From an optimization exercise on the open Yosys and OpenROAD flow, aimed at a short achievable clock period and few clock cycles; shortcuts taken in it are not production practice. The RTL was checked by simulation tests, not by an equivalence proof against the original design. Not every run is shown, and edits may drop behaviour that the tests do not exercise. Power figures rest on the tool's default switching activity, not on a simulated workload.

### Cell placement, run 1

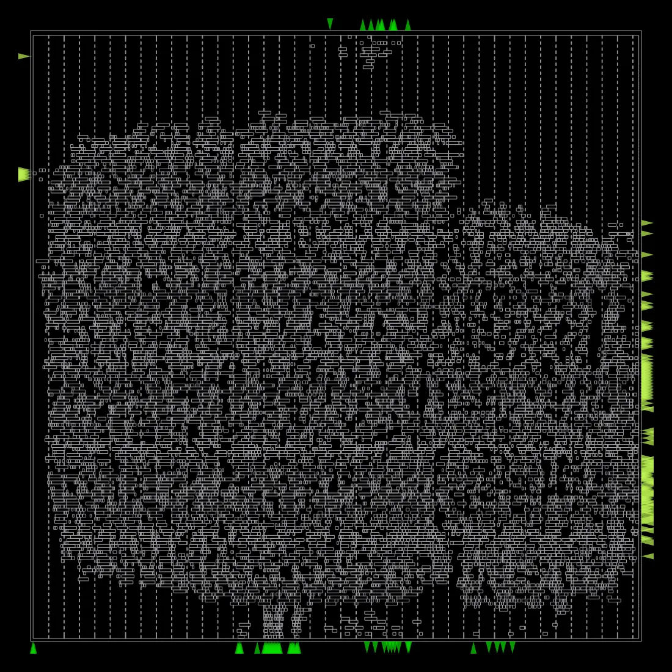
### Metal 1, run 1

Supply wires on this layer in gray. Cells faint in the background.
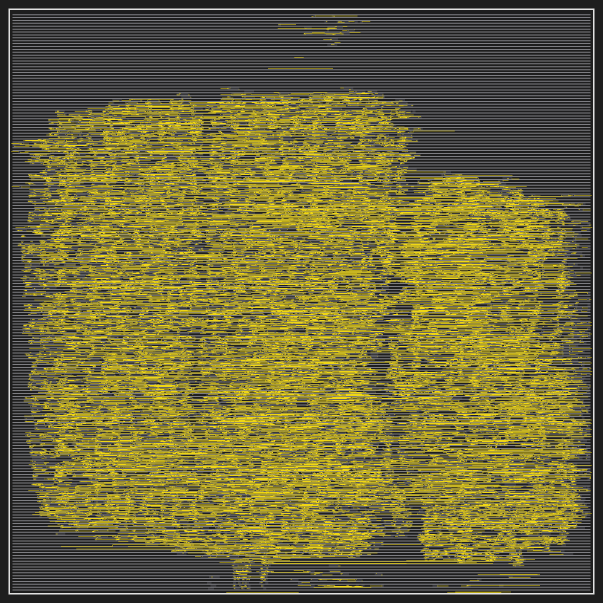
### Where the registers sit, run 1

The bar under the picture is 200 microns long. Other sequential cells in the stronger gray, the rest of the logic in the fainter gray.
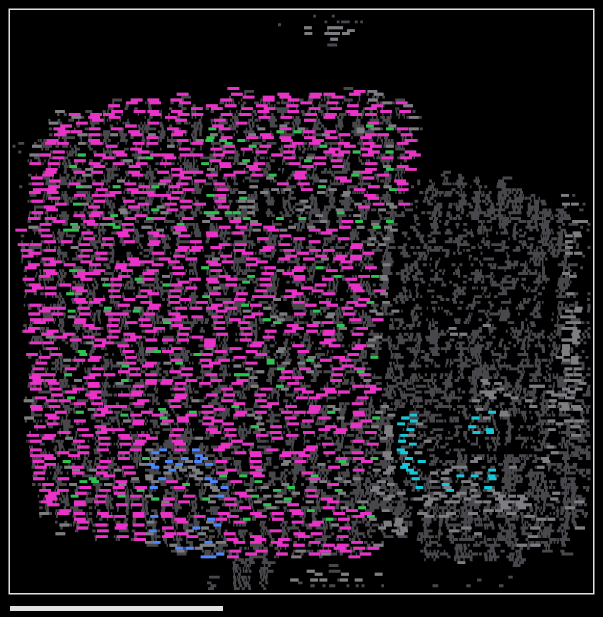
==> design/flow/design.v <==
module riscv_core (
    input clk,
    input reset,
    output [31:0] imem_addr,
    input  [31:0] imem_rdata,
    output [31:0] dmem_addr,
    output [31:0] dmem_wdata,
    output [1:0]  dmem_size,
    output        dmem_we,
    input  [31:0] dmem_rdata
);
    reg  [31:0] pc_f;
    reg        x_valid;
    reg [31:0] x_pc, x_pc4, x_imm;
    reg [31:0] x_c1 [0:3];
    reg [31:0] x_c2 [0:3];
    reg [5:0]  x_s1, x_s2, x_sb;     
    reg [4:0]  x_rd;
    reg [31:1] x_rd_oh;
    reg [2:0]  x_f3;
    reg x_lui, x_auipc, x_jal, x_jalr, x_branch, x_load, x_store, x_bsel, x_predt;
    reg x_add, x_sub, x_sll, x_slt, x_sltu, x_xor, x_srl, x_sra, x_or, x_and;
    reg x_rdwe;
    reg [31:0] last_res, last_ld;
    reg        m_we, m_ldwe;
    reg [31:0] m_addr, m_wdata;
    reg [1:0]  m_size;
    reg [4:0]  m_rd;
    reg [31:1] m_rd_oh;
    reg [2:0]  m_f3;
    reg [31:0] rf [1:31];
    reg [31:1] wr;
    assign imem_addr  = pc_f;
    assign dmem_addr  = m_addr;
    assign dmem_wdata = m_wdata;
    assign dmem_size  = m_size;
    assign dmem_we    = m_we;
    wire [31:0] in = imem_rdata;
    wire [4:0]  op = in[6:2];
    wire d_lui    = (op == 5'b01101);
    wire d_auipc  = (op == 5'b00101);
    wire d_jal    = (op == 5'b11011);
    wire d_jalr   = (op == 5'b11001);
    wire d_branch = (op == 5'b11000);
    wire d_load   = (op == 5'b00000);
    wire d_store  = (op == 5'b01000);
    wire d_opimm  = (op == 5'b00100);
    wire d_op     = (op == 5'b01100);
    wire [2:0] f3 = in[14:12];
    wire d_alu    = d_opimm | d_op;
    wire d_sub    = d_op & (f3 == 3'b000) & in[30];
    wire d_add    = (d_alu & (f3 == 3'b000) & ~d_sub) | d_load | d_store;
    wire d_sll    = d_alu & (f3 == 3'b001);
    wire d_slt    = d_alu & (f3 == 3'b010);
    wire d_sltu   = d_alu & (f3 == 3'b011);
    wire d_xor    = d_alu & (f3 == 3'b100);
    wire d_srl    = d_alu & (f3 == 3'b101) & ~in[30];
    wire d_sra    = d_alu & (f3 == 3'b101) & in[30];
    wire d_or     = d_alu & (f3 == 3'b110);
    wire d_and    = d_alu & (f3 == 3'b111);
    wire d_rdwe   = (d_lui | d_auipc | d_jal | d_jalr | d_load | d_opimm | d_op) & (in[11:7] != 5'd0);
    wire d_use1   = d_jalr | d_branch | d_load | d_store | d_opimm | d_op;
    wire d_use2   = d_branch | d_store | d_op;
    wire d_bsel   = ~(d_op | d_branch);
    wire d_predt  = d_branch & in[31];
    reg [31:0] d_imm;
    always @(*) begin
        if (d_lui | d_auipc)   d_imm = {in[31:12], 12'b0};
        else if (d_jal)        d_imm = {{12{in[31]}}, in[19:12], in[20], in[30:21], 1'b0};
        else if (d_branch)     d_imm = {{20{in[31]}}, in[7], in[30:25], in[11:8], 1'b0};
        else if (d_store)      d_imm = {{21{in[31]}}, in[30:25], in[11:7]};
        else                   d_imm = {{21{in[31]}}, in[30:20]};
    end
    wire [4:0] rs1 = in[19:15];
    wire [4:0] rs2 = in[24:20];
    wire [7:0] lo1 = 8'd1 << rs1[2:0];
    wire [7:0] lo2 = 8'd1 << rs2[2:0];
    wire [31:0] rfm [0:31];
    assign rfm[0] = 32'd0;
    genvar gi;
    generate
        for (gi = 1; gi < 32; gi = gi + 1) begin : rfmask
            assign rfm[gi] = {32{wr[gi]}} & rf[gi];
        end
    endgenerate
    reg [31:0] c1 [0:3];
    reg [31:0] c2 [0:3];
    integer g, j;
    always @(*) begin
        for (g = 0; g < 4; g = g + 1) begin
            c1[g] = 32'd0;
            c2[g] = 32'd0;
            for (j = 0; j < 8; j = j + 1) begin
                c1[g] = c1[g] | ({32{lo1[j]}} & rfm[8*g+j]);
                c2[g] = c2[g] | ({32{lo2[j]}} & rfm[8*g+j]);
            end
        end
    end
    wire x_wres = x_valid & x_rdwe & ~x_load;
    wire f1_res = x_wres & (rs1 == x_rd);
    wire f2_res = x_wres & (rs2 == x_rd);
    wire f1_ld  = m_ldwe & (rs1 == m_rd);
    wire f2_ld  = m_ldwe & (rs2 == m_rd);
    wire [3:0] hi1 = 4'd1 << rs1[4:3];
    wire [3:0] hi2 = 4'd1 << rs2[4:3];
    wire [5:0] s1 = ~d_use1 ? 6'd0 : f1_res ? 6'b100000 : f1_ld ? 6'b010000 : {2'b00, hi1};
    wire [5:0] s2 = ~d_use2 ? 6'd0 : f2_res ? 6'b100000 : f2_ld ? 6'b010000 : {2'b00, hi2};
    wire x_lw = x_valid & x_load & x_rdwe;
    wire stall = x_lw & ((d_use1 & (rs1 == x_rd)) | (d_use2 & (rs2 == x_rd)));
    wire [31:0] pc_f4 = pc_f + 32'd4;
    wire [20:0] j_lo;
    wire        j_c;
    ks_add #(21, 5) add_j (.a(pc_f[20:0]), .b({in[31], in[19:12], in[20], in[30:21], 1'b0}), .ci(1'b0),
                        .s(j_lo), .co(j_c));
    wire [10:0] j_hi0 = pc_f[31:21];
    wire [10:0] j_hip = pc_f[31:21] + 11'd1;
    wire [10:0] j_him = pc_f[31:21] - 11'd1;
    wire [10:0] j_hi  = in[31] ? (j_c ? j_hi0 : j_him) : (j_c ? j_hip : j_hi0);
    wire [31:0] pc_j  = {j_hi, j_lo};
    wire [12:0] b_lo;
    wire        b_c;
    ks_add #(13, 4) add_b (.a(pc_f[12:0]), .b({in[31], in[7], in[30:25], in[11:8], 1'b0}), .ci(1'b0),
                        .s(b_lo), .co(b_c));
    wire [18:0] b_hi0 = pc_f[31:13];
    wire [18:0] b_hip = pc_f[31:13] + 19'd1;
    wire [18:0] b_him = pc_f[31:13] - 19'd1;
    wire [18:0] b_hi  = in[31] ? (b_c ? b_hi0 : b_him) : (b_c ? b_hip : b_hi0);
    wire [31:0] pc_b  = {b_hi, b_lo};
    wire [31:0] pc_pred = d_jal ? pc_j : d_predt ? pc_b : pc_f4;
    wire [31:0] rs1v = ({32{x_s1[5]}} & last_res) | ({32{x_s1[4]}} & last_ld)
                     | ({32{x_s1[3]}} & x_c1[3]) | ({32{x_s1[2]}} & x_c1[2])
                     | ({32{x_s1[1]}} & x_c1[1]) | ({32{x_s1[0]}} & x_c1[0]);
    wire [31:0] rs2v = ({32{x_s2[5]}} & last_res) | ({32{x_s2[4]}} & last_ld)
                     | ({32{x_s2[3]}} & x_c2[3]) | ({32{x_s2[2]}} & x_c2[2])
                     | ({32{x_s2[1]}} & x_c2[1]) | ({32{x_s2[0]}} & x_c2[0]);
    wire [31:0] opb  = ({32{x_sb[5]}} & last_res) | ({32{x_sb[4]}} & last_ld)
                     | ({32{x_sb[3]}} & x_c2[3]) | ({32{x_sb[2]}} & x_c2[2])
                     | ({32{x_sb[1]}} & x_c2[1]) | ({32{x_sb[0]}} & x_c2[0])
                     | ({32{x_bsel}} & x_imm);
    wire [31:0] sum, dif;
    wire        sum_c, dif_c;
    ks_add #(32, 6) add_s (.a(rs1v), .b(opb),  .ci(1'b0), .s(sum), .co(sum_c));
    ks_add #(32, 6) add_d (.a(rs1v), .b(~opb), .ci(1'b1), .s(dif), .co(dif_c));
    wire ltu = ~dif_c;
    wire lt  = (rs1v[31] ^ opb[31]) ? rs1v[31] : ltu;
    wire eq  = (rs1v == opb);
    wire [31:0] sl  = rs1v << opb[4:0];
    wire [31:0] sr  = $signed({x_sra & rs1v[31], rs1v}) >>> opb[4:0];
    wire [31:0] pc_imm = x_pc + x_imm;
    wire [31:0] res =
          ({32{x_add}}  & sum)
        | ({32{x_sub}}  & dif)
        | ({32{x_sll}}  & sl)
        | ({32{x_slt}}  & {31'b0, lt})
        | ({32{x_sltu}} & {31'b0, ltu})
        | ({32{x_xor}}  & (rs1v ^ opb))
        | ({32{x_srl | x_sra}} & sr)
        | ({32{x_or}}   & (rs1v | opb))
        | ({32{x_and}}  & (rs1v & opb))
        | ({32{x_lui}}  & x_imm)
        | ({32{x_auipc}} & pc_imm)
        | ({32{x_jal | x_jalr}} & x_pc4);
    reg  cond;
    always @(*) begin
        case (x_f3)
            3'b000: cond = eq;
            3'b001: cond = ~eq;
            3'b100: cond = lt;
            3'b101: cond = ~lt;
            3'b110: cond = ltu;
            default: cond = ~ltu;
        endcase
    end
    wire redirect = x_valid & (x_jalr | (x_branch & (cond ^ x_predt)));
    wire [31:0] target = x_jalr ? {sum[31:1], 1'b0} : x_predt ? x_pc4 : pc_imm;
    reg [31:0] ld;
    always @(*) begin
        case (m_f3)
            3'b000: ld = {{24{dmem_rdata[7]}}, dmem_rdata[7:0]};
            3'b001: ld = {{16{dmem_rdata[15]}}, dmem_rdata[15:0]};
            3'b100: ld = {24'b0, dmem_rdata[7:0]};
            3'b101: ld = {16'b0, dmem_rdata[15:0]};
            default: ld = dmem_rdata;
        endcase
    end
    always @(posedge clk or posedge reset) begin
        if (reset) begin
            pc_f    <= 32'd0;
            x_valid <= 1'b0;
            m_we    <= 1'b0;
            m_ldwe  <= 1'b0;
        end else begin
            if (redirect)    pc_f <= target;
            else if (~stall) pc_f <= pc_pred;
            x_valid <= ~redirect & ~stall;
            m_we   <= x_valid & x_store;
            m_ldwe <= x_lw;
        end
    end
    integer q;
    always @(posedge clk) begin
        x_pc     <= pc_f;
        x_pc4    <= pc_f4;
        x_imm    <= d_imm;
        for (q = 0; q < 4; q = q + 1) begin
            x_c1[q] <= c1[q];
            x_c2[q] <= c2[q];
        end
        x_s1     <= s1;
        x_s2     <= s2;
        x_sb     <= d_bsel ? 6'd0 : s2;
        x_rd     <= in[11:7];
        x_rd_oh  <= (32'd1 << in[11:7]) >> 1;
        x_f3     <= f3;
        x_lui  <= d_lui;  x_auipc <= d_auipc; x_jal <= d_jal; x_jalr <= d_jalr;
        x_branch <= d_branch; x_load <= d_load; x_store <= d_store;
        x_bsel <= d_bsel;
        x_predt <= d_predt;
        x_add <= d_add; x_sub <= d_sub; x_sll <= d_sll; x_slt <= d_slt; x_sltu <= d_sltu;
        x_xor <= d_xor; x_srl <= d_srl; x_sra <= d_sra; x_or <= d_or; x_and <= d_and;
        x_rdwe <= d_rdwe;
        last_res <= res;
        last_ld  <= ld;
        m_addr  <= sum;
        m_wdata <= rs2v;
        m_size  <= x_f3[1:0];
        m_rd    <= x_rd;
        m_rd_oh <= x_rd_oh;
        m_f3    <= x_f3;
    end
    wire [31:1] we_x = {31{x_wres}} & x_rd_oh;
    wire [31:1] we_m = {31{m_ldwe}} & m_rd_oh;
    integer i;
    always @(posedge clk) begin
        for (i = 1; i < 32; i = i + 1) begin
            if (we_x[i]) rf[i] <= res;
            else if (we_m[i]) rf[i] <= ld;
        end
    end
    always @(posedge clk or posedge reset) begin
        if (reset) wr <= 31'd0;
        else       wr <= wr | we_x | we_m;
    end
endmodule
module ks_add #(parameter W = 32, parameter L = 6) (
    input  [W-1:0] a,
    input  [W-1:0] b,
    input          ci,
    output [W-1:0] s,
    output         co
);
    wire [W:0] g0 = {a & b, ci};
    wire [W:0] p0 = {a ^ b, 1'b0};
    wire [W:0] g [0:L];
    wire [W:0] p [0:L];
    assign g[0] = g0;
    assign p[0] = p0;
    genvar l, j;
    generate
        for (l = 0; l < L; l = l + 1) begin : lvl
            for (j = 0; j <= W; j = j + 1) begin : bit_
                if (j >= (1 << l)) begin : comb
                    assign g[l+1][j] = g[l][j] | (p[l][j] & g[l][j - (1 << l)]);
                    assign p[l+1][j] = p[l][j] & p[l][j - (1 << l)];
                end else begin : pass
                    assign g[l+1][j] = g[l][j];
                    assign p[l+1][j] = p[l][j];
                end
            end
        end
    endgenerate
    assign s  = p0[W:1] ^ g[L][W-1:0];
    assign co = g[L][W];
endmodule
==> design/flow/flow/run.sh <==
#!/bin/bash
set -euo pipefail
bash standard.sh SETUP_SLACK_MARGIN=13 "BUFFER_PORTS_ARGS=-buffer_cell sky130_fd_sc_hd__buf_4" finish > flow_make.log 2>&1
==> design/flow/standard.sh <==
#!/bin/bash
# synth_recipe.tcl (not shown) runs the flow's synth.tcl, then flattens the netlist and writes it again
# the make line also repeats each setting of config.mk as NAME=value (left out here)
make -C /OpenROAD-flow-scripts/flow DESIGN_CONFIG=/design/flow/config.mk WORK_HOME=/design/flow/orfs CLKGATE_MAP_FILE= SYNTH_SCRIPT=/design/flow/synth_recipe.tcl "${@:-finish}"
==> design/flow/config.mk <==
export PLATFORM = sky130hd
export DESIGN_NAME = riscv_core
export DESIGN_NICKNAME = riscv_core
export VERILOG_FILES = /design/flow/design.v
export SDC_FILE = /design/flow/constraint.sdc
export NUM_CORES = 4
export LEC_CHECK = 0
export ABC_CLOCK_PERIOD_IN_PS = 2000
export CAP_MARGIN = 20
export CORE_MARGIN = 2
export CORE_UTILIZATION = 30
export PLACE_DENSITY = 0.5
export SLEW_MARGIN = 20
==> design/flow/constraint.sdc <==
create_clock -name core_clock -period 18.0 [get_ports {clk}]
set_input_delay 3.6000 -clock core_clock [delete_from_list [all_inputs] [get_ports {clk}]]
set_output_delay 3.6000 -clock core_clock [all_outputs]
set_load 0.01 [all_outputs]
==> summary.txt, run 1 <==
The flow ran to the end and the layout has no timing, DRC or antenna violations. The wire length per cell after detailed routing was 38.01 microns; the total length of routed met2 wires was 218.4 mm. The most used flip-flop cell after synthesis is edfxtp_1.

Global routing consumed, on the met1 layer, 40.78% of the routing resources. The total half-perimeter wirelength after legalization and detailed placement was 307.1 mm; the leakage power of the design was 38.77 nW. Global routing consumed, over all layers together, 33.07% of the routing resources. The number of synthesized register bits came out at 1652. In the synthesized netlist, mux cells make up 2.785% of the area. The signal arrival time at the worst endpoint was 6.25 ns; the simple-gate area share of the yosys netlist was 17.37%. The leading cell type in the layout, fill and taps excluded was nor2_1. The tools report the number of distinct library cells after synthesis as 95.

The run gives 16140 as the number of design-rule violations left by the first detailed-router iteration. The start point of the critical path is imem_rdata[21]. In this design, the stage delay of the slowest critical-path cell is 0.39 ns. For flop-to-flop paths, the worst setup slack is 12.79 ns. At the worst endpoint, the required time is 18.76 ns. In this run the deepest clock path goes through 4 buffers. The floorplan step defined a die boundary enclosing 300800 sq um.

The highest layer touched by signal routing is met5. The placed instances occupy a cell area of 93950 sq um. Detailed routing inserted a total of 90720 vias.

The depth of the worst register-to-register path is 21, and the critical path buffer and inverter count is 4. The cell with the largest stage delay on the worst path was a311oi_4. Max-cap violations in this run came to 0. The worst register-to-register path ends at rf[9][28]. Counting instances, the worst hold path has a depth of 0. In the synthesized netlist, the number of instances is 10000. After synthesis the cells add up to 88920 sq um. The critical path goes through buf_16 -> ha_4 -> inv_2 -> fa_2 -> nor2b_2 -> o31a_1 -> o211ai_1 -> buf_4 -> a31oi_4 -> a311oi_4 -> mux2i_4 -> buf_6 -> o31ai_4 -> mux2_4.

The power density relative to cell area was 113.1 nW/um^2; the initial core utilization was 30.21%. Start-to-end type of the worst setup path: input pin to flip-flop. Relative to the synthesized area, the layout overhead comes to 20.27%.

Global routing consumed, on the met3 layer, 12.99% of the routing resources. The run gives 9 as the synthesis warning total. After detailed placement, the design holds a cell count of 13320. The startpoint of the lowest-slack register-to-register path was x_s1[1].

The endpoint class of the critical path is a flip-flop. The clock tree synthesis step divided the H-tree into 4 levels. After detailed routing, the number of remaining DRC violations is 0.

At the end of the flow, the number of nets in the layout was 10130. The startpoint identified for the worst hold timing path is x_rd_oh[15]. Of the synthesized area, sequential elements account for 48.73%.

The compound-cell area share of the yosys netlist was 21.90%. After detailed routing, the wire length on met1 is 191.4 mm. In this run, post-CTS hold repair placed 0 buffers.

At the end of routability-driven placement, the weighted congestion stood at 0.9719. Hold is met by 0.3277 ns. Counting the buffers created by CTS gives 192.

The TritonCTS sink count is 1652, and the buffers inserted during post-CTS setup optimization is 137. Setup total negative slack on the finished layout was measured at 0 ns. After detailed routing, the met3 layer carries 81.08 mm of wire.

Dominant combinational cell family by area after synthesis: compound AO/OA/AOI/OAI gates. For the count of TritonRoute iterations in the first routing pass, the log shows 10. The floorplan step set the die height to 548.4 microns.

The post-synthesis share of cell area spent on full adders, half adders and majority gates is 2.541%. The share of synthesized registers carrying an async set or reset is 3.995%. Grouping stages by cell kind, the critical path spends the most delay in compound AO/OA/AOI/OAI gates. The maximum vdd drop was 75.54 uV; the share of final-layout standard cells stronger than drive strength 1 was 16.18%. The initial antenna violation count is 61. The total non-filler cell area in the finished layout was 106900 sq um; the internal power of the cells was 7.668 mW. Registers are responsible for 38.4% of the overall power.

In this run switching power makes up 36.59% of total power. Dividing the detail-routed via count by the number of cells gives 6.481. After Yosys synthesis, XOR and XNOR cells account for 1.340% of the synthesized area. The met2 capacity usage during global routing is 47.72%.

The top contributor to total power is registers. The number of nets still failing antenna checks after routing was 0. TritonCTS built the clock tree.

Setup violations remaining at the end of the flow were counted as 0. The largest net degree at the start of global routing was 66; the clock insertion delay at the later pin of the skew report was 0.93 ns. For the number of ports placed on the die boundary, the log shows 165.

The clock-net power was 4.00 mW; the count of final max-slew check failures was 0. After global routing the overflow that remains totals 0. Along the worst path, the maximum fanout reaches 6. The floorplan has 199 rows.

The clock period could shrink to 5.482 ns. The tools report the area of the core region as 294300 sq um. Combinational logic burns 28.5% of the power. The number of synthesized flops with an enable pin came out at 992. OpenSTA, run right after detailed placement, puts the worst setup slack at 10.44 ns. Timing would allow up to 182.4 MHz. The total count of hold-check failures in the final report came out at 0. The first global-routing pass estimated 693.1 mm of wire. The tree is rooted in a clkbuf_16. After synthesis, the mean cell area works out to 8.889 sq um.

The critical path ends at pc_f[31]. The largest registers in the layout are rf x992, x_c1 x128, x_c2 x128. The top register by number of flip-flops was rf. For this run, the share of the core covered by cells in the final layout is 36.34%. Port buffering added 162 buffers. The global-route layer with the greatest usage was met2. The post-route clock period utilization is 30.46%, and the final setup slack of the worst path is 12.52 ns. The share of total power in the clock network is 33.1%.

The library cells used most frequently in the layout, excluding fill and tap cells, are nor2_1 (1298), nand2_1 (1158), edfxtp_1 (992). The worst hold path terminates at m_rd_oh[15]. The register with the most flip-flops in the layout has 992 of them. The via count of the first global-routing pass is 81840, and the switching power summed over all nets is 4.424 mW.

In this run the horizontal extent of the chip is 548.4 microns. The path class of the tightest hold or removal check is flip-flop to flip-flop. Across the routed clock network, the largest skew measured is 0.06215 ns.

Summing internal, switching and leakage power gives 12.09 mW. Counting buffers and inverters, the worst setup path is 14 cells deep. Setup repair after global routing could not meet its margin everywhere.

STA classifies the critical path startpoint as an input pin. Headroom to the max-slew limit: 9.541%. For the pin with the worst max-slew slack, the measured transition is 1.357 ns.

For the sequential-cell power consumption, the log shows 4.64 mW. The number of gates resized after CTS was 508. Summed over all layers, the routed wires come to 532.1 mm.

The clock transition at the register clock pins on the worst setup and hold paths after CTS was 0.06 ns; the power dissipated in combinational cells was 3.45 mW. Leaving out filler cells and counting taps, the final layout contains 14000.
Testbench counts for the RTL of run 1, summed over its fixed seeds: cycles 36,415.
Notes on 'Cell placement' above:
number of fill cells in the layout: 29520
number of well taps: 3919

Notes on 'Metal 1' above:
The layer holds 36% of the routed length. The wires run mostly horizontal. The longest straight run is 207 microns.

Notes on 'Where the registers sit' above:
Key: blue = m_rd_oh [placed flops 31]; cyan = x_imm [placed flops 32]; green = x_c1 [placed flops 128]; magenta = rf [placed flops 992]

[run 1: synth_stat cells, types with 49 or more instances]
cell,instances,share of area [%]
xor2_1,49,0.48
inv_1,161,0.68
buf_2,110,0.62
and2_1,57,0.40
nand3_1,321,1.8
o211ai_1,52,0.44
buf_1,65,0.27
edfxtp_1,992,34
nor3_1,70,0.39
a31oi_1,183,1.3
xnor2_1,87,0.86
a21o_1,76,0.64
ha_1,171,2.4
nor2_1,1313,5.5
dfxtp_1,594,13
a21oi_1,1089,6.1
or4_1,181,1.5
dfrtp_1,66,1.9
nand4_1,79,0.56
o21ai_0,187,1.1
nand2_1,1173,5.0
or2_2,49,0.34
mux2i_1,217,2.4
and3_1,70,0.49
a22oi_1,294,2.5
o22ai_1,790,5.6
clkbuf_1,860,3.6
[run 1: area by class of cell]
type / instances / area, sq um
Antenna cell: 36 / 90.09
Multi-Input combinational cell: 7154 / 43900
Clock buffer: 293 / 5705
Sequential cell: 1652 / 43410
Clock inverter: 61 / 550.5
Timing Repair Buffer: 713 / 7656
Fill cell: 29520 / 187400
Tap cell: 3919 / 4903
Timing Repair inverter: 1 / 8.758
Inverter: 169 / 715.7
## Run 2: what changed since run 1
--- a/design/flow/design.v
+++ b/design/flow/design.v
@@ -10,6 +10,7 @@
     input  [31:0] dmem_rdata
 );
     reg  [31:0] pc_f;
+    reg  [31:0] pc_out;      
     reg        x_valid;
     reg [31:0] x_pc, x_pc4, x_imm;
     reg [31:0] x_c1 [0:3];
@@ -18,7 +19,7 @@
     reg [4:0]  x_rd;
     reg [31:1] x_rd_oh;
     reg [2:0]  x_f3;
-    reg x_lui, x_auipc, x_jal, x_jalr, x_branch, x_load, x_store, x_bsel, x_predt;
+    reg x_lui, x_auipc, x_jal, x_jalr, x_branch, x_load, x_store, x_bsel, x_hz;
     reg x_add, x_sub, x_sll, x_slt, x_sltu, x_xor, x_srl, x_sra, x_or, x_and;
     reg x_rdwe;
     reg [31:0] last_res, last_ld;
@@ -30,7 +31,7 @@
     reg [2:0]  m_f3;
     reg [31:0] rf [1:31];
     reg [31:1] wr;
-    assign imem_addr  = pc_f;
+    assign imem_addr  = pc_out;
     assign dmem_addr  = m_addr;
     assign dmem_wdata = m_wdata;
     assign dmem_size  = m_size;
@@ -62,7 +63,6 @@
     wire d_use1   = d_jalr | d_branch | d_load | d_store | d_opimm | d_op;
     wire d_use2   = d_branch | d_store | d_op;
     wire d_bsel   = ~(d_op | d_branch);
-    wire d_predt  = d_branch & in[31];
     reg [31:0] d_imm;
     always @(*) begin
         if (d_lui | d_auipc)   d_imm = {in[31:12], 12'b0};
@@ -96,7 +96,7 @@
             end
         end
     end
-    wire x_wres = x_valid & x_rdwe & ~x_load;
+    wire x_wres = x_valid & ~x_hz & x_rdwe & ~x_load;
     wire f1_res = x_wres & (rs1 == x_rd);
     wire f2_res = x_wres & (rs2 == x_rd);
     wire f1_ld  = m_ldwe & (rs1 == m_rd);
@@ -106,27 +106,8 @@
     wire [5:0] s1 = ~d_use1 ? 6'd0 : f1_res ? 6'b100000 : f1_ld ? 6'b010000 : {2'b00, hi1};
     wire [5:0] s2 = ~d_use2 ? 6'd0 : f2_res ? 6'b100000 : f2_ld ? 6'b010000 : {2'b00, hi2};
     wire x_lw = x_valid & x_load & x_rdwe;
-    wire stall = x_lw & ((d_use1 & (rs1 == x_rd)) | (d_use2 & (rs2 == x_rd)));
+    wire d_hz = x_lw & ((d_use1 & (rs1 == x_rd)) | (d_use2 & (rs2 == x_rd)));
     wire [31:0] pc_f4 = pc_f + 32'd4;
-    wire [20:0] j_lo;
-    wire        j_c;
-    ks_add #(21, 5) add_j (.a(pc_f[20:0]), .b({in[31], in[19:12], in[20], in[30:21], 1'b0}), .ci(1'b0),
-                        .s(j_lo), .co(j_c));
-    wire [10:0] j_hi0 = pc_f[31:21];
-    wire [10:0] j_hip = pc_f[31:21] + 11'd1;
-    wire [10:0] j_him = pc_f[31:21] - 11'd1;
-    wire [10:0] j_hi  = in[31] ? (j_c ? j_hi0 : j_him) : (j_c ? j_hip : j_hi0);
-    wire [31:0] pc_j  = {j_hi, j_lo};
-    wire [12:0] b_lo;
-    wire        b_c;
-    ks_add #(13, 4) add_b (.a(pc_f[12:0]), .b({in[31], in[7], in[30:25], in[11:8], 1'b0}), .ci(1'b0),
-                        .s(b_lo), .co(b_c));
-    wire [18:0] b_hi0 = pc_f[31:13];
-    wire [18:0] b_hip = pc_f[31:13] + 19'd1;
-    wire [18:0] b_him = pc_f[31:13] - 19'd1;
-    wire [18:0] b_hi  = in[31] ? (b_c ? b_hi0 : b_him) : (b_c ? b_hip : b_hi0);
-    wire [31:0] pc_b  = {b_hi, b_lo};
-    wire [31:0] pc_pred = d_jal ? pc_j : d_predt ? pc_b : pc_f4;
     wire [31:0] rs1v = ({32{x_s1[5]}} & last_res) | ({32{x_s1[4]}} & last_ld)
                      | ({32{x_s1[3]}} & x_c1[3]) | ({32{x_s1[2]}} & x_c1[2])
                      | ({32{x_s1[1]}} & x_c1[1]) | ({32{x_s1[0]}} & x_c1[0]);
@@ -171,8 +152,10 @@
             default: cond = ~ltu;
         endcase
     end
-    wire redirect = x_valid & (x_jalr | (x_branch & (cond ^ x_predt)));
-    wire [31:0] target = x_jalr ? {sum[31:1], 1'b0} : x_predt ? x_pc4 : pc_imm;
+    wire x_go = x_valid & ~x_hz;
+    wire redirect = x_valid & (x_hz | x_jal | x_jalr | (x_branch & cond));
+    wire [31:0] target = x_hz ? x_pc : x_jalr ? {sum[31:1], 1'b0} : pc_imm;
+    wire [31:0] pc_next = redirect ? target : pc_f4;
     reg [31:0] ld;
     always @(*) begin
         case (m_f3)
@@ -190,12 +173,15 @@
             m_we    <= 1'b0;
             m_ldwe  <= 1'b0;
         end else begin
-            if (redirect)    pc_f <= target;
-            else if (~stall) pc_f <= pc_pred;
-            x_valid <= ~redirect & ~stall;
-            m_we   <= x_valid & x_store;
-            m_ldwe <= x_lw;
-        end
+            pc_f    <= pc_next;
+            x_valid <= ~redirect;
+            m_we    <= x_go & x_store;
+            m_ldwe  <= x_go & x_load & x_rdwe;
+        end
+    end
+    always @(posedge clk) begin
+        if (reset) pc_out <= 32'd0;
+        else       pc_out <= pc_next;
     end
     integer q;
     always @(posedge clk) begin
@@ -215,7 +201,7 @@
         x_lui  <= d_lui;  x_auipc <= d_auipc; x_jal <= d_jal; x_jalr <= d_jalr;
         x_branch <= d_branch; x_load <= d_load; x_store <= d_store;
         x_bsel <= d_bsel;
-        x_predt <= d_predt;
+        x_hz   <= d_hz;
         x_add <= d_add; x_sub <= d_sub; x_sll <= d_sll; x_slt <= d_slt; x_sltu <= d_sltu;
         x_xor <= d_xor; x_srl <= d_srl; x_sra <= d_sra; x_or <= d_or; x_and <= d_and;
         x_rdwe <= d_rdwe;
@@ -223,7 +209,7 @@
         last_ld  <= ld;
         m_addr  <= sum;
         m_wdata <= rs2v;
-        m_size  <= x_f3[1:0];
+        m_size  <= x_store ? x_f3[1:0] : 2'b10;
         m_rd    <= x_rd;
         m_rd_oh <= x_rd_oh;
         m_f3    <= x_f3;
### Close-up of the layout, run 2

Window x 386 to 426, y 386 to 426 microns. Cells in gray, sequential cells in the stronger gray; small squares are vias.
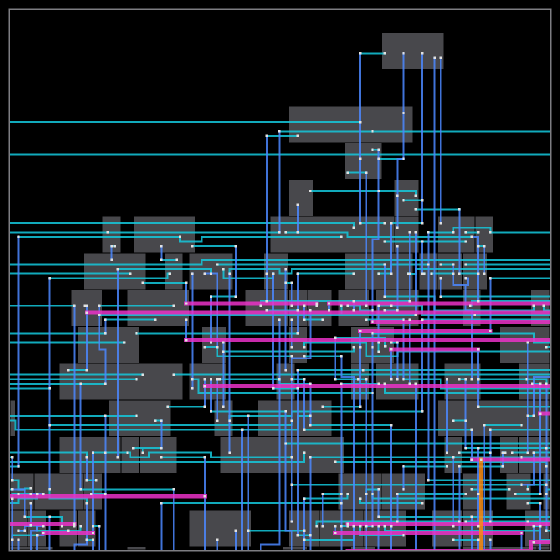
Key: orange = M4; blue = M2; magenta = M3; cyan = M1
Sequential cells in the window: 0. 68 logic cells have their middle in the window. Most frequent: inv_1 (8), ha_1 (8), nand2_1 (7).

### Where the registers sit, run 2

The bar under the picture is 200 microns long. Other sequential cells in the stronger gray, the rest of the logic in the fainter gray.
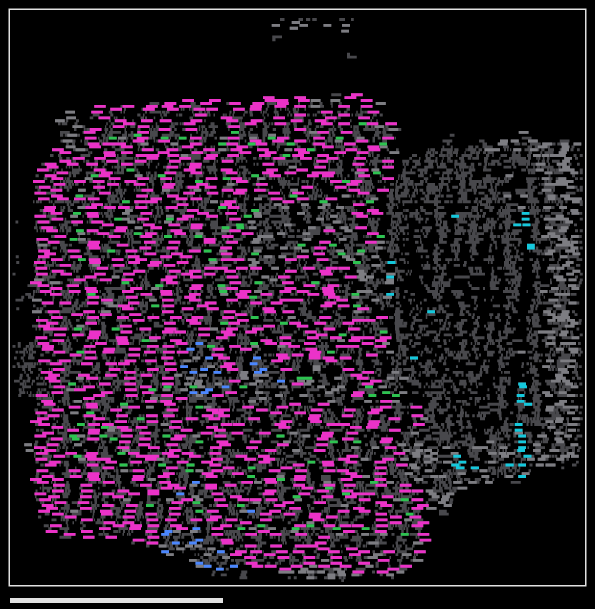
Key: blue = m_rd_oh [placed flops 31]; green = x_c1 [placed flops 128]; magenta = rf [placed flops 992]; cyan = x_imm [placed flops 32]
Another 503 sequential cells are not colored.
area taken by flip-flops and latches: 44080 sq um
sequential share of cell area: 42.95%

### Cell placement, run 2

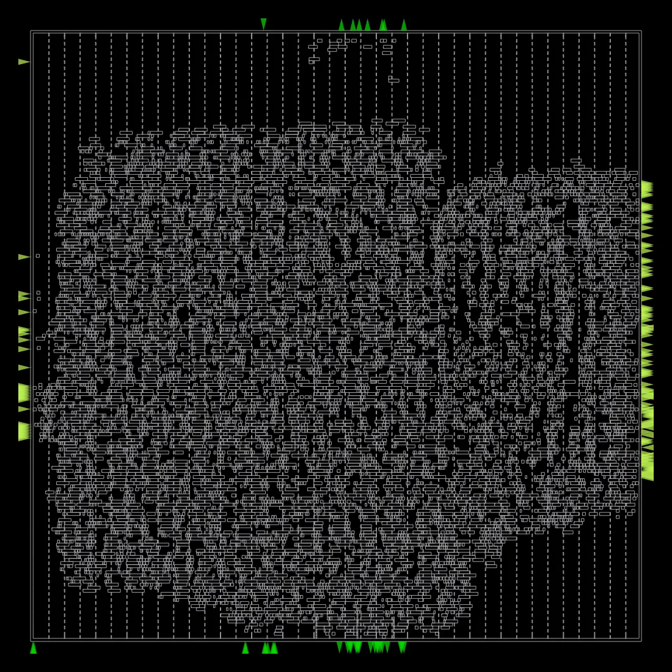
layout sequential cell count: 1686
number of fill cells in the layout: 28980
number of rows in the core area: 197
utilization after layout: 35.70%
Floorplan Core Area: 287400 sq um

==> run 2 against run 1 <==
Against the previous run:
- synthesized area fell by 2.8%
- first-iteration DRC count fell by 7.2%
- hold slack improved by 0.013 ns
- via count fell by 5.1%
- clock skew rose by 0.025 ns
- non-clock buffer count fell by 121
- synthesized cell count fell by 3.6%
- global-route usage fell by 0.72 points
- largest power group unchanged
==> summary.txt, run 2 <==
The flow ran to the end and the layout has no timing, DRC or antenna violations. The flip-flop count of the largest register after layout is 992. The synthesis warning total is 7, and the initial antenna violation count is 54. The largest single stage delay on the critical path is 0.56 ns.

The final critical-path required period is 5.266 ns, and the sequential-cell power consumption is 4.71 mW. Among all flip-flop cells after synthesis, the most frequent one is edfxtp_1. The cell area reported after detailed placement is 91000 sq um, and the post-synthesis average cell area is 8.968 sq um. The area growth from synthesis to layout works out to 18.72%. The post-synthesis sequential area ratio is 50.92%, and the global-route wire length before repair is 658.4 mm. The number of nets in the layout was 9630; the clock transition at the register clock pins on the worst setup and hold paths after CTS was 0.06 ns.

Summed over the clock group, the power is 4.19 mW. The internal power of the cells totals 7.578 mW. The cell family contributing the most delay on the critical path is simple AND/OR/NAND/NOR gates. The number of max-capacitance violations reported is 0, and the wire length per cell after detailed routing is 37.57 microns. The logs give 14990 for the number of design-rule violations left by the first detailed-router iteration and 41.0% for the power share of the sequential group. Of the cells placed in the final design, the portion with a size suffix greater than 1 is 14.69%.

The share of total power in the clock network came out at 36.4%. Post-route clock period utilization: 29.26%. The leading cell type in the layout, fill and taps excluded was nor2_1. In the synthesized netlist, the cells that appear most often are nor2_1 (1276), nand2_1 (1149), a21oi_1 (1144).

Entering global routing, the biggest net connects 66 pins. Global placer's final weighted congestion: 0.9931. Leaving out fill and tap cells, the most frequent cells in the layout are nor2_1 (1264), nand2_1 (1135), a21oi_1 (1120). In the post-synthesis netlist, the biggest area contributors are edfxtp_1 (34%), dfxtp_1 (15%), a21oi_1 (6.6%), o22ai_1 (6.0%), nor2_1 (5.5%).

The remaining global-route overflow is 0. The most common cell type on the critical path was buf_4. After layout, the design draws a total of 11.50 mW. The run gives 0 as the total count of hold-check failures in the final report. The via count of the first global-routing pass is 78230. The first detailed-routing pass ran for 10 iterations. The largest registers in the layout are rf x992, x_c1 x128, x_c2 x128. No sink is reached through more buffers than the 4 on the longest clock path. The wire length on met1 was 178.9 mm. For this run, design rule violations remaining after detail routing come to 0. With fillers left out, the area of the finished cells amounts to 102600 sq um. In the post-synthesis netlist, the cell with the most instances is nor2_1. STA classifies the critical path endpoint as a flip-flop. The count of port buffers added during placement was 162; the met3 demand-to-capacity share in global routing was 11.72%.

The critical path goes through buf_4 -> a22oi_2 -> nand3_1 -> buf_4 -> ha_1 -> inv_2 -> and3_4 -> nor4bb_4 -> xor2_1 -> a21oi_1 -> o31ai_1 -> nor3b_2 -> a311oi_4 -> buf_6 -> buf_12 -> mux2_4 -> and2_4. Summed over all nets, wire length on met3 after detailed routing comes to 75.50 mm. The synthesized instance count was 9638; the required time of the critical path was 18.75 ns.

The slew at the pin with the worst max-slew slack works out to 1.297 ns. The critical path buffer and inverter count came out at 5. Summing every instance area after synthesis gives 86430 sq um. Global routing consumed, on the met2 layer, 46.21% of the routing resources.

The routed layout has 86080 vias. Hold is met by 0.3407 ns. The logs give 93 for the number of distinct library cells after synthesis and 4 for the CTS H-tree depth. The buffer type at the clock tree root is clkbuf_16. The fraction of power consumed by combinational cells is 22.6%.

In this run, synthesis produced a sequential element count of 1686. On the critical path, the stage with the largest delay is an instance of nor4bb_4. In this run, placement finished with an instance count of 12830.

The top-area cell type share of the netlist area was 34.46%. Buffers inserted during clock tree synthesis total 195. For the headroom to the max-slew limit, the log shows 13.53%. The final setup slack of the worst path came out at 12.73 ns. After global routing, the most crowded layer is met2. The average vias per placed instance was 6.411. Once detailed placement completed, the half-perimeter wirelength came to 291.3 mm. For the number of nets still failing antenna checks after routing, the log shows 0. Number of synthesized flops with an enable pin: 992. The maximum vdd drop is 80.80 uV. The analysis attributes to net switching a power of 3.921 mW.

For this design, the CTS-stage hold fixing added 0 buffers. The run gives 37.16 nW as the leakage power of the design. In this run the worst hold path is classified as flip-flop to flip-flop. The TritonCTS sink count came out at 1686. Of all nets on the critical path, the largest fanout is 13.

Signal routing reaches up to met5. The power dissipated in combinational cells is 2.60 mW. The run gives 10.54 ns as the minimum setup slack after placement. The count of final max-slew check failures is 0, and the share of synthesized registers carrying an async set or reset is 3.915%. The width of the die was 540.8 microns; the number of gates resized after CTS was 404.

The startpoint class of the critical path was a flip-flop. Summed over all layers, the routed wires come to 504.5 mm. The die footprint came out at 292400 sq um. rf holds more flip-flops than any other register.

TritonCTS built the clock tree. The logs give 189.9 MHz for the timing-limited maximum frequency and 0 ns for the accumulated negative setup slack. For the buffers inserted during post-CTS setup optimization, the log shows 76. In the final layout, the multi-input gates occupy 40210 sq um. Wire segments on met2 add up to 202.9 mm in the final route. The largest clock skew in the final design is 0.08708 ns. The post-synthesis cell type with the largest combined area was edfxtp_1.

Ranked by power, first place goes to registers. Global routing consumed, on the met1 layer, 39.66% of the routing resources. For this run, the total global-route usage over all layers was measured as 32.35%. The floorplan step set the die height to 540.8 microns. For the final setup violation count, the log shows 0. In this run the power density over the cells is 112.1 nW/um^2. The initial core utilization came out at 30.07%. The non-filler instance count after layout is 13430. Setup repair after global routing could not meet its margin everywhere. The number of ports placed on the die boundary is 165.

The start-to-end type of the worst setup path is flip-flop to flip-flop. Data on the critical path arrives at its endpoint at 6.01 ns. The run gives 0.94 ns as the clock insertion delay at the later pin of the skew report. The switching part of the total power came out at 34.10%.
Testbench counts for the RTL of run 2, summed over its fixed seeds: cycles 37,241.
-- run 2: cells by family (layout without fill, tap and decap cells) --
| group | after synthesis | count (layout) | share of synthesized area, % |
|---|---|---|---|
| AOI/OAI and AO/OA | 2953 | 2953 | 21.11 |
| and+or+nand+nor | 3365 | 3380 | 17.18 |
| xor gates and xnor gates | 125 | 125 | 1.267 |
| muxes | 194 | 194 | 2.306 |
| buffers and inverters | 1184 | 1129 | 5.295 |
| DFF | 1686 | 1686 | 50.92 |
| other | 0 | 49 | 0 |
| adders and majority gates | 131 | 131 | 1.914 |
-- run 2: final timing paths --
kind	endpoint	start	cells after the start	slack (ns)
min reg2reg	m_rd_oh[11]	x_rd_oh[11]	0	0.34
max	pc_out[0]	x_s1[3]	17	12.73
min	m_rd_oh[11]	x_rd_oh[11]	0	0.34
max in group asynchronous	wr[29]	reset	3	13.75
min in group asynchronous	pc_f[31]	reset	2	2.94
max reg2reg	pc_out[0]	x_s1[3]	17	12.73
-- run 2: final cells by class --
class	count	share of cell area [%]
flip-flops and latches	1686	42.95
multi-input cells	6783	39.18
repair buffers	592	6.099
clock buffers	275	5.439
well taps	3781	4.610
clock inverters	87	0.9340
inverters	175	0.6621
diodes	49	0.1195
## Run 3: what changed since run 2
--- a/design/flow/design.v
+++ b/design/flow/design.v
@@ -22,8 +22,8 @@
     reg x_lui, x_auipc, x_jal, x_jalr, x_branch, x_load, x_store, x_bsel, x_hz;
     reg x_add, x_sub, x_sll, x_slt, x_sltu, x_xor, x_srl, x_sra, x_or, x_and;
     reg x_rdwe;
-    reg [31:0] last_res, last_ld;
-    reg        m_we, m_ldwe;
+    reg [31:0] last_res, last_wb;
+    reg        m_we, m_ldwe, m_wres;
     reg [31:0] m_addr, m_wdata;
     reg [1:0]  m_size;
     reg [4:0]  m_rd;
@@ -97,10 +97,11 @@
         end
     end
     wire x_wres = x_valid & ~x_hz & x_rdwe & ~x_load;
+    wire m_wb   = m_wres | m_ldwe;
     wire f1_res = x_wres & (rs1 == x_rd);
     wire f2_res = x_wres & (rs2 == x_rd);
-    wire f1_ld  = m_ldwe & (rs1 == m_rd);
-    wire f2_ld  = m_ldwe & (rs2 == m_rd);
+    wire f1_ld  = m_wb & (rs1 == m_rd);
+    wire f2_ld  = m_wb & (rs2 == m_rd);
     wire [3:0] hi1 = 4'd1 << rs1[4:3];
     wire [3:0] hi2 = 4'd1 << rs2[4:3];
     wire [5:0] s1 = ~d_use1 ? 6'd0 : f1_res ? 6'b100000 : f1_ld ? 6'b010000 : {2'b00, hi1};
@@ -108,13 +109,13 @@
     wire x_lw = x_valid & x_load & x_rdwe;
     wire d_hz = x_lw & ((d_use1 & (rs1 == x_rd)) | (d_use2 & (rs2 == x_rd)));
     wire [31:0] pc_f4 = pc_f + 32'd4;
-    wire [31:0] rs1v = ({32{x_s1[5]}} & last_res) | ({32{x_s1[4]}} & last_ld)
+    wire [31:0] rs1v = ({32{x_s1[5]}} & last_res) | ({32{x_s1[4]}} & last_wb)
                      | ({32{x_s1[3]}} & x_c1[3]) | ({32{x_s1[2]}} & x_c1[2])
                      | ({32{x_s1[1]}} & x_c1[1]) | ({32{x_s1[0]}} & x_c1[0]);
-    wire [31:0] rs2v = ({32{x_s2[5]}} & last_res) | ({32{x_s2[4]}} & last_ld)
+    wire [31:0] rs2v = ({32{x_s2[5]}} & last_res) | ({32{x_s2[4]}} & last_wb)
                      | ({32{x_s2[3]}} & x_c2[3]) | ({32{x_s2[2]}} & x_c2[2])
                      | ({32{x_s2[1]}} & x_c2[1]) | ({32{x_s2[0]}} & x_c2[0]);
-    wire [31:0] opb  = ({32{x_sb[5]}} & last_res) | ({32{x_sb[4]}} & last_ld)
+    wire [31:0] opb  = ({32{x_sb[5]}} & last_res) | ({32{x_sb[4]}} & last_wb)
                      | ({32{x_sb[3]}} & x_c2[3]) | ({32{x_sb[2]}} & x_c2[2])
                      | ({32{x_sb[1]}} & x_c2[1]) | ({32{x_sb[0]}} & x_c2[0])
                      | ({32{x_bsel}} & x_imm);
@@ -172,11 +173,13 @@
             x_valid <= 1'b0;
             m_we    <= 1'b0;
             m_ldwe  <= 1'b0;
+            m_wres  <= 1'b0;
         end else begin
             pc_f    <= pc_next;
             x_valid <= ~redirect;
             m_we    <= x_go & x_store;
             m_ldwe  <= x_go & x_load & x_rdwe;
+            m_wres  <= x_wres;
         end
     end
     always @(posedge clk) begin
@@ -206,7 +209,7 @@
         x_xor <= d_xor; x_srl <= d_srl; x_sra <= d_sra; x_or <= d_or; x_and <= d_and;
         x_rdwe <= d_rdwe;
         last_res <= res;
-        last_ld  <= ld;
+        last_wb  <= wbv;
         m_addr  <= sum;
         m_wdata <= rs2v;
         m_size  <= x_store ? x_f3[1:0] : 2'b10;
@@ -214,18 +217,16 @@
         m_rd_oh <= x_rd_oh;
         m_f3    <= x_f3;
     end
-    wire [31:1] we_x = {31{x_wres}} & x_rd_oh;
-    wire [31:1] we_m = {31{m_ldwe}} & m_rd_oh;
+    wire [31:0] wbv = m_ldwe ? ld : last_res;
+    wire [31:1] we  = {31{m_wb}} & m_rd_oh;
     integer i;
     always @(posedge clk) begin
-        for (i = 1; i < 32; i = i + 1) begin
-            if (we_x[i]) rf[i] <= res;
-            else if (we_m[i]) rf[i] <= ld;
-        end
+        for (i = 1; i < 32; i = i + 1)
+            if (we[i]) rf[i] <= wbv;
     end
     always @(posedge clk or posedge reset) begin
         if (reset) wr <= 31'd0;
-        else       wr <= wr | we_x | we_m;
+        else       wr <= wr | we;
     end
 endmodule
 module ks_add #(parameter W = 32, parameter L = 6) (
==> run 3 against run 2 <==
Against the previous run:
- routed wire length decreased by 26%
- critical path depth shrank 11
- first-iteration DRC count decreased by 32%
- highest routed layer unchanged
==> summary.txt, run 3 <==
The count of TritonRoute iterations in the first routing pass was 10. TritonCTS built the clock tree. The total count of hold-check failures in the final report came out at 0.

The top-area cell type share of the netlist area is 39.37%. The total non-filler cell area in the finished layout was 89140 sq um; the count of final max-slew check failures was 0. The synthesized design contains 992 enable-type register cells.

The post-synthesis average cell area is 10.54 sq um, and the switching power summed over all nets is 3.379 mW. The run gives 7180 as the synthesized instance count. The final critical-path required period is 5.108 ns, and the largest clock skew in the final design is 0.08591 ns.

Share of final-layout standard cells stronger than drive strength 1: 13.90%. The post-synthesis sequential area ratio is 58.20%. Counting stages on the worst path, the most repeated cell is buf_12. After layout, the worst path uses 28.38% of the clock period.

The first global-routing pass estimated 498.9 mm of wire. Power share of the sequential group: 44.5%. Final hold analysis gives a worst-case slack of 0.3276 ns. The critical path buffer and inverter count was 3. Number of distinct library cells after synthesis: 98. Synthesis warning total: 7. The run finished with no timing, DRC or antenna violations. The worst setup path is launched from an input pin. The tools report the maximum vdd drop as 102.1 uV. edfxtp_1 takes more of the synthesized area than any other cell. The number of design-rule violations left by the first detailed-router iteration was 10170. Of all flip-flops after synthesis, the portion carrying an async set or reset was 3.972%. Top register by number of flip-flops: rf. Among all stages on the critical path, the largest delay is contributed by or4_1.

The hold buffer count at cts is 0, and the power density relative to cell area is 119.2 nW/um^2. Summing every instance area after synthesis gives 75670 sq um. The run gives 184 as the TritonCTS buffer count. Setup slack on the critical path of the routed design comes to 12.89 ns.

The tools report the number of gates resized after CTS as 231. Buffers added to address setup during post-CTS repair amount to 8. Across the run, the number of max-cap violations was 0.

Endpoint class of the critical path: a flip-flop. In this run the remaining antenna-violating nets after routing total 0. For this run, the leading register cell type out of synthesis is edfxtp_1.

In the final layout, the registers with the most flip-flops are rf x992, x_c1 x128, x_c2 x128. In the final timing run, aggregate negative setup slack is 0 ns. After global routing the overflow that remains totals 0.

After legalization and detailed placement, the total HPWL measured 229.6 mm. Power attributed to combinational cells is 1.94 mW. Once placement finished, the instance area stood at 80650 sq um. Setup violations remaining at the end of the flow were counted as 0. Clock-pin slew was measured on the worst setup and hold paths at 0.06 ns. The multi-input gate area in the final layout is 30030 sq um, and the area of the core region is 251200 sq um. The tools report the fraction of power consumed by combinational cells as 18.2%. Average vias per placed instance: 6.151. The H-tree was split into 4 levels. The clock insertion delay at the later pin of the skew report is 0.89 ns, and the internal power of the cells is 7.244 mW.

The slack of the worst reg-to-reg path is 12.97 ns, and the share of total power in the clock network is 37.2%. The sequential cell area is 44080 sq um, and the via count of the first global-routing pass is 61750. The top cell types in the final layout, fill and taps aside, are nand2_1 (1174), edfxtp_1 (992), o22ai_1 (823). The critical path goes through buf_6 -> nand3_4 -> buf_12 -> buf_12 -> o22ai_1 -> or4_1. Among cell families on the critical path, the largest total delay comes from buffers and inverters. The die covers 256300 sq um.

Yosys instantiated no cell more often than nand2_1. The number of buffers between clock root and the deepest sink was 3. Static timing analysis puts the maximum clock frequency at 195.8 MHz. Port buffering added 162 buffers.

The largest single stage delay on the critical path is 0.57 ns. Measured against its own limit, the worst slew margin works out to 19.95%. The filler cells instantiated in the layout total 24870. Data arrives at the worst endpoint at 5.82 ns. For the pin with the worst max-slew slack, the measured transition is 1.188 ns. The number of ports placed on the die boundary was 165.

The tools report the initial antenna violation count as 30. At the worst endpoint, the required time is 18.71 ns. Summed over the clock group, the power is 3.95 mW.

The root buffer cell chosen for the clock tree is clkbuf_16. Number of nets in the layout: 7368. Leading cell type in the layout, fill and taps excluded: nand2_1.

Top contributor to total power: registers. The tools report the sequential-cell power consumption as 4.73 mW. The area growth from synthesis to layout is 17.80%. Net switching is 31.81% of the power.

In this run the core area contains 184 standard-cell rows. After detailed routing, the average wire length per cell comes to 34.74 microns. Routability-driven placement finished with a final weighted congestion of 1.008. Setup repair after global routing could not meet its margin everywhere. The TritonCTS sink count is 1687, and the die extent in y is 506.2 microns. After detailed routing, the number of remaining DRC violations is 0. After synthesis, the cell types taking the most area are edfxtp_1 (39%), dfxtp_1 (17%), o22ai_1 (6.8%), nand2_1 (5.8%), a22oi_1 (2.8%). The largest net degree at the start of global routing came out at 121. In this run the horizontal extent of the chip is 506.2 microns.

The initial core utilization was 30.13%.
Testbench counts for the RTL of run 3, summed over its fixed seeds: cycles 37,241.
run 3: worst paths after layout:
path                           startpoint      endpoint  cells after the start
max in group asynchronous           reset         wr[2]                      4
min reg2reg                   x_rd_oh[31]   m_rd_oh[31]                      0
max reg2reg                       x_s1[0]  last_res[27]                     13
max                        imem_rdata[20]    x_c2[3][9]                      6
min in group asynchronous           reset      pc_f[30]                      2
min                           x_rd_oh[31]   m_rd_oh[31]                      0
run 3: layer usage:
metal	global-route usage [%]	share of wire (%)	routed length, microns
met1	36.05	38	143200
met2	40.60	42	158200
met3	7.585	12	46460
met4	15.66	6.6	24560
met5	0	0.016	59
run 3: logic make-up after synthesis:
| kind of cell | after synthesis | share of synthesized area, % |
|---|---|---|
| buf+inv | 715 | 3.646 |
| simple gates | 2397 | 14.76 |
| flops | 1687 | 58.20 |
| compound gates | 1948 | 17.36 |
| fa+ha+maj | 133 | 2.219 |
| xor+xnor | 126 | 1.458 |
| mux | 174 | 2.359 |
run 3: final cells by class:
class	count	share of cell area [%]
repair buffers	381	4.280
clock inverters	98	1.318
clock buffers	251	5.895
flip-flops and latches	1687	49.45
diodes	40	0.1123
inverters	130	0.5572
multi-input cells	4785	33.69
well taps	3348	4.699
### Where the registers sit, run 3

The bar under the picture is 200 microns long. Other sequential cells in the stronger gray, the rest of the logic in the fainter gray.
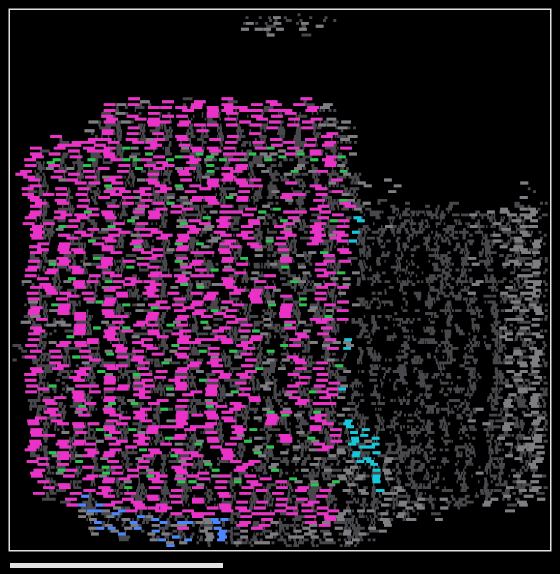
Key: magenta = rf [placed flops 992]; green = x_c1 [placed flops 128]; blue = m_rd_oh [placed flops 31, where bottom left]; cyan = x_imm [placed flops 32]

### Metal 1, run 3

Supply wires on this layer in gray. Cells faint in the background.
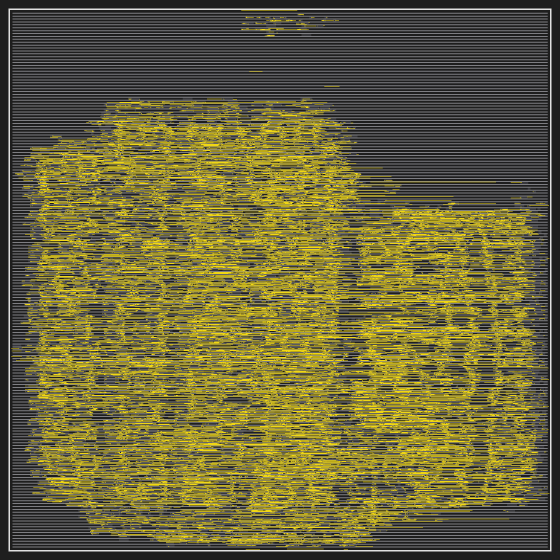
total routed wirelength: 372.4 mm
total via count after detailed routing: 65940
M1 GR Usage: 36.05%

### Cell placement, run 3

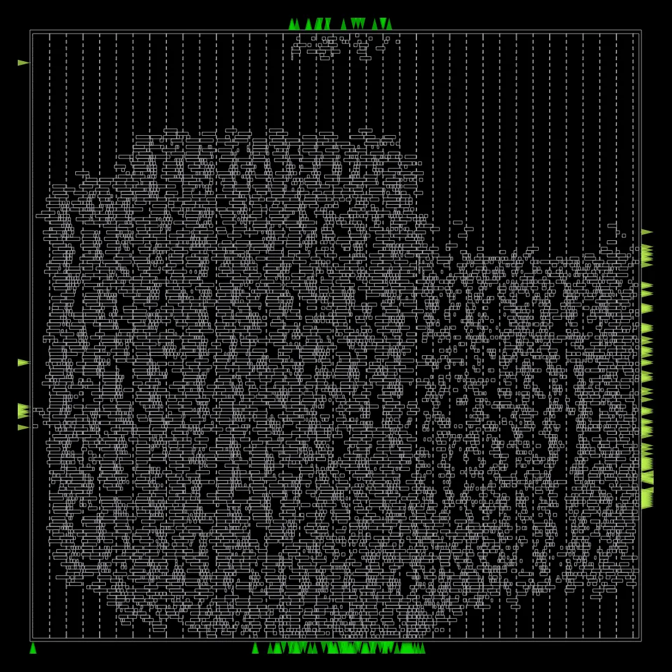
number of non-filler instances in the completed layout: 10720
utilization after layout: 35.49%
number of well taps: 3348

## Run 4: what changed since run 3
==> design/flow/flow/run.sh (replaced) <==
#!/bin/bash
set -euo pipefail
bash standard.sh SETUP_SLACK_MARGIN=13.3 "BUFFER_PORTS_ARGS=-buffer_cell sky130_fd_sc_hd__buf_4" finish > flow_make.log 2>&1
==> run 4 against run 3 <==
Against the previous run:
- the layout now fails its checks (capacitance limit, slew limit)
- die area stayed put
- sequential share of layout area is 1.8 points lower
- hold slack lost 0.0027 ns
- final cell count rose by 1.4%
- critical path type unchanged
- clock skew increased by 0.057 ns
- routed wire length grew 15%
==> summary.txt, run 4 <==
The largest registers in the layout are rf x992, x_c1 x128, x_c2 x128. The area growth from synthesis to layout is 22.64%. In the synthesized netlist the dominant register cell turns out to be edfxtp_1. Averaged over all synthesized cells, the footprint is 10.54 sq um. The share of final-layout standard cells stronger than drive strength 1 came out at 17.65%.

Clock transition at the register clock pins on the worst setup and hold paths after CTS: 0.06 ns. The register with the most flip-flops in the layout has 992 of them. The startpoint identified for the worst register-to-register timing path is x_s1[0]. For the via count of the first global-routing pass, the log shows 64170.

The TritonCTS buffer count is 184, and the number of vias in the routed layout is 70070. The final layout contains routed wiring with a total length of 427.1 mm. Cell internal power was estimated by the tool at 7.317 mW. Number of nets in the layout: 7514.

The largest net degree at the start of global routing is 66, and the signal arrival time at the worst endpoint is 5.56 ns. The logs give 45.44% for the met2 capacity usage during global routing and 176.9 mm for the total length of routed met2 wires. The count of port buffers added during placement was 162. A clean result was blocked by capacitance limit, slew limit. The post-layout utilization of the core came out at 36.95%. In the final routed layout, each cell accounts on average for 39.29 microns. Cell with the largest stage delay on the worst path: a31oi_4. Once the clock tree was built, the setup fixing pass inserted 73 buffers.

The longest clock path from root to sink contains 3 buffers. The die is 506.2 microns tall. The leading cell type in the layout, fill and taps excluded is nand2_1. In the detailed route, the total length drawn on met3 is 62.38 mm.

Signal routing reaches up to met5. Summed over all nets, the switching power comes to 3.591 mW. After detailed routing, the wire length on met1 is 152.0 mm. Setup repair after global routing could not meet its margin everywhere. The worst setup path is launched from an input pin. The cell area that synthesis handed to floorplanning was 75670 sq um.

Along the worst hold path, the cell count comes to 0. Net switching is 32.92% of the power. The number of design-rule violations left by the first detailed-router iteration came out at 12000.

For this run, the slowest stage of the critical path takes 0.94 ns. The startpoint identified for the worst hold timing path is x_rd_oh[21]. Count of final max-slew check failures: 3.

The sink of the worst hold path was m_rd_oh[21]. The post-route clock period utilization was 28.15%. The fraction of power consumed by combinational cells is 20.5%.

The class of the most critical hold timing path was flip-flop to flip-flop. Global routing used 12.35% of the available met3 tracks. For this run the aggregate overflow at the end of global routing stands at 0. The headroom to the max-slew limit is -13.54%.

CTS built an H-tree with a depth of 4. The filler cells instantiated in the layout total 24530. The share of synthesized registers carrying an async set or reset was 3.972%; the initial antenna violation count was 40.

For the pin with the worst max-slew slack, the measured transition is 1.692 ns. In this run the critical register-to-register path is captured at last_res[20]. The top cell types in the final layout, fill and taps aside, are nand2_1 (1172), edfxtp_1 (992), o22ai_1 (818). For this run, the register share of the synthesized area comes to 58.20%.

The run gives 2.23 mW as the power dissipated in combinational cells. The logs give 7180 for the synthesized instance count and 31.33% for the total global routing track utilization. The total count of hold-check failures in the final report is 0. OpenSTA, run right after detailed placement, puts the worst setup slack at 10.77 ns. Number of gates resized after CTS: 510.

Summed over all instances, the cell type with the most area after synthesis is edfxtp_1. For this design, the CTS-stage hold fixing added 0 buffers. The remaining design rule violation count is 0, and the number of ports placed on the die boundary is 165. Derived from the worst setup path, the maximum achievable clock frequency is 197.3 MHz.

The tools report the required time of the critical path as 18.49 ns. Setup slack on the worst reg-to-reg path comes out at 13.14 ns. After routing the design area is 92800 sq um. The run finished, with violations left. Top-area cell type share of the netlist area: 39.37%. The peak fanout along the critical path is 32, and the number of max-capacitance violations reported is 1.
## run 4: cell counts after synthesis
No cell type changed its count.
## run 4: worst max path at each step
stage / slack [ns] / to / start / depth (start not counted)
2_1_floorplan: 12.63 / pc_out[23] / reset / 5
3_3_place_gp: 10.78 / x_c1[1][16] / imem_rdata[15] / 6
3_5_place_dp: 10.77 / x_c1[1][20] / imem_rdata[15] / 6
4_1_cts: 13.00 / dmem_wdata[3] / m_wdata[3] / 1
5_1_grt: 12.98 / rf[25][9] / dmem_rdata[7] / 3
6_report: 12.93 / rf[15][10] / dmem_rdata[7] / 3
## run 4: cells by family after synthesis
kind of cell               count (synthesis)  synth area share (%)
muxes                                    174                 2.359
AOI/OAI and AO/OA                       1948                 17.36
DFF                                     1687                 58.20
and+or+nand+nor                         2397                 14.76
buffers and inverters                    715                 3.646
xor gates and xnor gates                 126                 1.458
adders and majority gates                133                 2.219
## run 4: final cells by class
class	count	area (sq um)	area share [%]
flip-flops and latches	1687	44180	47.61
multi-input cells	4810	31180	33.60
repair buffers	502	6294	6.782
clock buffers	262	5241	5.648
well taps	3348	4189	4.514
clock inverters	86	1109	1.195
inverters	130	496.7	0.5353
diodes	45	112.6	0.1213
### Where the registers sit, run 4

The bar under the picture is 200 microns long. Other sequential cells in the stronger gray, the rest of the logic in the fainter gray.
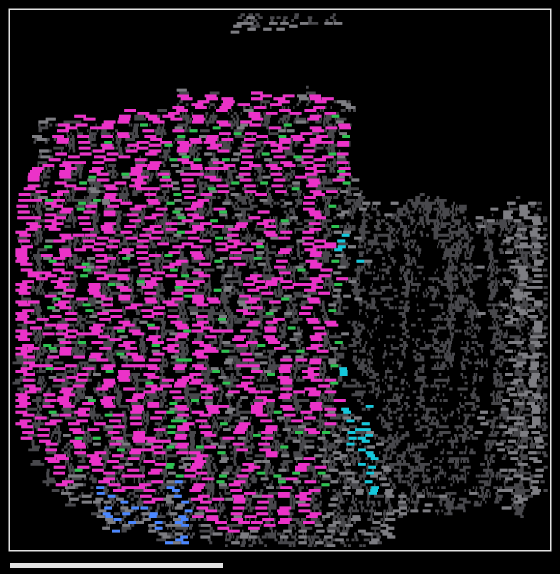
Key: magenta = rf [placed flops 992]; blue = m_rd_oh [placed flops 31, where bottom left]; green = x_c1 [placed flops 128]; cyan = x_imm [placed flops 32]
Another 504 sequential cells are not colored.

### Metal 1, run 4

Supply wires on this layer in gray. Cells faint in the background.
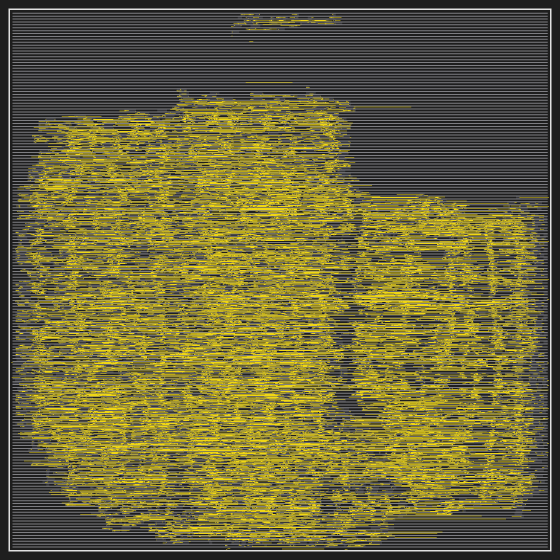
The wires run mostly horizontal. The layer carries 152 mm of wire. 7087 nets have wire on it.

### Cell placement, run 4

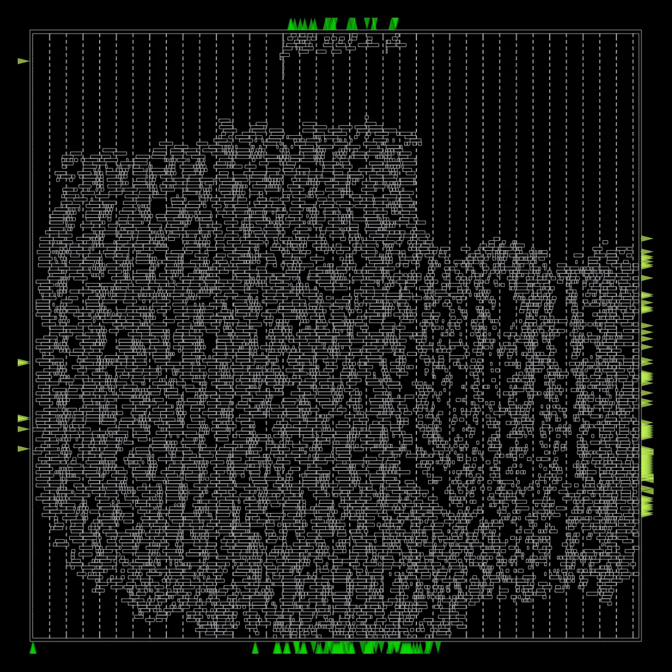
layout sequential cell count: 1687
sequential share of cell area: 47.61%

## Run 5: what changed since run 4
--- a/design/flow/design.v
+++ b/design/flow/design.v
@@ -19,7 +19,7 @@
     reg [4:0]  x_rd;
     reg [31:1] x_rd_oh;
     reg [2:0]  x_f3;
-    reg x_lui, x_auipc, x_jal, x_jalr, x_branch, x_load, x_store, x_bsel, x_hz;
+    reg x_lui, x_auipc, x_jal, x_jalr, x_branch, x_load, x_store, x_bsel, x_hz, x_pj, x_pb;
     reg x_add, x_sub, x_sll, x_slt, x_sltu, x_xor, x_srl, x_sra, x_or, x_and;
     reg x_rdwe;
     reg [31:0] last_res, last_wb;
@@ -109,6 +109,20 @@
     wire x_lw = x_valid & x_load & x_rdwe;
     wire d_hz = x_lw & ((d_use1 & (rs1 == x_rd)) | (d_use2 & (rs2 == x_rd)));
     wire [31:0] pc_f4 = pc_f + 32'd4;
+    wire [9:0] jimm_lo = {in[29:21], 1'b0};
+    wire [9:0] bimm_lo = {in[29:25], in[11:8], 1'b0};
+    wire d_pj = d_jal & (in[31] ? (&{in[19:12], in[20], in[30:29]}) : ~(|{in[19:12], in[20], in[30:29]}))
+                      & ~in[21];
+    wire d_pb = d_branch & in[31] & in[7] & in[30] & in[29] & ~in[8];
+    wire [8:0] j_lo = {1'b0, pc_f[9:2]} + {1'b0, jimm_lo[9:2]};
+    wire [8:0] b_lo = {1'b0, pc_f[9:2]} + {1'b0, bimm_lo[9:2]};
+    wire [21:0] hi0 = pc_f[31:10];
+    wire [21:0] hip, him;
+    inc_dec #(22) pc_hi_pm (.a(pc_f[31:10]), .inc(hip), .dec(him));
+    wire [21:0] j_hi = in[31] ? (j_lo[8] ? hi0 : him) : (j_lo[8] ? hip : hi0);
+    wire [21:0] b_hi = b_lo[8] ? hi0 : him;
+    wire [31:0] pc_j = {j_hi, j_lo[7:0], pc_f[1:0]};
+    wire [31:0] pc_b = {b_hi, b_lo[7:0], pc_f[1:0]};
     wire [31:0] rs1v = ({32{x_s1[5]}} & last_res) | ({32{x_s1[4]}} & last_wb)
                      | ({32{x_s1[3]}} & x_c1[3]) | ({32{x_s1[2]}} & x_c1[2])
                      | ({32{x_s1[1]}} & x_c1[1]) | ({32{x_s1[0]}} & x_c1[0]);
@@ -154,9 +168,17 @@
         endcase
     end
     wire x_go = x_valid & ~x_hz;
-    wire redirect = x_valid & (x_hz | x_jal | x_jalr | (x_branch & cond));
-    wire [31:0] target = x_hz ? x_pc : x_jalr ? {sum[31:1], 1'b0} : pc_imm;
-    wire [31:0] pc_next = redirect ? target : pc_f4;
+    wire redirect = x_valid & (x_hz | (x_jal & ~x_pj) | x_jalr | (x_branch & (cond ^ x_pb)));
+    wire [31:0] target = x_hz ? x_pc : x_jalr ? {sum[31:1], 1'b0} : x_pb ? x_pc4 : pc_imm;
+    wire sel_t = redirect;
+    wire sel_j = ~redirect & d_pj;
+    wire sel_b = ~redirect & d_pb;
+    wire sel_4 = ~redirect & ~d_pj & ~d_pb;
+    wire [31:0] pc_next = ({32{sel_t}} & target) | ({32{sel_j}} & pc_j)
+                        | ({32{sel_b}} & pc_b) | ({32{sel_4}} & pc_f4);
+    wire [3:0] so = {sel_t, sel_j, sel_b, sel_4} & {4{~reset}};
+    wire [31:0] pc_next_o = ({32{so[3]}} & target) | ({32{so[2]}} & pc_j)
+                          | ({32{so[1]}} & pc_b) | ({32{so[0]}} & pc_f4);
     reg [31:0] ld;
     always @(*) begin
         case (m_f3)
@@ -183,8 +205,7 @@
         end
     end
     always @(posedge clk) begin
-        if (reset) pc_out <= 32'd0;
-        else       pc_out <= pc_next;
+        pc_out <= pc_next_o;
     end
     integer q;
     always @(posedge clk) begin
@@ -205,6 +226,8 @@
         x_branch <= d_branch; x_load <= d_load; x_store <= d_store;
         x_bsel <= d_bsel;
         x_hz   <= d_hz;
+        x_pj   <= d_pj;
+        x_pb   <= d_pb;
         x_add <= d_add; x_sub <= d_sub; x_sll <= d_sll; x_slt <= d_slt; x_sltu <= d_sltu;
         x_xor <= d_xor; x_srl <= d_srl; x_sra <= d_sra; x_or <= d_or; x_and <= d_and;
         x_rdwe <= d_rdwe;
@@ -259,3 +282,11 @@
     assign s  = p0[W:1] ^ g[L][W-1:0];
     assign co = g[L][W];
 endmodule
+module inc_dec #(parameter W = 22) (
+    input  [W-1:0] a,
+    output [W-1:0] inc,
+    output [W-1:0] dec
+);
+    assign inc = a + 1'b1;
+    assign dec = a - 1'b1;
+endmodule
==> design/flow/flow/run.sh (replaced) <==
#!/bin/bash
set -euo pipefail
bash standard.sh SETUP_SLACK_MARGIN=13 "BUFFER_PORTS_ARGS=-buffer_cell sky130_fd_sc_hd__buf_4" finish > flow_make.log 2>&1
--- a/design/flow/config.mk
+++ b/design/flow/config.mk
@@ -11,3 +11,4 @@
 export CORE_UTILIZATION = 30
 export PLACE_DENSITY = 0.5
 export SLEW_MARGIN = 20
+export SYNTH_HIERARCHICAL = 1
### Close-up of the layout, run 5

Window x 368 to 408, y 368 to 408 microns. Cells in gray, sequential cells in the stronger gray; small squares are vias.
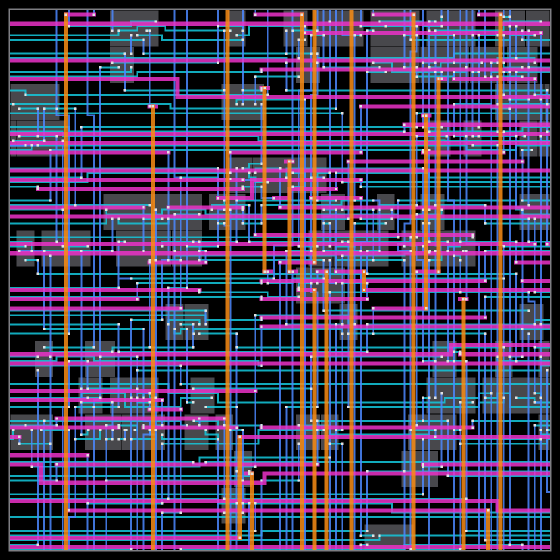
Key: magenta = M3; cyan = M1; orange = M4; blue = M2
Most frequent: mux2i_1 (15), nor2_1 (9), a21oi_1 (9). Sequential cells in the window: 0. 66 logic cells have their middle in the window.

### Cell placement, run 5

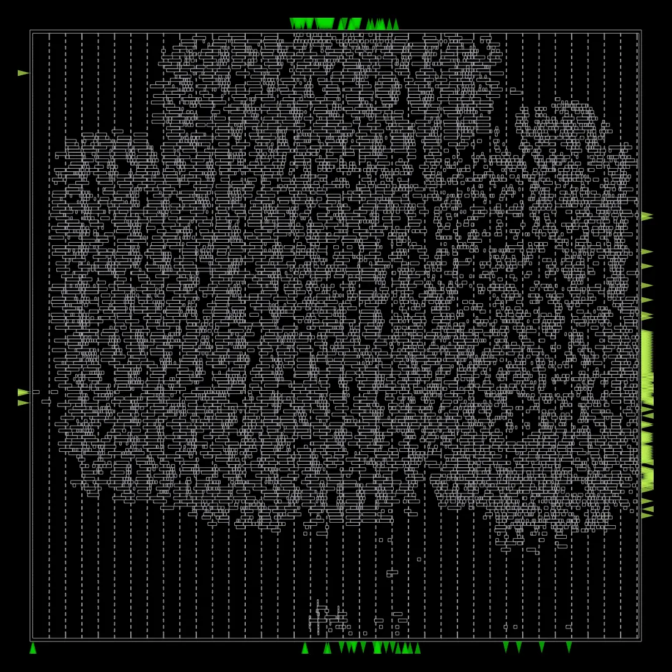
number of rows in the core area: 188
number of well taps: 3515

==> run 5 against run 4 <==
Against the previous run:
- now clean on timing, DRC and antenna
- cell area increased by 2.9%
- sequential power increased by 4%
- routed wire length increased by 1.8%
- synthesized area increased by 4.3%
- first-iteration DRC count increased by 1.2%
- highest routed layer unchanged
==> summary.txt, run 5 <==
The flow ran to the end and the layout has no timing, DRC or antenna violations. Buffer type at the clock tree root: clkbuf_16. Via count of the first global-routing pass: 65550. For this run, the slowest stage of the critical path takes 0.48 ns.

IR analysis of the VDD net gives a maximum drop of 102.1 uV. TritonCTS created 186 clock buffers. The global-route layer with the greatest usage was met2. The remaining global-route overflow was 0.

The total length of routed met2 wires is 182.9 mm, and the switching part of the total power is 35.45%. Ranked by power, first place goes to registers. Measured along the y axis, the die boundary spans 516.9 microns.

After detailed routing, the number of remaining DRC violations is 0. The global placer's final weighted congestion was 1.016; the met3 demand-to-capacity share in global routing was 10.12%. At the worst endpoint, the required time is 18.74 ns. In this run, power in the clock network comes to 3.92 mW. The logs give 10 for the count of TritonRoute iterations in the first routing pass and 30.11% for the initial core utilization. The critical path contains buffers and inverters numbering 7 combined.

The number of ports placed on the die boundary is 165, and the wire length per cell after detailed routing is 38.01 microns. Walking the worst path, the cells encountered are buf_12 -> buf_16 -> a22oi_2 -> and3_4 -> buf_8 -> clkinvlp_4 -> ha_4 -> nand2_4 -> nor4_4 -> a31oi_2 -> a31oi_2 -> o211a_1 -> o21ai_4 -> a21oi_4 -> buf_12 -> xor2_1 -> o2bb2ai_1 -> a221oi_2 -> o21ai_1 -> a211o_4 -> buf_12 -> inv_16 -> a311oi_4 -> a211oi_2. After technology mapping, the gate count stands at 7567. The peak fanout along the critical path works out to 8.

Including well taps, the total number of placed cells is 10850. The count of nets left with antenna violations once routing finished came out at 0. The logs give 4.102 mW for the switching power summed over all nets and 55 for the initial antenna violation count.

Cell with the largest stage delay on the worst path: a211oi_2. The cell family with the largest share of critical-path delay is compound AO/OA/AOI/OAI gates. A synthesized cell averages 10.43 sq um.

The logs give 434.6 mm for the final routed wirelength across all metal layers and 7955 for the number of nets in the layout. Relative to the synthesized area, the layout overhead comes to 21.02%. The run gives 271.4 mm as the total half-perimeter wirelength after legalization and detailed placement.

From left edge to right edge, the die measures 516.9 microns. For the global-route wire length before repair, the log shows 571.7 mm. TritonCTS built the clock tree. The internal portion of the total power is 7.468 mW. The run gives 3 as the number of buffers between clock root and the deepest sink.

For this block, the via count after detailed routing is 73080. Non-filler instance count after layout: 11430. The count of buffers added on input and output ports is 162. Most common cell type on the critical path: buf_12.

Global routing used 38.15% of the available met1 tracks. The timing-limited maximum frequency is 182.4 MHz. Combinational cells consume a total of 2.73 mW. The highest metal layer carrying signal wires in the routed design is met5. Clock-pin slew was measured on the worst setup and hold paths at 0.06 ns. The logs give 0 for the number of max-capacitance violations reported and 42.5% for the power share of the sequential group.

Setup repair after global routing could not meet its margin everywhere. The worst setup path is launched from a flip-flop. The largest registers in the layout are rf x992, x_c1 x128, x_c2 x128.

STA classifies the critical path endpoint as a flip-flop. The TritonCTS sink count is 1689. The power density relative to cell area works out to 121.2 nW/um^2. In the global route stage, met2 resource usage came out at 46.42%. Setup slack closes at 12.52 ns. The run gives 0.90 ns as the clock insertion delay at the later pin of the skew report.

Combinational logic burns 23.6% of the power. The leading cell type in the layout, fill and taps excluded is nand2_1. Met3 wire length: 59.58 mm. Wire length on met1: 153.9 mm.

The minimum setup slack after placement is 10.38 ns, and the share of total power in the clock network is 33.9%. The largest net degree at the start of global routing is 61. For the total global routing track utilization, the log shows 31.06%.

More flip-flops sit in one register than any other, and that register is rf. In this run the static leakage power is 33.88 nW. The tightest hold path in the finished design has a slack of 0.3206 ns. The final critical-path required period is 5.482 ns. In this run the cell area measured after placement is 84490 sq um.

Setup violations remaining at the end of the flow were counted as 0. In this run the number of H-tree levels came out at 4. Hold repair after CTS inserted 0 buffers. The floorplan step defined a die boundary enclosing 267100 sq um.

In the final layout, the share of cells above drive strength 1 is 17.21%. The library cells used most frequently in the layout, excluding fill and tap cells, are nand2_1 (1154), edfxtp_1 (992), o22ai_1 (816). The synthesized netlist occupies a cell area of 78910 sq um.

For this block, the initial DRC count from the detailed router was 12130. For the pin with the worst max-slew slack, the measured transition is 1.252 ns. The flip-flop count of the largest register after layout is 992, and the count of final max-slew check failures is 0. Data arrives at the worst endpoint at 6.22 ns. Overall power consumption after layout is estimated at 11.57 mW. The post-route clock period utilization was 30.46%; the accumulated negative setup slack was 0 ns.

The post-layout utilization of the core was 36.44%; the synthesis warning total was 13.
Testbench counts for the RTL of run 5, summed over its fixed seeds: cycles 36,521.
### Where the registers sit, run 5

The bar under the picture is 200 microns long. Other sequential cells in the stronger gray, the rest of the logic in the fainter gray.
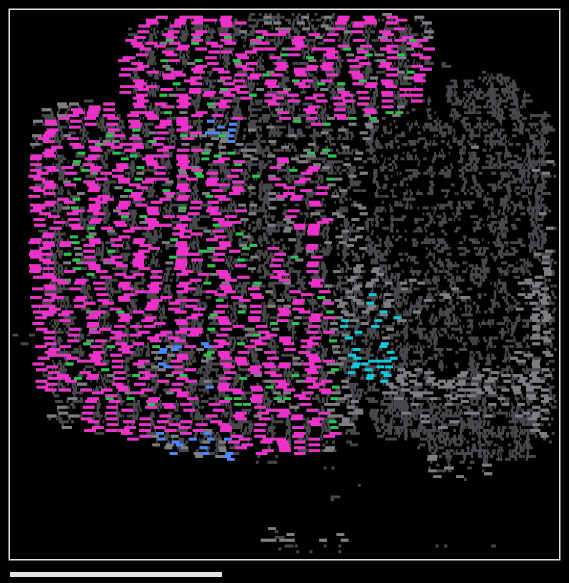
Key: magenta = rf [placed flops 992]; blue = m_rd_oh [placed flops 31]; green = x_c1 [placed flops 128]; cyan = x_imm [placed flops 32]
Another 506 sequential cells are not colored.
flip-flop and latch power: 4.92 mW
sequential share of cell area: 46.18%
area taken by flip-flops and latches: 44100 sq um

[run 5: path summary, 6_finish.rpt]
path | startpoint | end | slack [ns] | cells past startpoint
hold reg to reg | x_rd_oh[25] | m_rd_oh[25] | 0.32 | 0
setup reg to reg | x_s1[0] | pc_out[13] | 12.52 | 24
setup / recovery | x_s1[0] | pc_out[13] | 12.52 | 24
hold / removal | x_rd_oh[25] | m_rd_oh[25] | 0.32 | 0
max in group asynchronous | reset | wr[7] | 13.40 | 3
min in group asynchronous | reset | pc_f[27] | 3.03 | 2
[run 5: final cells by class]
cell class,count,area (sq um)
Fill cell,25930,166500
Sequential cell,1689,44100
Multi-Input combinational cell,5146,34360
Timing Repair Buffer,560,5672
Clock buffer,251,5101
Tap cell,3515,4398
Clock inverter,101,1152
Inverter,124,541.8
Antenna cell,45,112.6
Timing Repair inverter,3,56.30
[run 5: timing repair]
| action | CTS | global route |
|---|---|---|
| setup endpoints to repair | 363 | 181 |
| buffers inserted | 108 | 46 |
| pin swaps | 124 | 81 |
| resized for setup | 418 | 116 |
| gates cloned | 30 | 7 |
--- run 6 (changed files replaced; the others as in run 5) ---
==> design/flow/design.v <==
module riscv_core (
    input clk,
    input reset,
    output [31:0] imem_addr,
    input  [31:0] imem_rdata,
    output [31:0] dmem_addr,
    output [31:0] dmem_wdata,
    output [1:0]  dmem_size,
    output        dmem_we,
    input  [31:0] dmem_rdata
);
    reg  [31:0] pc_f;
    reg  [31:0] pc_out;      
    reg        x_valid;
    reg [31:0] x_pc, x_pc4, x_imm;
    reg [31:0] x_c1, x_c2;           
    reg [2:0]  x_s1, x_s2, x_sb;     
    reg [4:0]  x_rd;
    reg [31:1] x_rd_oh;
    reg [2:0]  x_f3;
    reg x_lui, x_auipc, x_jal, x_jalr, x_branch, x_load, x_store, x_bsel, x_hz;
    reg x_add, x_sub, x_sll, x_slt, x_sltu, x_xor, x_srl, x_sra, x_or, x_and;
    reg x_rdwe;
    reg [31:0] last_res, last_wb;
    reg        m_we, m_ldwe, m_wres;
    reg [31:0] m_addr, m_wdata;
    reg [1:0]  m_size;
    reg [4:0]  m_rd;
    reg [31:1] m_rd_oh;
    reg [2:0]  m_f3;
    reg [31:0] rf [1:31];
    reg [31:1] wr;
    assign imem_addr  = pc_out;
    assign dmem_addr  = m_addr;
    assign dmem_wdata = m_wdata;
    assign dmem_size  = m_size;
    assign dmem_we    = m_we;
    wire [31:0] in = imem_rdata;
    wire [4:0]  op = in[6:2];
    wire d_lui    = (op == 5'b01101);
    wire d_auipc  = (op == 5'b00101);
    wire d_jal    = (op == 5'b11011);
    wire d_jalr   = (op == 5'b11001);
    wire d_branch = (op == 5'b11000);
    wire d_load   = (op == 5'b00000);
    wire d_store  = (op == 5'b01000);
    wire d_opimm  = (op == 5'b00100);
    wire d_op     = (op == 5'b01100);
    wire [2:0] f3 = in[14:12];
    wire d_alu    = d_opimm | d_op;
    wire d_sub    = d_op & (f3 == 3'b000) & in[30];
    wire d_add    = (d_alu & (f3 == 3'b000) & ~d_sub) | d_load | d_store;
    wire d_sll    = d_alu & (f3 == 3'b001);
    wire d_slt    = d_alu & (f3 == 3'b010);
    wire d_sltu   = d_alu & (f3 == 3'b011);
    wire d_xor    = d_alu & (f3 == 3'b100);
    wire d_srl    = d_alu & (f3 == 3'b101) & ~in[30];
    wire d_sra    = d_alu & (f3 == 3'b101) & in[30];
    wire d_or     = d_alu & (f3 == 3'b110);
    wire d_and    = d_alu & (f3 == 3'b111);
    wire d_rdwe   = (d_lui | d_auipc | d_jal | d_jalr | d_load | d_opimm | d_op) & (in[11:7] != 5'd0);
    wire d_use1   = d_jalr | d_branch | d_load | d_store | d_opimm | d_op;
    wire d_use2   = d_branch | d_store | d_op;
    wire d_bsel   = ~(d_op | d_branch);
    reg [31:0] d_imm;
    always @(*) begin
        if (d_lui | d_auipc)   d_imm = {in[31:12], 12'b0};
        else if (d_jal)        d_imm = {{12{in[31]}}, in[19:12], in[20], in[30:21], 1'b0};
        else if (d_branch)     d_imm = {{20{in[31]}}, in[7], in[30:25], in[11:8], 1'b0};
        else if (d_store)      d_imm = {{21{in[31]}}, in[30:25], in[11:7]};
        else                   d_imm = {{21{in[31]}}, in[30:20]};
    end
    wire [4:0] rs1 = in[19:15];
    wire [4:0] rs2 = in[24:20];
    wire [31:0] sel1 = 32'd1 << rs1;
    wire [31:0] sel2 = 32'd1 << rs2;
    reg [31:0] c1, c2;
    integer j;
    always @(*) begin
        c1 = 32'd0;
        c2 = 32'd0;
        for (j = 1; j < 32; j = j + 1) begin
            c1 = c1 | ({32{sel1[j] & wr[j]}} & rf[j]);
            c2 = c2 | ({32{sel2[j] & wr[j]}} & rf[j]);
        end
    end
    wire x_wres = x_valid & ~x_hz & x_rdwe & ~x_load;
    wire m_wb   = m_wres | m_ldwe;
    wire f1_res = x_wres & (rs1 == x_rd);
    wire f2_res = x_wres & (rs2 == x_rd);
    wire f1_ld  = m_wb & (rs1 == m_rd);
    wire f2_ld  = m_wb & (rs2 == m_rd);
    wire [2:0] s1 = ~d_use1 ? 3'd0 : f1_res ? 3'b100 : f1_ld ? 3'b010 : 3'b001;
    wire [2:0] s2 = ~d_use2 ? 3'd0 : f2_res ? 3'b100 : f2_ld ? 3'b010 : 3'b001;
    wire x_lw = x_valid & x_load & x_rdwe;
    wire d_hz = x_lw & ((d_use1 & (rs1 == x_rd)) | (d_use2 & (rs2 == x_rd)));
    wire [31:0] pc_f4 = pc_f + 32'd4;
    wire [31:0] rs1v = ({32{x_s1[2]}} & last_res) | ({32{x_s1[1]}} & last_wb)
                     | ({32{x_s1[0]}} & x_c1);
    wire [31:0] rs2v = ({32{x_s2[2]}} & last_res) | ({32{x_s2[1]}} & last_wb)
                     | ({32{x_s2[0]}} & x_c2);
    wire [31:0] opb  = ({32{x_sb[2]}} & last_res) | ({32{x_sb[1]}} & last_wb)
                     | ({32{x_sb[0]}} & x_c2) | ({32{x_bsel}} & x_imm);
    wire [31:0] sum, dif;
    wire        sum_c, dif_c;
    ks_add #(32, 6) add_s (.a(rs1v), .b(opb),  .ci(1'b0), .s(sum), .co(sum_c));
    ks_add #(32, 6) add_d (.a(rs1v), .b(~opb), .ci(1'b1), .s(dif), .co(dif_c));
    wire ltu = ~dif_c;
    wire lt  = (rs1v[31] ^ opb[31]) ? rs1v[31] : ltu;
    wire eq  = (rs1v == opb);
    wire [31:0] sl  = rs1v << opb[4:0];
    wire [31:0] sr  = $signed({x_sra & rs1v[31], rs1v}) >>> opb[4:0];
    wire [31:0] pc_imm = x_pc + x_imm;
    wire [31:0] res =
          ({32{x_add}}  & sum)
        | ({32{x_sub}}  & dif)
        | ({32{x_sll}}  & sl)
        | ({32{x_slt}}  & {31'b0, lt})
        | ({32{x_sltu}} & {31'b0, ltu})
        | ({32{x_xor}}  & (rs1v ^ opb))
        | ({32{x_srl | x_sra}} & sr)
        | ({32{x_or}}   & (rs1v | opb))
        | ({32{x_and}}  & (rs1v & opb))
        | ({32{x_lui}}  & x_imm)
        | ({32{x_auipc}} & pc_imm)
        | ({32{x_jal | x_jalr}} & x_pc4);
    reg  cond;
    always @(*) begin
        case (x_f3)
            3'b000: cond = eq;
            3'b001: cond = ~eq;
            3'b100: cond = lt;
            3'b101: cond = ~lt;
            3'b110: cond = ltu;
            default: cond = ~ltu;
        endcase
    end
    wire x_go = x_valid & ~x_hz;
    wire redirect = x_valid & (x_hz | x_jal | x_jalr | (x_branch & cond));
    wire [31:0] target = x_hz ? x_pc : x_jalr ? {sum[31:1], 1'b0} : pc_imm;
    wire [31:0] pc_next = redirect ? target : pc_f4;
    reg [31:0] ld;
    always @(*) begin
        case (m_f3)
            3'b000: ld = {{24{dmem_rdata[7]}}, dmem_rdata[7:0]};
            3'b001: ld = {{16{dmem_rdata[15]}}, dmem_rdata[15:0]};
            3'b100: ld = {24'b0, dmem_rdata[7:0]};
            3'b101: ld = {16'b0, dmem_rdata[15:0]};
            default: ld = dmem_rdata;
        endcase
    end
    always @(posedge clk or posedge reset) begin
        if (reset) begin
            pc_f    <= 32'd0;
            x_valid <= 1'b0;
            m_we    <= 1'b0;
            m_ldwe  <= 1'b0;
            m_wres  <= 1'b0;
        end else begin
            pc_f    <= pc_next;
            x_valid <= ~redirect;
            m_we    <= x_go & x_store;
            m_ldwe  <= x_go & x_load & x_rdwe;
            m_wres  <= x_wres;
        end
    end
    always @(posedge clk) begin
        if (reset) pc_out <= 32'd0;
        else       pc_out <= pc_next;
    end
    always @(posedge clk) begin
        x_pc     <= pc_f;
        x_pc4    <= pc_f4;
        x_imm    <= d_imm;
        x_c1     <= c1;
        x_c2     <= c2;
        x_s1     <= s1;
        x_s2     <= s2;
        x_sb     <= d_bsel ? 3'd0 : s2;
        x_rd     <= in[11:7];
        x_rd_oh  <= (32'd1 << in[11:7]) >> 1;
        x_f3     <= f3;
        x_lui  <= d_lui;  x_auipc <= d_auipc; x_jal <= d_jal; x_jalr <= d_jalr;
        x_branch <= d_branch; x_load <= d_load; x_store <= d_store;
        x_bsel <= d_bsel;
        x_hz   <= d_hz;
        x_add <= d_add; x_sub <= d_sub; x_sll <= d_sll; x_slt <= d_slt; x_sltu <= d_sltu;
        x_xor <= d_xor; x_srl <= d_srl; x_sra <= d_sra; x_or <= d_or; x_and <= d_and;
        x_rdwe <= d_rdwe;
        last_res <= res;
        last_wb  <= wbv;
        m_addr  <= sum;
        m_wdata <= rs2v;
        m_size  <= x_store ? x_f3[1:0] : 2'b10;
        m_rd    <= x_rd;
        m_rd_oh <= x_rd_oh;
        m_f3    <= x_f3;
    end
    wire [31:0] wbv = m_ldwe ? ld : last_res;
    wire [31:1] we  = {31{m_wb}} & m_rd_oh;
    integer i;
    always @(posedge clk) begin
        for (i = 1; i < 32; i = i + 1)
            if (we[i]) rf[i] <= wbv;
    end
    always @(posedge clk or posedge reset) begin
        if (reset) wr <= 31'd0;
        else       wr <= wr | we;
    end
endmodule
module ks_add #(parameter W = 32, parameter L = 6) (
    input  [W-1:0] a,
    input  [W-1:0] b,
    input          ci,
    output [W-1:0] s,
    output         co
);
    wire [W:0] g0 = {a & b, ci};
    wire [W:0] p0 = {a ^ b, 1'b0};
    wire [W:0] g [0:L];
    wire [W:0] p [0:L];
    assign g[0] = g0;
    assign p[0] = p0;
    genvar l, j;
    generate
        for (l = 0; l < L; l = l + 1) begin : lvl
            for (j = 0; j <= W; j = j + 1) begin : bit_
                if (j >= (1 << l)) begin : comb
                    assign g[l+1][j] = g[l][j] | (p[l][j] & g[l][j - (1 << l)]);
                    assign p[l+1][j] = p[l][j] & p[l][j - (1 << l)];
                end else begin : pass
                    assign g[l+1][j] = g[l][j];
                    assign p[l+1][j] = p[l][j];
                end
            end
        end
    endgenerate
    assign s  = p0[W:1] ^ g[L][W-1:0];
    assign co = g[L][W];
endmodule
==> design/flow/config.mk <==
export PLATFORM = sky130hd
export DESIGN_NAME = riscv_core
export DESIGN_NICKNAME = riscv_core
export VERILOG_FILES = /design/flow/design.v
export SDC_FILE = /design/flow/constraint.sdc
export NUM_CORES = 4
export LEC_CHECK = 0
export ABC_CLOCK_PERIOD_IN_PS = 2000
export CAP_MARGIN = 20
export CORE_MARGIN = 2
export CORE_UTILIZATION = 30
export PLACE_DENSITY = 0.5
export SLEW_MARGIN = 20
### Cell placement, run 6

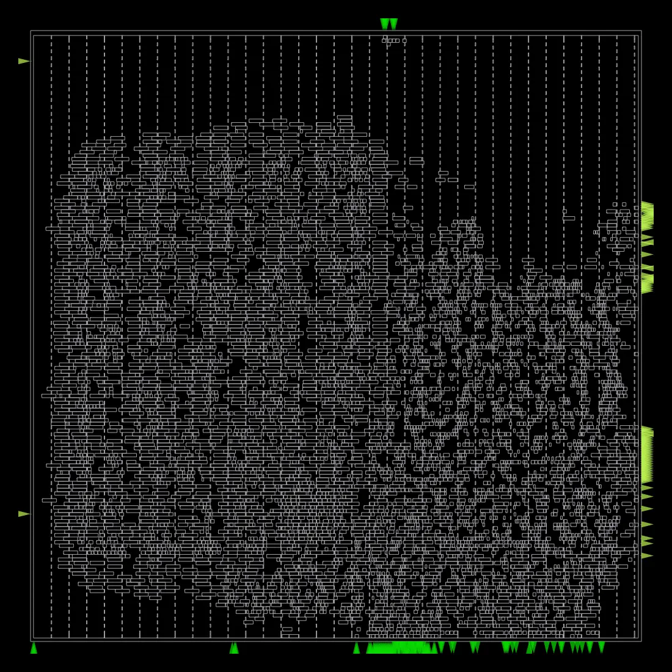
layout sequential cell count: 1486
number of fill cells in the layout: 21380

### Gate-type map, run 6

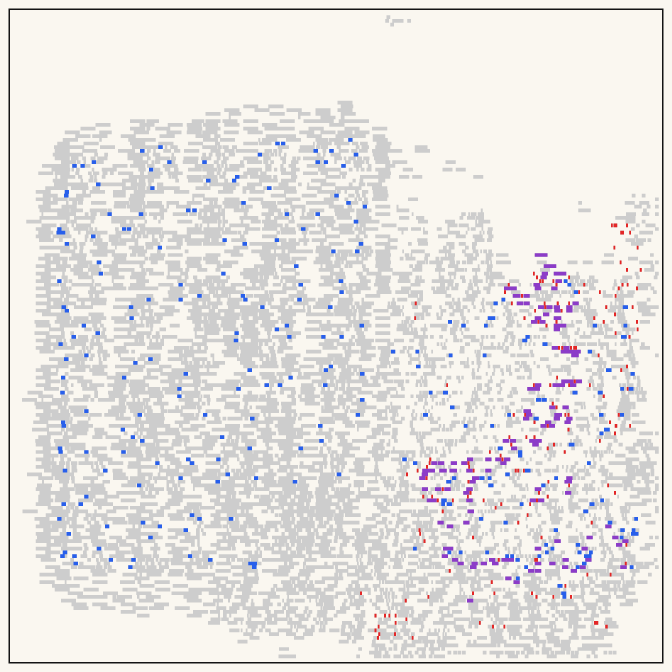
Key: purple = fa/ha/maj cells [cells 131, most used ha_1]; blue = non-inverting ao/oa cells [cells 263, most used a22o_1]; red = inv cells [cells 170, most used inv_1]
number of non-filler instances in the completed layout: 9097
fraction of standard cell area in multi-input logic: 32.47%

==> run 6 against run 5 <==
Against the previous run:
- routed wire length down 13%
- global-route usage rose by 0.28 points
- clock skew fell by 0.0026 ns
- clock power decreased by 9.4%
- power fell by 20%
- critical endpoint is now x_c1[27]
- largest power group unchanged
- setup slack gained 0.39 ns
- sequential power fell by 16%
- core utilization is 1.1 points higher
- fmax increased by 7.7%
- largest cell class unchanged
- combinational power is 42% lower
- critical path type is now input pin to flip-flop
==> summary.txt, run 6 <==
The run finished with no timing, DRC or antenna violations. The average vias per placed instance was 6.610. Combinational logic burns 17.0% of the power. The post-synthesis sequential area ratio was 59.58%.

The initial core utilization is 30.21%. The startpoint identified for the worst hold timing path is x_rd_oh[20]. Per report_power, the sequential group accounts for 44.7% of the total. The startpoint identified for the worst register-to-register timing path is x_sb[0]. For the met2 capacity usage during global routing, the log shows 46.10%. STA classifies the critical path endpoint as a flip-flop. Summing the areas of all fa, ha and maj instances in the mapped netlist gives 2.463% of the synthesized area.

The count of port buffers added during placement is 162, and the remaining design rule violation count is 0. Of the total power, the clock network draws 38.3%. The number of buffers between clock root and the deepest sink was 3. In this run the register-to-register setup slack is 12.96 ns. The logs give 0.07913 ns for the largest clock skew in the final design and 0.87 ns for the clock insertion delay at the later pin of the skew report. The switching part of the total power was 30.16%; the global-route wire length before repair was 491.3 mm. The run gives 11.29% as the met3 demand-to-capacity share in global routing. The top register by number of flip-flops is rf.

Yosys printed 3 warnings. The completed layout was analyzed and its total power is 9.282 mW. The count of TritonRoute iterations in the first routing pass was 10; the number of nets still failing antenna checks after routing was 0. The final critical-path required period came out at 5.092 ns. The share of final-layout standard cells stronger than drive strength 1 is 21.86%, and the signal arrival time at the worst endpoint is 5.74 ns. The worst hold path belongs to the class flip-flop to flip-flop.

Sink of the worst hold path: m_rd_oh[20]. For the leakage power of the design, the log shows 30.47 nW. The critical path is of the input pin to flip-flop type.

The analysis attributes to net switching a power of 2.800 mW. The routed design uses 53.16 mm of met3 wire. Ranked by total cell area, the synthesized netlist is headed by edfxtp_1 (44%), dfxtp_1 (13%), a22oi_1 (7.6%), dfrtp_1 (2.5%), a221oi_1 (2.5%). The number of placed instances, taps included, is 8578.

The number of instances on the worst hold path is 0. The number of rows created at floorplan is 173. After synthesis, the mean cell area works out to 11.79 sq um.

The tree built by TritonCTS fans out to 1486 sinks. The count of final max-slew check failures is 0. The highest routing layer actually used was met5. Entering global routing, the biggest net connects 70 pins. The run gives 0 as the hold buffer count at cts. The number of synthesized register bits works out to 1486. The initial antenna violation count is 36, and the total length of routed met2 wires is 157.6 mm. In the final routed layout, each cell accounts on average for 41.62 microns. The simple-gate area share of the yosys netlist works out to 10.13%. The die extent in y was 477.1 microns; the width of the die was 477.1 microns. Following the worst setup path forward leads to its endpoint at x_c1[27].

In the layout the commonest cells are edfxtp_1 (992), a22oi_1 (601), dfxtp_1 (421). For the final setup slack of the worst path, the log shows 12.91 ns. Measured against its own limit, the worst slew margin works out to 16.06%. Peak fanout along the critical path: 11.

Ranked by instance count, the synthesized netlist is headed by edfxtp_1 (992), a22oi_1 (682), dfxtp_1 (427). The tools report the timing-limited maximum frequency as 196.4 MHz. Setup repair after global routing could not meet its margin everywhere.

The total overflow left after global routing is 0. After synthesis, the share of cell area in mux cells is 1.885%. Post-synthesis cell type with the largest combined area: edfxtp_1.

The register with the most flip-flops in the layout has 992 of them. In this run the cell area measured after placement is 73350 sq um. The tools report the minimum setup slack after placement as 11.40 ns. For the CTS H-tree depth, the log shows 4. For the pin with the worst max-slew slack, the measured transition is 1.259 ns. The synthesized netlist devotes 20.80% of its cell area to compound gates.

Counting flops with an async set or reset pin after synthesis yields a share of 4.509%. The top cell type by area accounts for 44.36% of the synthesized area. The area growth from synthesis to layout came out at 24.40%. For the area of the core region, the log shows 222300 sq um. The number of synthesized flops with an enable pin is 992. By instance count, the leading cell after synthesis is edfxtp_1.

The cell area that synthesis handed to floorplanning was 67160 sq um. The total count of hold-check failures in the final report came out at 0. Number of ports placed on the die boundary: 165.

The final critical path takes up 28.29% of the cycle. TritonCTS built the clock tree. The internal power of the cells totals 6.482 mW. At the end of the flow, the number of nets in the layout was 6157.

For this run, the share of the core covered by cells in the final layout is 37.58%. The total global routing track utilization was 31.34%; the wire length on met1 was 136.4 mm. The xor and xnor fraction of the mapped netlist area works out to 1.643%. Leaving out fill and tap cells, the most frequent cell in the layout is edfxtp_1. For this run, the leading register cell type out of synthesis is edfxtp_1.
Testbench counts for the RTL of run 6, summed over its fixed seeds: cycles 37,241.
### Metal 1, run 6

Supply wires on this layer in gray. Cells faint in the background.
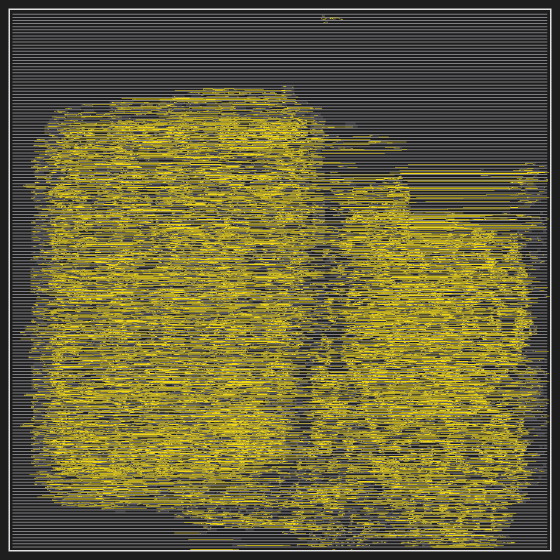
The wires run mostly horizontal. The layer holds 36% of the routed length.
total routed wirelength: 378.6 mm
M1 GR Usage: 38.79%
total via count after detailed routing: 60130

-- run 6: area by class of cell --
type	instances	area [sq um]	area share (%)
multi-input cells	3587	27120	32.47
flip-flops and latches	1486	40030	47.91
diodes	23	57.56	0.06889
inverters	170	645.6	0.7728
clock buffers	212	4407	5.275
repair buffers	554	6341	7.590
well taps	2975	3722	4.456
clock inverters	90	1216	1.456
-- run 6: critical path, cell delays in order --
cell	delay, ns
buf_4	0.17
nor2b_4	0.16
nor2b_4	0.14
and3_4	0.22
buf_12	0.16
bufbuf_16	0.33
a22oi_1	0.18
nand3_1	0.10
or4_4	0.63
-- run 6: repair_timing --
action / in CTS / in global routing
endpoints found under the setup margin: 149 / 94
buffers inserted: 84 / 78
pin swaps: 42 / 57
gates resized for setup: 355 / 127
gates cloned: 16 / 15
-- run 6: power groups by stage --
stage	Sequential (mW)	Clock, mW	Combinational, mW
2_1_floorplan	4.10	0	0.832
3_3_place_gp	4.20	0	1.46
3_5_place_dp	4.20	0	1.45
4_1_cts	4.14	3.58	1.51
5_1_grt	4.16	3.71	1.64
6_report	4.15	3.55	1.58
## Run 7: what changed since run 6
--- a/design/flow/config.mk
+++ b/design/flow/config.mk
@@ -8,6 +8,6 @@
 export ABC_CLOCK_PERIOD_IN_PS = 2000
 export CAP_MARGIN = 20
 export CORE_MARGIN = 2
-export CORE_UTILIZATION = 30
-export PLACE_DENSITY = 0.5
+export CORE_UTILIZATION = 40
+export PLACE_DENSITY = 0.6
 export SLEW_MARGIN = 20
### Where the registers sit, run 7

The bar under the picture is 100 microns long. Other sequential cells in the stronger gray, the rest of the logic in the fainter gray.
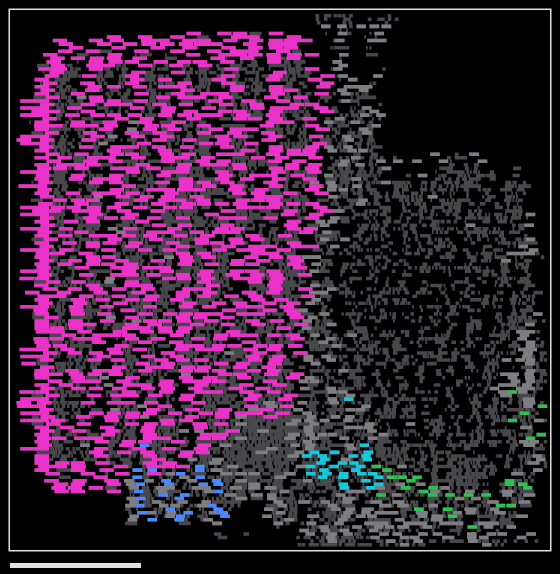
Key: blue = m_rd_oh [placed flops 31]; green = x_pc [placed flops 30, where bottom right]; cyan = x_imm [placed flops 32]; magenta = rf [placed flops 992]

### Gate-type map, run 7

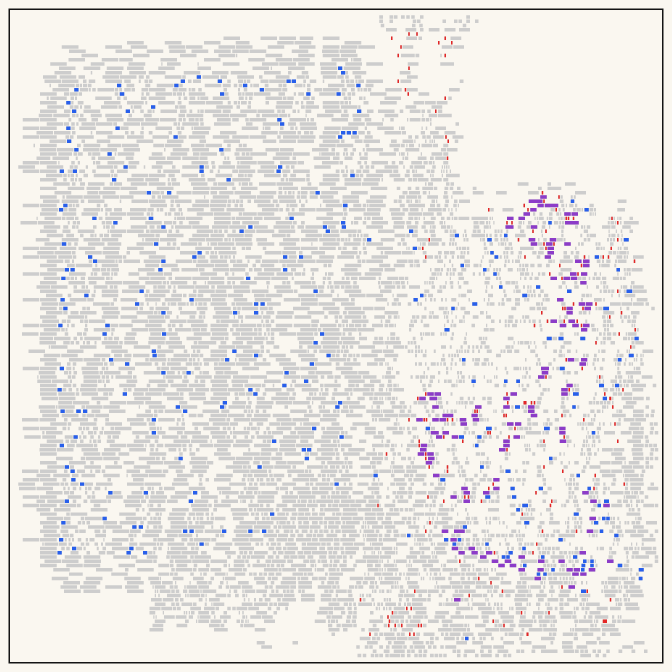
Key: purple = fa/ha/maj cells [cells 131, most used ha_1]; red = inv cells [cells 170, most used inv_1]; blue = non-inverting ao/oa cells [cells 263, most used a22o_1, where all over the die]
fraction of standard cell area in multi-input logic: 33.23%
commonest non-fill, non-tap cell in the layout: edfxtp_1
number of non-filler instances in the completed layout: 8309

### Cell placement, run 7

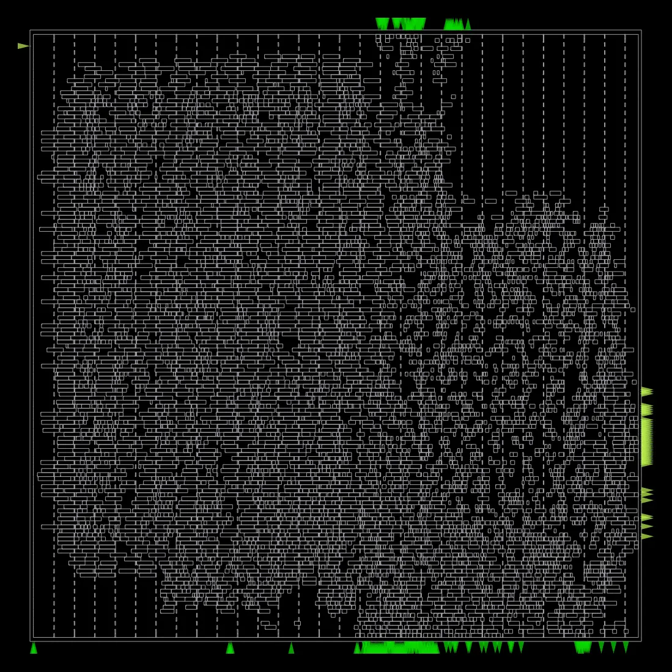
utilization after layout: 48.91%
sequential share of cell area: 48.98%
number of fill cells in the layout: 14570
number of well taps: 2204

==> run 7 against run 6 <==
Against the previous run:
- first-iteration DRC count grew 7.5%
- final cell count down 8.7%
- setup slack got worse by 0.12 ns
- still clean
- global-route usage increased by 9.4 points
- cell area fell by 2.2%
- critical path depth down 1
- power decreased by 2.7%
- count of clock-buffer cells in the layout shrank 3
- critical path type unchanged
==> summary.txt, run 7 <==
The register with the most flip-flops in the final layout is rf. The detail route stage leaves a number of antenna-violating nets equal to 0. The xor and xnor fraction of the mapped netlist area came out at 1.643%. The average vias per placed instance is 7.420, and the signal arrival time at the worst endpoint is 5.86 ns. The cell count after placement is 7781.

In the synthesized netlist the dominant register cell turns out to be edfxtp_1. The width of the die was 413.8 microns. Leaving out fill and tap cells, the most frequent cells in the layout are edfxtp_1 (992), a22oi_1 (597), dfxtp_1 (424). The internal power of the cells totals 6.318 mW. The logs give 37.3% for the share of total power in the clock network and 0 for the hold buffer count at cts. The cell family with the largest share of critical-path delay was simple AND/OR/NAND/NOR gates. At the worst endpoint, the required time is 18.65 ns. In the final routed layout, each cell accounts on average for 43.66 microns. The minimum setup slack after placement is 11.47 ns, and the die extent in y is 413.8 microns. The congestion estimate from routability-driven global placement came to 1.016. The slew at the pin with the worst max-slew slack works out to 1.240 ns.

The routed layout has 61650 vias. Global routing used 40.71% of the available tracks. Summing the areas of all and, or, nand and nor instances in the mapped netlist gives 10.13% of the synthesized area. Setup violations remaining at the end of the flow were counted as 0.

The final routed wirelength across all metal layers is 362.8 mm. For this design, the slowest cell found on the critical path is or4_4. For the total count of hold-check failures in the final report, the log shows 0. Setup repair after global routing could not meet its margin everywhere. The initial antenna violation count is 41, and the area growth from synthesis to layout is 21.66%. Counting along the longest clock path gives a buffer depth of 3. For the via count of the first global-routing pass, the log shows 56060. Once placement finished, the instance area stood at 72180 sq um.

Peak fanout along the critical path: 25. Row generation in the floorplan step produced 150 rows. The leakage power of the design came out at 30.04 nW. Die footprint: 171200 sq um. Post-route clock period utilization: 28.94%.

The register with the most flip-flops in the layout has 992 of them. Summed over all layers, the global routing overflow is 0. The TritonCTS sink count was 1486. The synthesis warning total was 3; the share of final-layout standard cells stronger than drive strength 1 was 21.05%. For the finished layout, the period the worst path requires is 5.210 ns. The run gives 11 as the count of TritonRoute iterations in the first routing pass. Measured against its own limit, the worst slew margin works out to 17.31%.

The clock transition at the register clock pins on the worst setup and hold paths after CTS is 0.06 ns. After synthesis, the largest family of logic cells by area is compound AO/OA/AOI/OAI gates. Buffers placed on the I/O ports in this run total 162. The post-synthesis average cell area was 11.79 sq um.

The logs give 4 for the CTS H-tree depth and 474.6 mm for the global-route wire length before repair. The run gives 165 as the number of ports placed on the die boundary. The worst setup path is captured at a flip-flop.

The number of synthesized register bits came out at 1486. The top contributor to total power was registers. Power dissipated in combinational cells: 1.51 mW. The final setup slack of the worst path was 12.79 ns. With fillers left out, the area of the finished cells amounts to 81700 sq um.

For the number of gates resized after CTS, the log shows 298. The cell area that synthesis handed to floorplanning was 67160 sq um. Combinational logic is responsible for 16.7% of the overall power. Power share of the sequential group: 46.0%. IR analysis of the VDD net gives a maximum drop of 89.41 uV.

The tools report the area of the core region as 167000 sq um. For the timing-limited maximum frequency, the log shows 191.9 MHz. For the largest clock skew in the final design, the log shows 0.08214 ns. edfxtp_1 takes more of the synthesized area than any other cell. After Yosys synthesis, full adders, half adders and majority gates account for 2.463% of the synthesized area. TritonCTS built the clock tree. The top-area cell type share of the netlist area is 44.36%, and the clock insertion delay at the later pin of the skew report is 0.85 ns. In the synthesized netlist, mux cells make up 1.885% of the area. The run finished with no timing, DRC or antenna violations.

The total half-perimeter wirelength after legalization and detailed placement was 198.8 mm. The number of max-capacitance violations reported came out at 0. After synthesis, the share of flip-flops with an asynchronous set or reset is 4.509%. The run gives 40.21% as the initial core utilization.

The critical path goes through buf_4 -> nor2b_4 -> and3_4 -> buf_12 -> a22o_1 -> a221oi_2 -> nand3_1 -> or4_4. Hold timing on the final database bottoms out at a slack of 0.3268 ns. The buffer type at the clock tree root is clkbuf_16. The accumulated negative setup slack came out at 0 ns.

The largest single stage delay on the critical path is 0.66 ns. The clock-net power is 3.37 mW, and the power density relative to cell area is 110.5 nW/um^2. For this design the total switching power over the nets is 2.713 mW.

In the final layout, flip-flops and latches occupy 40020 sq um. The number of distinct library cells after synthesis came out at 87. The class of the most critical hold timing path is flip-flop to flip-flop.

The compound-cell area share of the yosys netlist works out to 20.80%. The logs give 0 for the count of final max-slew check failures and 0 for the remaining design rule violation count. TritonCTS created 157 clock buffers. Counting instances in the post-synthesis netlist gives the leading cell types as edfxtp_1 (992), a22oi_1 (682), dfxtp_1 (427). Per report_power, the Sequential row totals 4.15 mW. Start-to-end type of the worst setup path: input pin to flip-flop. After the first detailed-routing iteration, the DRC count stood at 13600.

The switching part of the total power came out at 30.04%. The number of synthesized flops with an enable pin was 992. Cell with the most instances after synthesis: edfxtp_1. Entering global routing, the biggest net connects 61 pins. The post-synthesis sequential area ratio is 59.58%, and the total power draw is 9.030 mW. The critical path buffer and inverter count works out to 2. Sorting the synthesized cells by area gives the leading types as edfxtp_1 (44%), dfxtp_1 (13%), a22oi_1 (7.6%), dfrtp_1 (2.5%), a221oi_1 (2.5%). Synthesis handed over a netlist of 5696 instances. The tools report the number of nets in the layout as 6125. The worst setup path is launched from an input pin. The multi-input gate area in the final layout was 27150 sq um. The run gives 80 as the buffers inserted during post-CTS setup optimization.
-- run 7: cell counts after synthesis --
No cell type changed its count.
-- run 7: cell type report --
type,count,area share [%]
timing repair buffer,520,7.009
sequential,1486,48.98
clock inverter,83,1.299
multi-input combinational,3593,33.23
antenna,44,0.1348
clock buffer,209,5.182
inverter,170,0.7933
tap,2204,3.375
-- run 7: per-layer routing --
metal | track usage [%] | wire length [microns] | vias up
met1 | 46.39 | 118000 | 29810
li1 | - | - | 23100
met5 | 0.9045 | 368 | -
met4 | 34.31 | 39010 | 24
met3 | 17.15 | 55700 | 2090
met2 | 58.94 | 149700 | 6621
-- run 7: path summary, 6_finish.rpt --
check / start / endpoint / slack, ns / cells after the start
max in group asynchronous: reset / m_ldwe / 13.91 / 3
worst max-delay path: imem_rdata[21] / x_c2[20] / 12.79 / 8
min in group asynchronous: reset / pc_f[16] / 2.93 / 2
worst min-delay path: x_rd_oh[8] / m_rd_oh[8] / 0.33 / 0
worst max register to register: x_c2[2] / pc_out[31] / 13.09 / 15
worst min register to register: x_rd_oh[8] / m_rd_oh[8] / 0.33 / 0
## Run 8: what changed since run 7
==> design/flow/flow/run.sh (replaced) <==
#!/bin/bash
set -euo pipefail
bash standard.sh SETUP_SLACK_MARGIN=13.3 "BUFFER_PORTS_ARGS=-buffer_cell sky130_fd_sc_hd__buf_4" finish > flow_make.log 2>&1
--- a/design/flow/config.mk
+++ b/design/flow/config.mk
@@ -8,6 +8,6 @@
 export ABC_CLOCK_PERIOD_IN_PS = 2000
 export CAP_MARGIN = 20
 export CORE_MARGIN = 2
-export CORE_UTILIZATION = 40
-export PLACE_DENSITY = 0.6
+export CORE_UTILIZATION = 30
+export PLACE_DENSITY = 0.5
 export SLEW_MARGIN = 20
### Close-up of the layout, run 8

Window x 338 to 378, y 338 to 378 microns. Cells in gray, sequential cells in the stronger gray; small squares are vias.
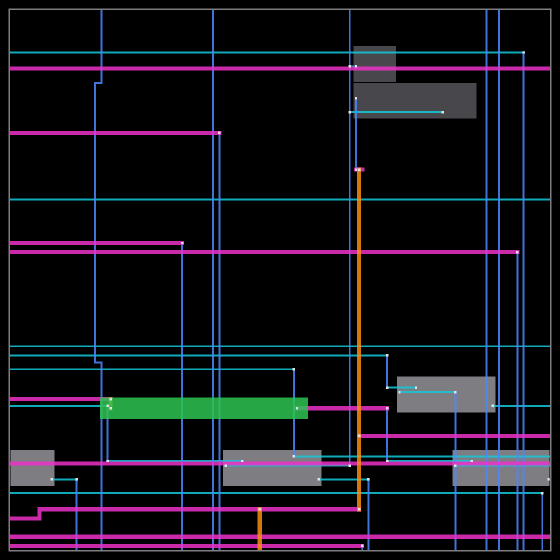
Key: magenta = M3; orange = M4; cyan = M1; green = M5; blue = M2
Most frequent: dfxtp_1 (3), clkbuf_16 (1), inv_6 (1). Sequential cells in the window: 3. 5 logic cells have their middle in the window. Netlist names of flops here include x_c1 (2), x_c2 (1).

### Cell placement, run 8

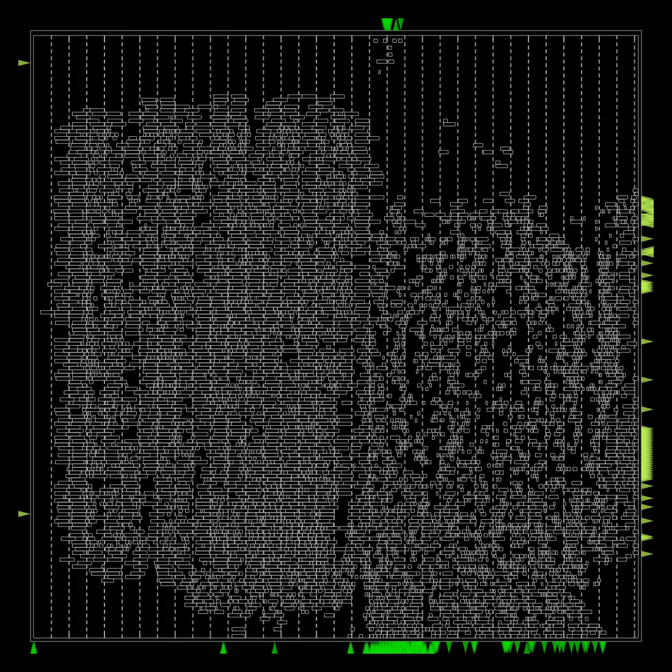
utilization after layout: 41.38%
number of fill cells in the layout: 20340

==> run 8 against run 7 <==
Against the previous run:
- now fails the layout checks on capacitance limit, slew limit
- critical path depth up 1
- synthesized area unchanged
- via count rose by 8.9%
- largest cell class unchanged
- synthesized cell count unchanged
- sequential power about the same
- critical path type unchanged
==> summary.txt, run 8 <==
Buffers outside the clock tree occupy 13.87% of the routed design's cell area. Combinational logic burns 18.6% of the power. The synthesized netlist devotes 20.80% of its cell area to compound gates. For the remaining design rule violation count, the log shows 0. The final route contains 67160 vias. After synthesis, the largest area contributor takes up 44.36% of total cell area. For this design the total switching power over the nets is 2.981 mW. Relative to the synthesized area, the layout overhead comes to 36.97%. Final setup violation count: 0.

The die extent in y was 477.1 microns; the flip-flop count of the largest register after layout was 992. The tree is rooted in a clkbuf_16. The mapped netlist covers 67160 sq um. Yosys printed 3 warnings.

The number of synthesized register bits is 1486, and the share of cell area taken by multi-input logic gates is 31.32%. The average vias per placed instance works out to 7.010. The slew at the pin with the worst max-slew slack works out to 1.585 ns. The die is 477.1 microns wide. The clock network is responsible for 37.9% of the overall power. Yosys instantiated no cell more often than edfxtp_1. The largest clock skew in the final design came out at 0.08944 ns.

The sequential cell area is 40160 sq um. Yosys mapped a number of flops with a built-in enable equal to 992. Leaving out fill and tap cells, the most frequent cell in the layout is edfxtp_1. The clock reaches the later pin of the worst-skew pair after 0.89 ns. The run gives 232.1 mm as the total half-perimeter wirelength after legalization and detailed placement. Top register by number of flip-flops: rf.

There are 1486 flip-flops and latches. The checks that failed: capacitance limit, slew limit. For the met2 capacity usage during global routing, the log shows 51.34%. By area the synthesized netlist is led by edfxtp_1 (44%), dfxtp_1 (13%), a22oi_1 (7.6%), dfrtp_1 (2.5%), a221oi_1 (2.5%).

Initial core utilization: 30.21%. The slowest stage of the critical path belongs to the cell or4_4. In the final layout, flip-flops and latches take up 43.66% of the cell area. The worst pin sits at a relative slew slack of -6.766%. The power share of the sequential group came out at 43.5%. In the final timing run, aggregate negative setup slack is 0 ns. The clock buffers instantiated in the layout total 223. The synthesized instance count was 5696; the number of instances on the worst hold path was 0. The post-synthesis sequential area ratio was 59.58%; the clock-net power was 3.64 mW. The number of distinct library cells after synthesis came out at 87. The start-to-end type of the worst setup path is input pin to flip-flop.

The simple-gate area share of the yosys netlist is 10.13%. For the internal power of the cells, the log shows 6.617 mW. The largest share of the power goes to registers. The tools report the timing-limited maximum frequency as 197.5 MHz. The final routed wirelength across all metal layers came out at 455.6 mm. The post-synthesis cell type with the largest combined area is edfxtp_1. The biggest area consumer among cell classes is sequential cells. In this run, CTS created clock tree buffers numbering 165.

Clock tree synthesis found a total of 1486 sinks. The commonest cells after synthesis are edfxtp_1 (992), a22oi_1 (682), dfxtp_1 (427). Power dissipated in combinational cells: 1.79 mW. In the final routed layout, each cell accounts on average for 47.56 microns.

The clock passes through at most 3 buffers. The post-route clock period utilization was 28.13%. The leakage power of the design came out at 34.02 nW. For this run, the total global-route usage over all layers was measured as 37.04%. For this run, global-route usage on met3 was measured as 18.39%.

In the layout the commonest cells are edfxtp_1 (992), a22oi_1 (542), buf_4 (499). On the critical path the largest part of the delay comes from simple AND/OR/NAND/NOR gates. The mux cell area share after synthesis came out at 1.885%. The run gives 5.73 ns as the signal arrival time at the worst endpoint. The total power draw was 9.598 mW. Net switching is 31.06% of the power. The first TritonRoute pass finished after 12 iterations.

Remaining global-route overflow: 0. The share of final-layout standard cells stronger than drive strength 1 works out to 31.58%. The share of synthesized registers carrying an async set or reset was 4.509%; the depth of the worst register-to-register path was 17. The peak fanout along the critical path was 11; the number of rows created at floorplan was 173. The power density relative to cell area came out at 104.3 nW/um^2. In the synthesized netlist the dominant register cell turns out to be edfxtp_1. Subtracting the final worst setup slack from the clock period gives 5.064 ns. The post-synthesis average cell area works out to 11.79 sq um. The clock transition at the register clock pins on the worst setup and hold paths after CTS was 0.06 ns. The count of final max-slew check failures was 4; the number of ports placed on the die boundary was 165.

Max-cap violations in this run came to 2. For the maximum vdd drop, the log shows 79.23 uV. The number of nets in the layout was 6608; the global-route wire length before repair was 566.6 mm. Sink of the worst hold path: m_rd_oh[14]. The tools report the minimum setup slack after placement as 11.36 ns. 54 antenna diodes ended up in the layout.

Non-clock buffers in the final layout number 976. In this run the most critical hold path is launched from x_rd_oh[14]. In the final layout, the multi-input gates occupy 28810 sq um. After synthesis, the largest family of logic cells by area is compound AO/OA/AOI/OAI gates.

CTS built an H-tree with a depth of 4. The tools report the startpoint of the lowest-slack register-to-register path as x_s1[2]. TritonCTS built the clock tree. The slack of the worst reg-to-reg path is 13.19 ns. The run gives 69 as the largest net degree at the start of global routing.

The floorplan step defined a die boundary enclosing 227700 sq um. Setup repair after global routing could not meet its margin everywhere. The startpoint class of the critical path is an input pin. On the final layout, the worst hold slack is 0.3025 ns. The total count of hold-check failures in the final report was 0; the xor and xnor fraction of the mapped netlist area was 1.643%.

The endpoint class of the critical path was a flip-flop. For the via count of the first global-routing pass, the log shows 59460. The required time of the critical path was 18.67 ns.

Input and output buffers added on the ports amount to 162. The layout has 170 inverters outside the clock class. For this block, the initial DRC count from the detailed router was 14980. The fraction of final cell area spent on clock buffers and inverters in this run is 6.256%. The flow inserted 2975 tap cells. Counting both buffers and inverters, the worst setup path holds a total of 3. The flow ran to the end, but the layout failed its checks.

The endpoint identified for the worst register-to-register timing path is pc_out[29]. The run gives 0 as the number of nets still failing antenna checks after routing. Once layout is complete, the cells apart from fillers number 9580. The area of the core region was 222300 sq um; the sequential-cell power consumption was 4.17 mW.

The tools report the global placer's final weighted congestion as 1.037. Global-route layer with the greatest usage: met2. The run gives 12.94 ns as the final setup slack of the worst path.

The run gives 3612 as the multi-input combinational cell count. The signal on the critical path passes through buf_12 -> nor2b_4 -> and2_4 -> and3_4 -> buf_4 -> buf_16 -> a22oi_2 -> nand3_1 -> or4_4. Critical path's largest stage delay: 0.65 ns. The class of the most critical hold timing path was flip-flop to flip-flop. The logs give 66 for the initial antenna violation count and 42.10% for the routing usage on met1. Of the total synthesized cell area, the portion taken by full adders, half adders and majority gates is 2.463%. Once placement completed, the tool counted placed cells totaling 8588.
### Gate-type map, run 8

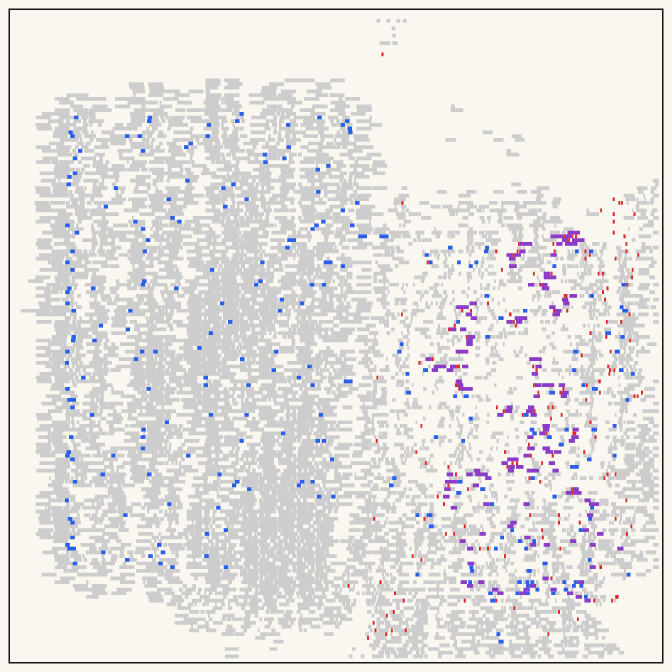
Key: purple = fa/ha/maj cells [cells 131, most used ha_1]; red = inv cells [cells 170, most used inv_1]; blue = non-inverting ao/oa cells [cells 264, most used a22o_1, where all over the die]

-- run 8: how the worst max path moves through the flow --
stage / startpoint / endpoint / slack [ns] / depth (start not counted)
6_report: imem_rdata[19] / x_c1[28] / 12.94 / 9
5_1_grt: imem_rdata[19] / x_c1[8] / 12.99 / 8
4_1_cts: m_we / dmem_we / 13.03 / 1
3_5_place_dp: imem_rdata[16] / x_c1[23] / 11.36 / 9
3_3_place_gp: imem_rdata[16] / x_c1[23] / 11.35 / 9
2_1_floorplan: imem_rdata[18] / x_c1[14] / 12.54 / 10
-- run 8: stage by stage --
stage,util [%],cell area [sq um]
after floorplan,-,69860
after global placement,33.04,73450
after detailed placement,33.06,73480
after CTS,39.91,88730
after global routing,41.34,91900
final,41.38,91980
-- run 8: what timing repair did --
| item | 4_1_cts | 5_1_grt |
|---|---|---|
| gates resized for setup | 921 | 285 |
| pin swaps | 261 | 231 |
| setup endpoints to repair | 546 | 690 |
| hold buffers | 0 | 0 |
| setup buffers | 380 | 136 |
| cloned | 77 | 30 |
-- run 8: per-layer routing --
metal  vias to the layer above  share of wire (%)
met2                      7431                 39
met4                        52                 11
met1                     33040                 34
met3                      2468                 16
li1                      24170                  -
met5                         -               0.40

[re-timing with driven ports]
How much do the figures lean on ideal ports? The routed layouts below were timed once more, with nothing changed but the port constraints.
Step 1 (the two cells are an assumption about what drives the block):
set clk [get_ports {clk}]
set_driving_cell -lib_cell sky130_fd_sc_hd__clkbuf_16 $clk
set_driving_cell -lib_cell sky130_fd_sc_hd__buf_2 [delete_from_list [all_inputs] $clk]
Step 2 also shifts input and output timing later by t, the mid clock arrival at the registers, as if the neighbouring blocks saw the same clock.
Three values: ideal, step 1, step 2; two values: the first two.
run	t, ns	setup slack, ns	worst setup path at the end	pins driven straight from the clock port
run 1	1.001	12.518 / 12.382 / 11.381	input to register	1
run 2	0.994	12.734 / 12.734 / 11.897	input to register	1
run 3	0.942	12.892 / 12.912 / 12.007	input to register	1
run 4	0.955	12.933 / 12.936 / 12.044	input to register	1
run 5	0.962	12.518 / 12.518 / 11.667	input to register	1
run 6	0.919	12.908 / 12.818 / 11.899	input to register	1
run 7	0.913	12.790 / 12.874 / 11.961	input to register	1
run 8	0.944	12.936 / 12.912 / 11.968	input to register	1
For run 1, which loses most, drivers alone change the setup slack by -0.136 ns; drivers and shift together by -1.137 ns.
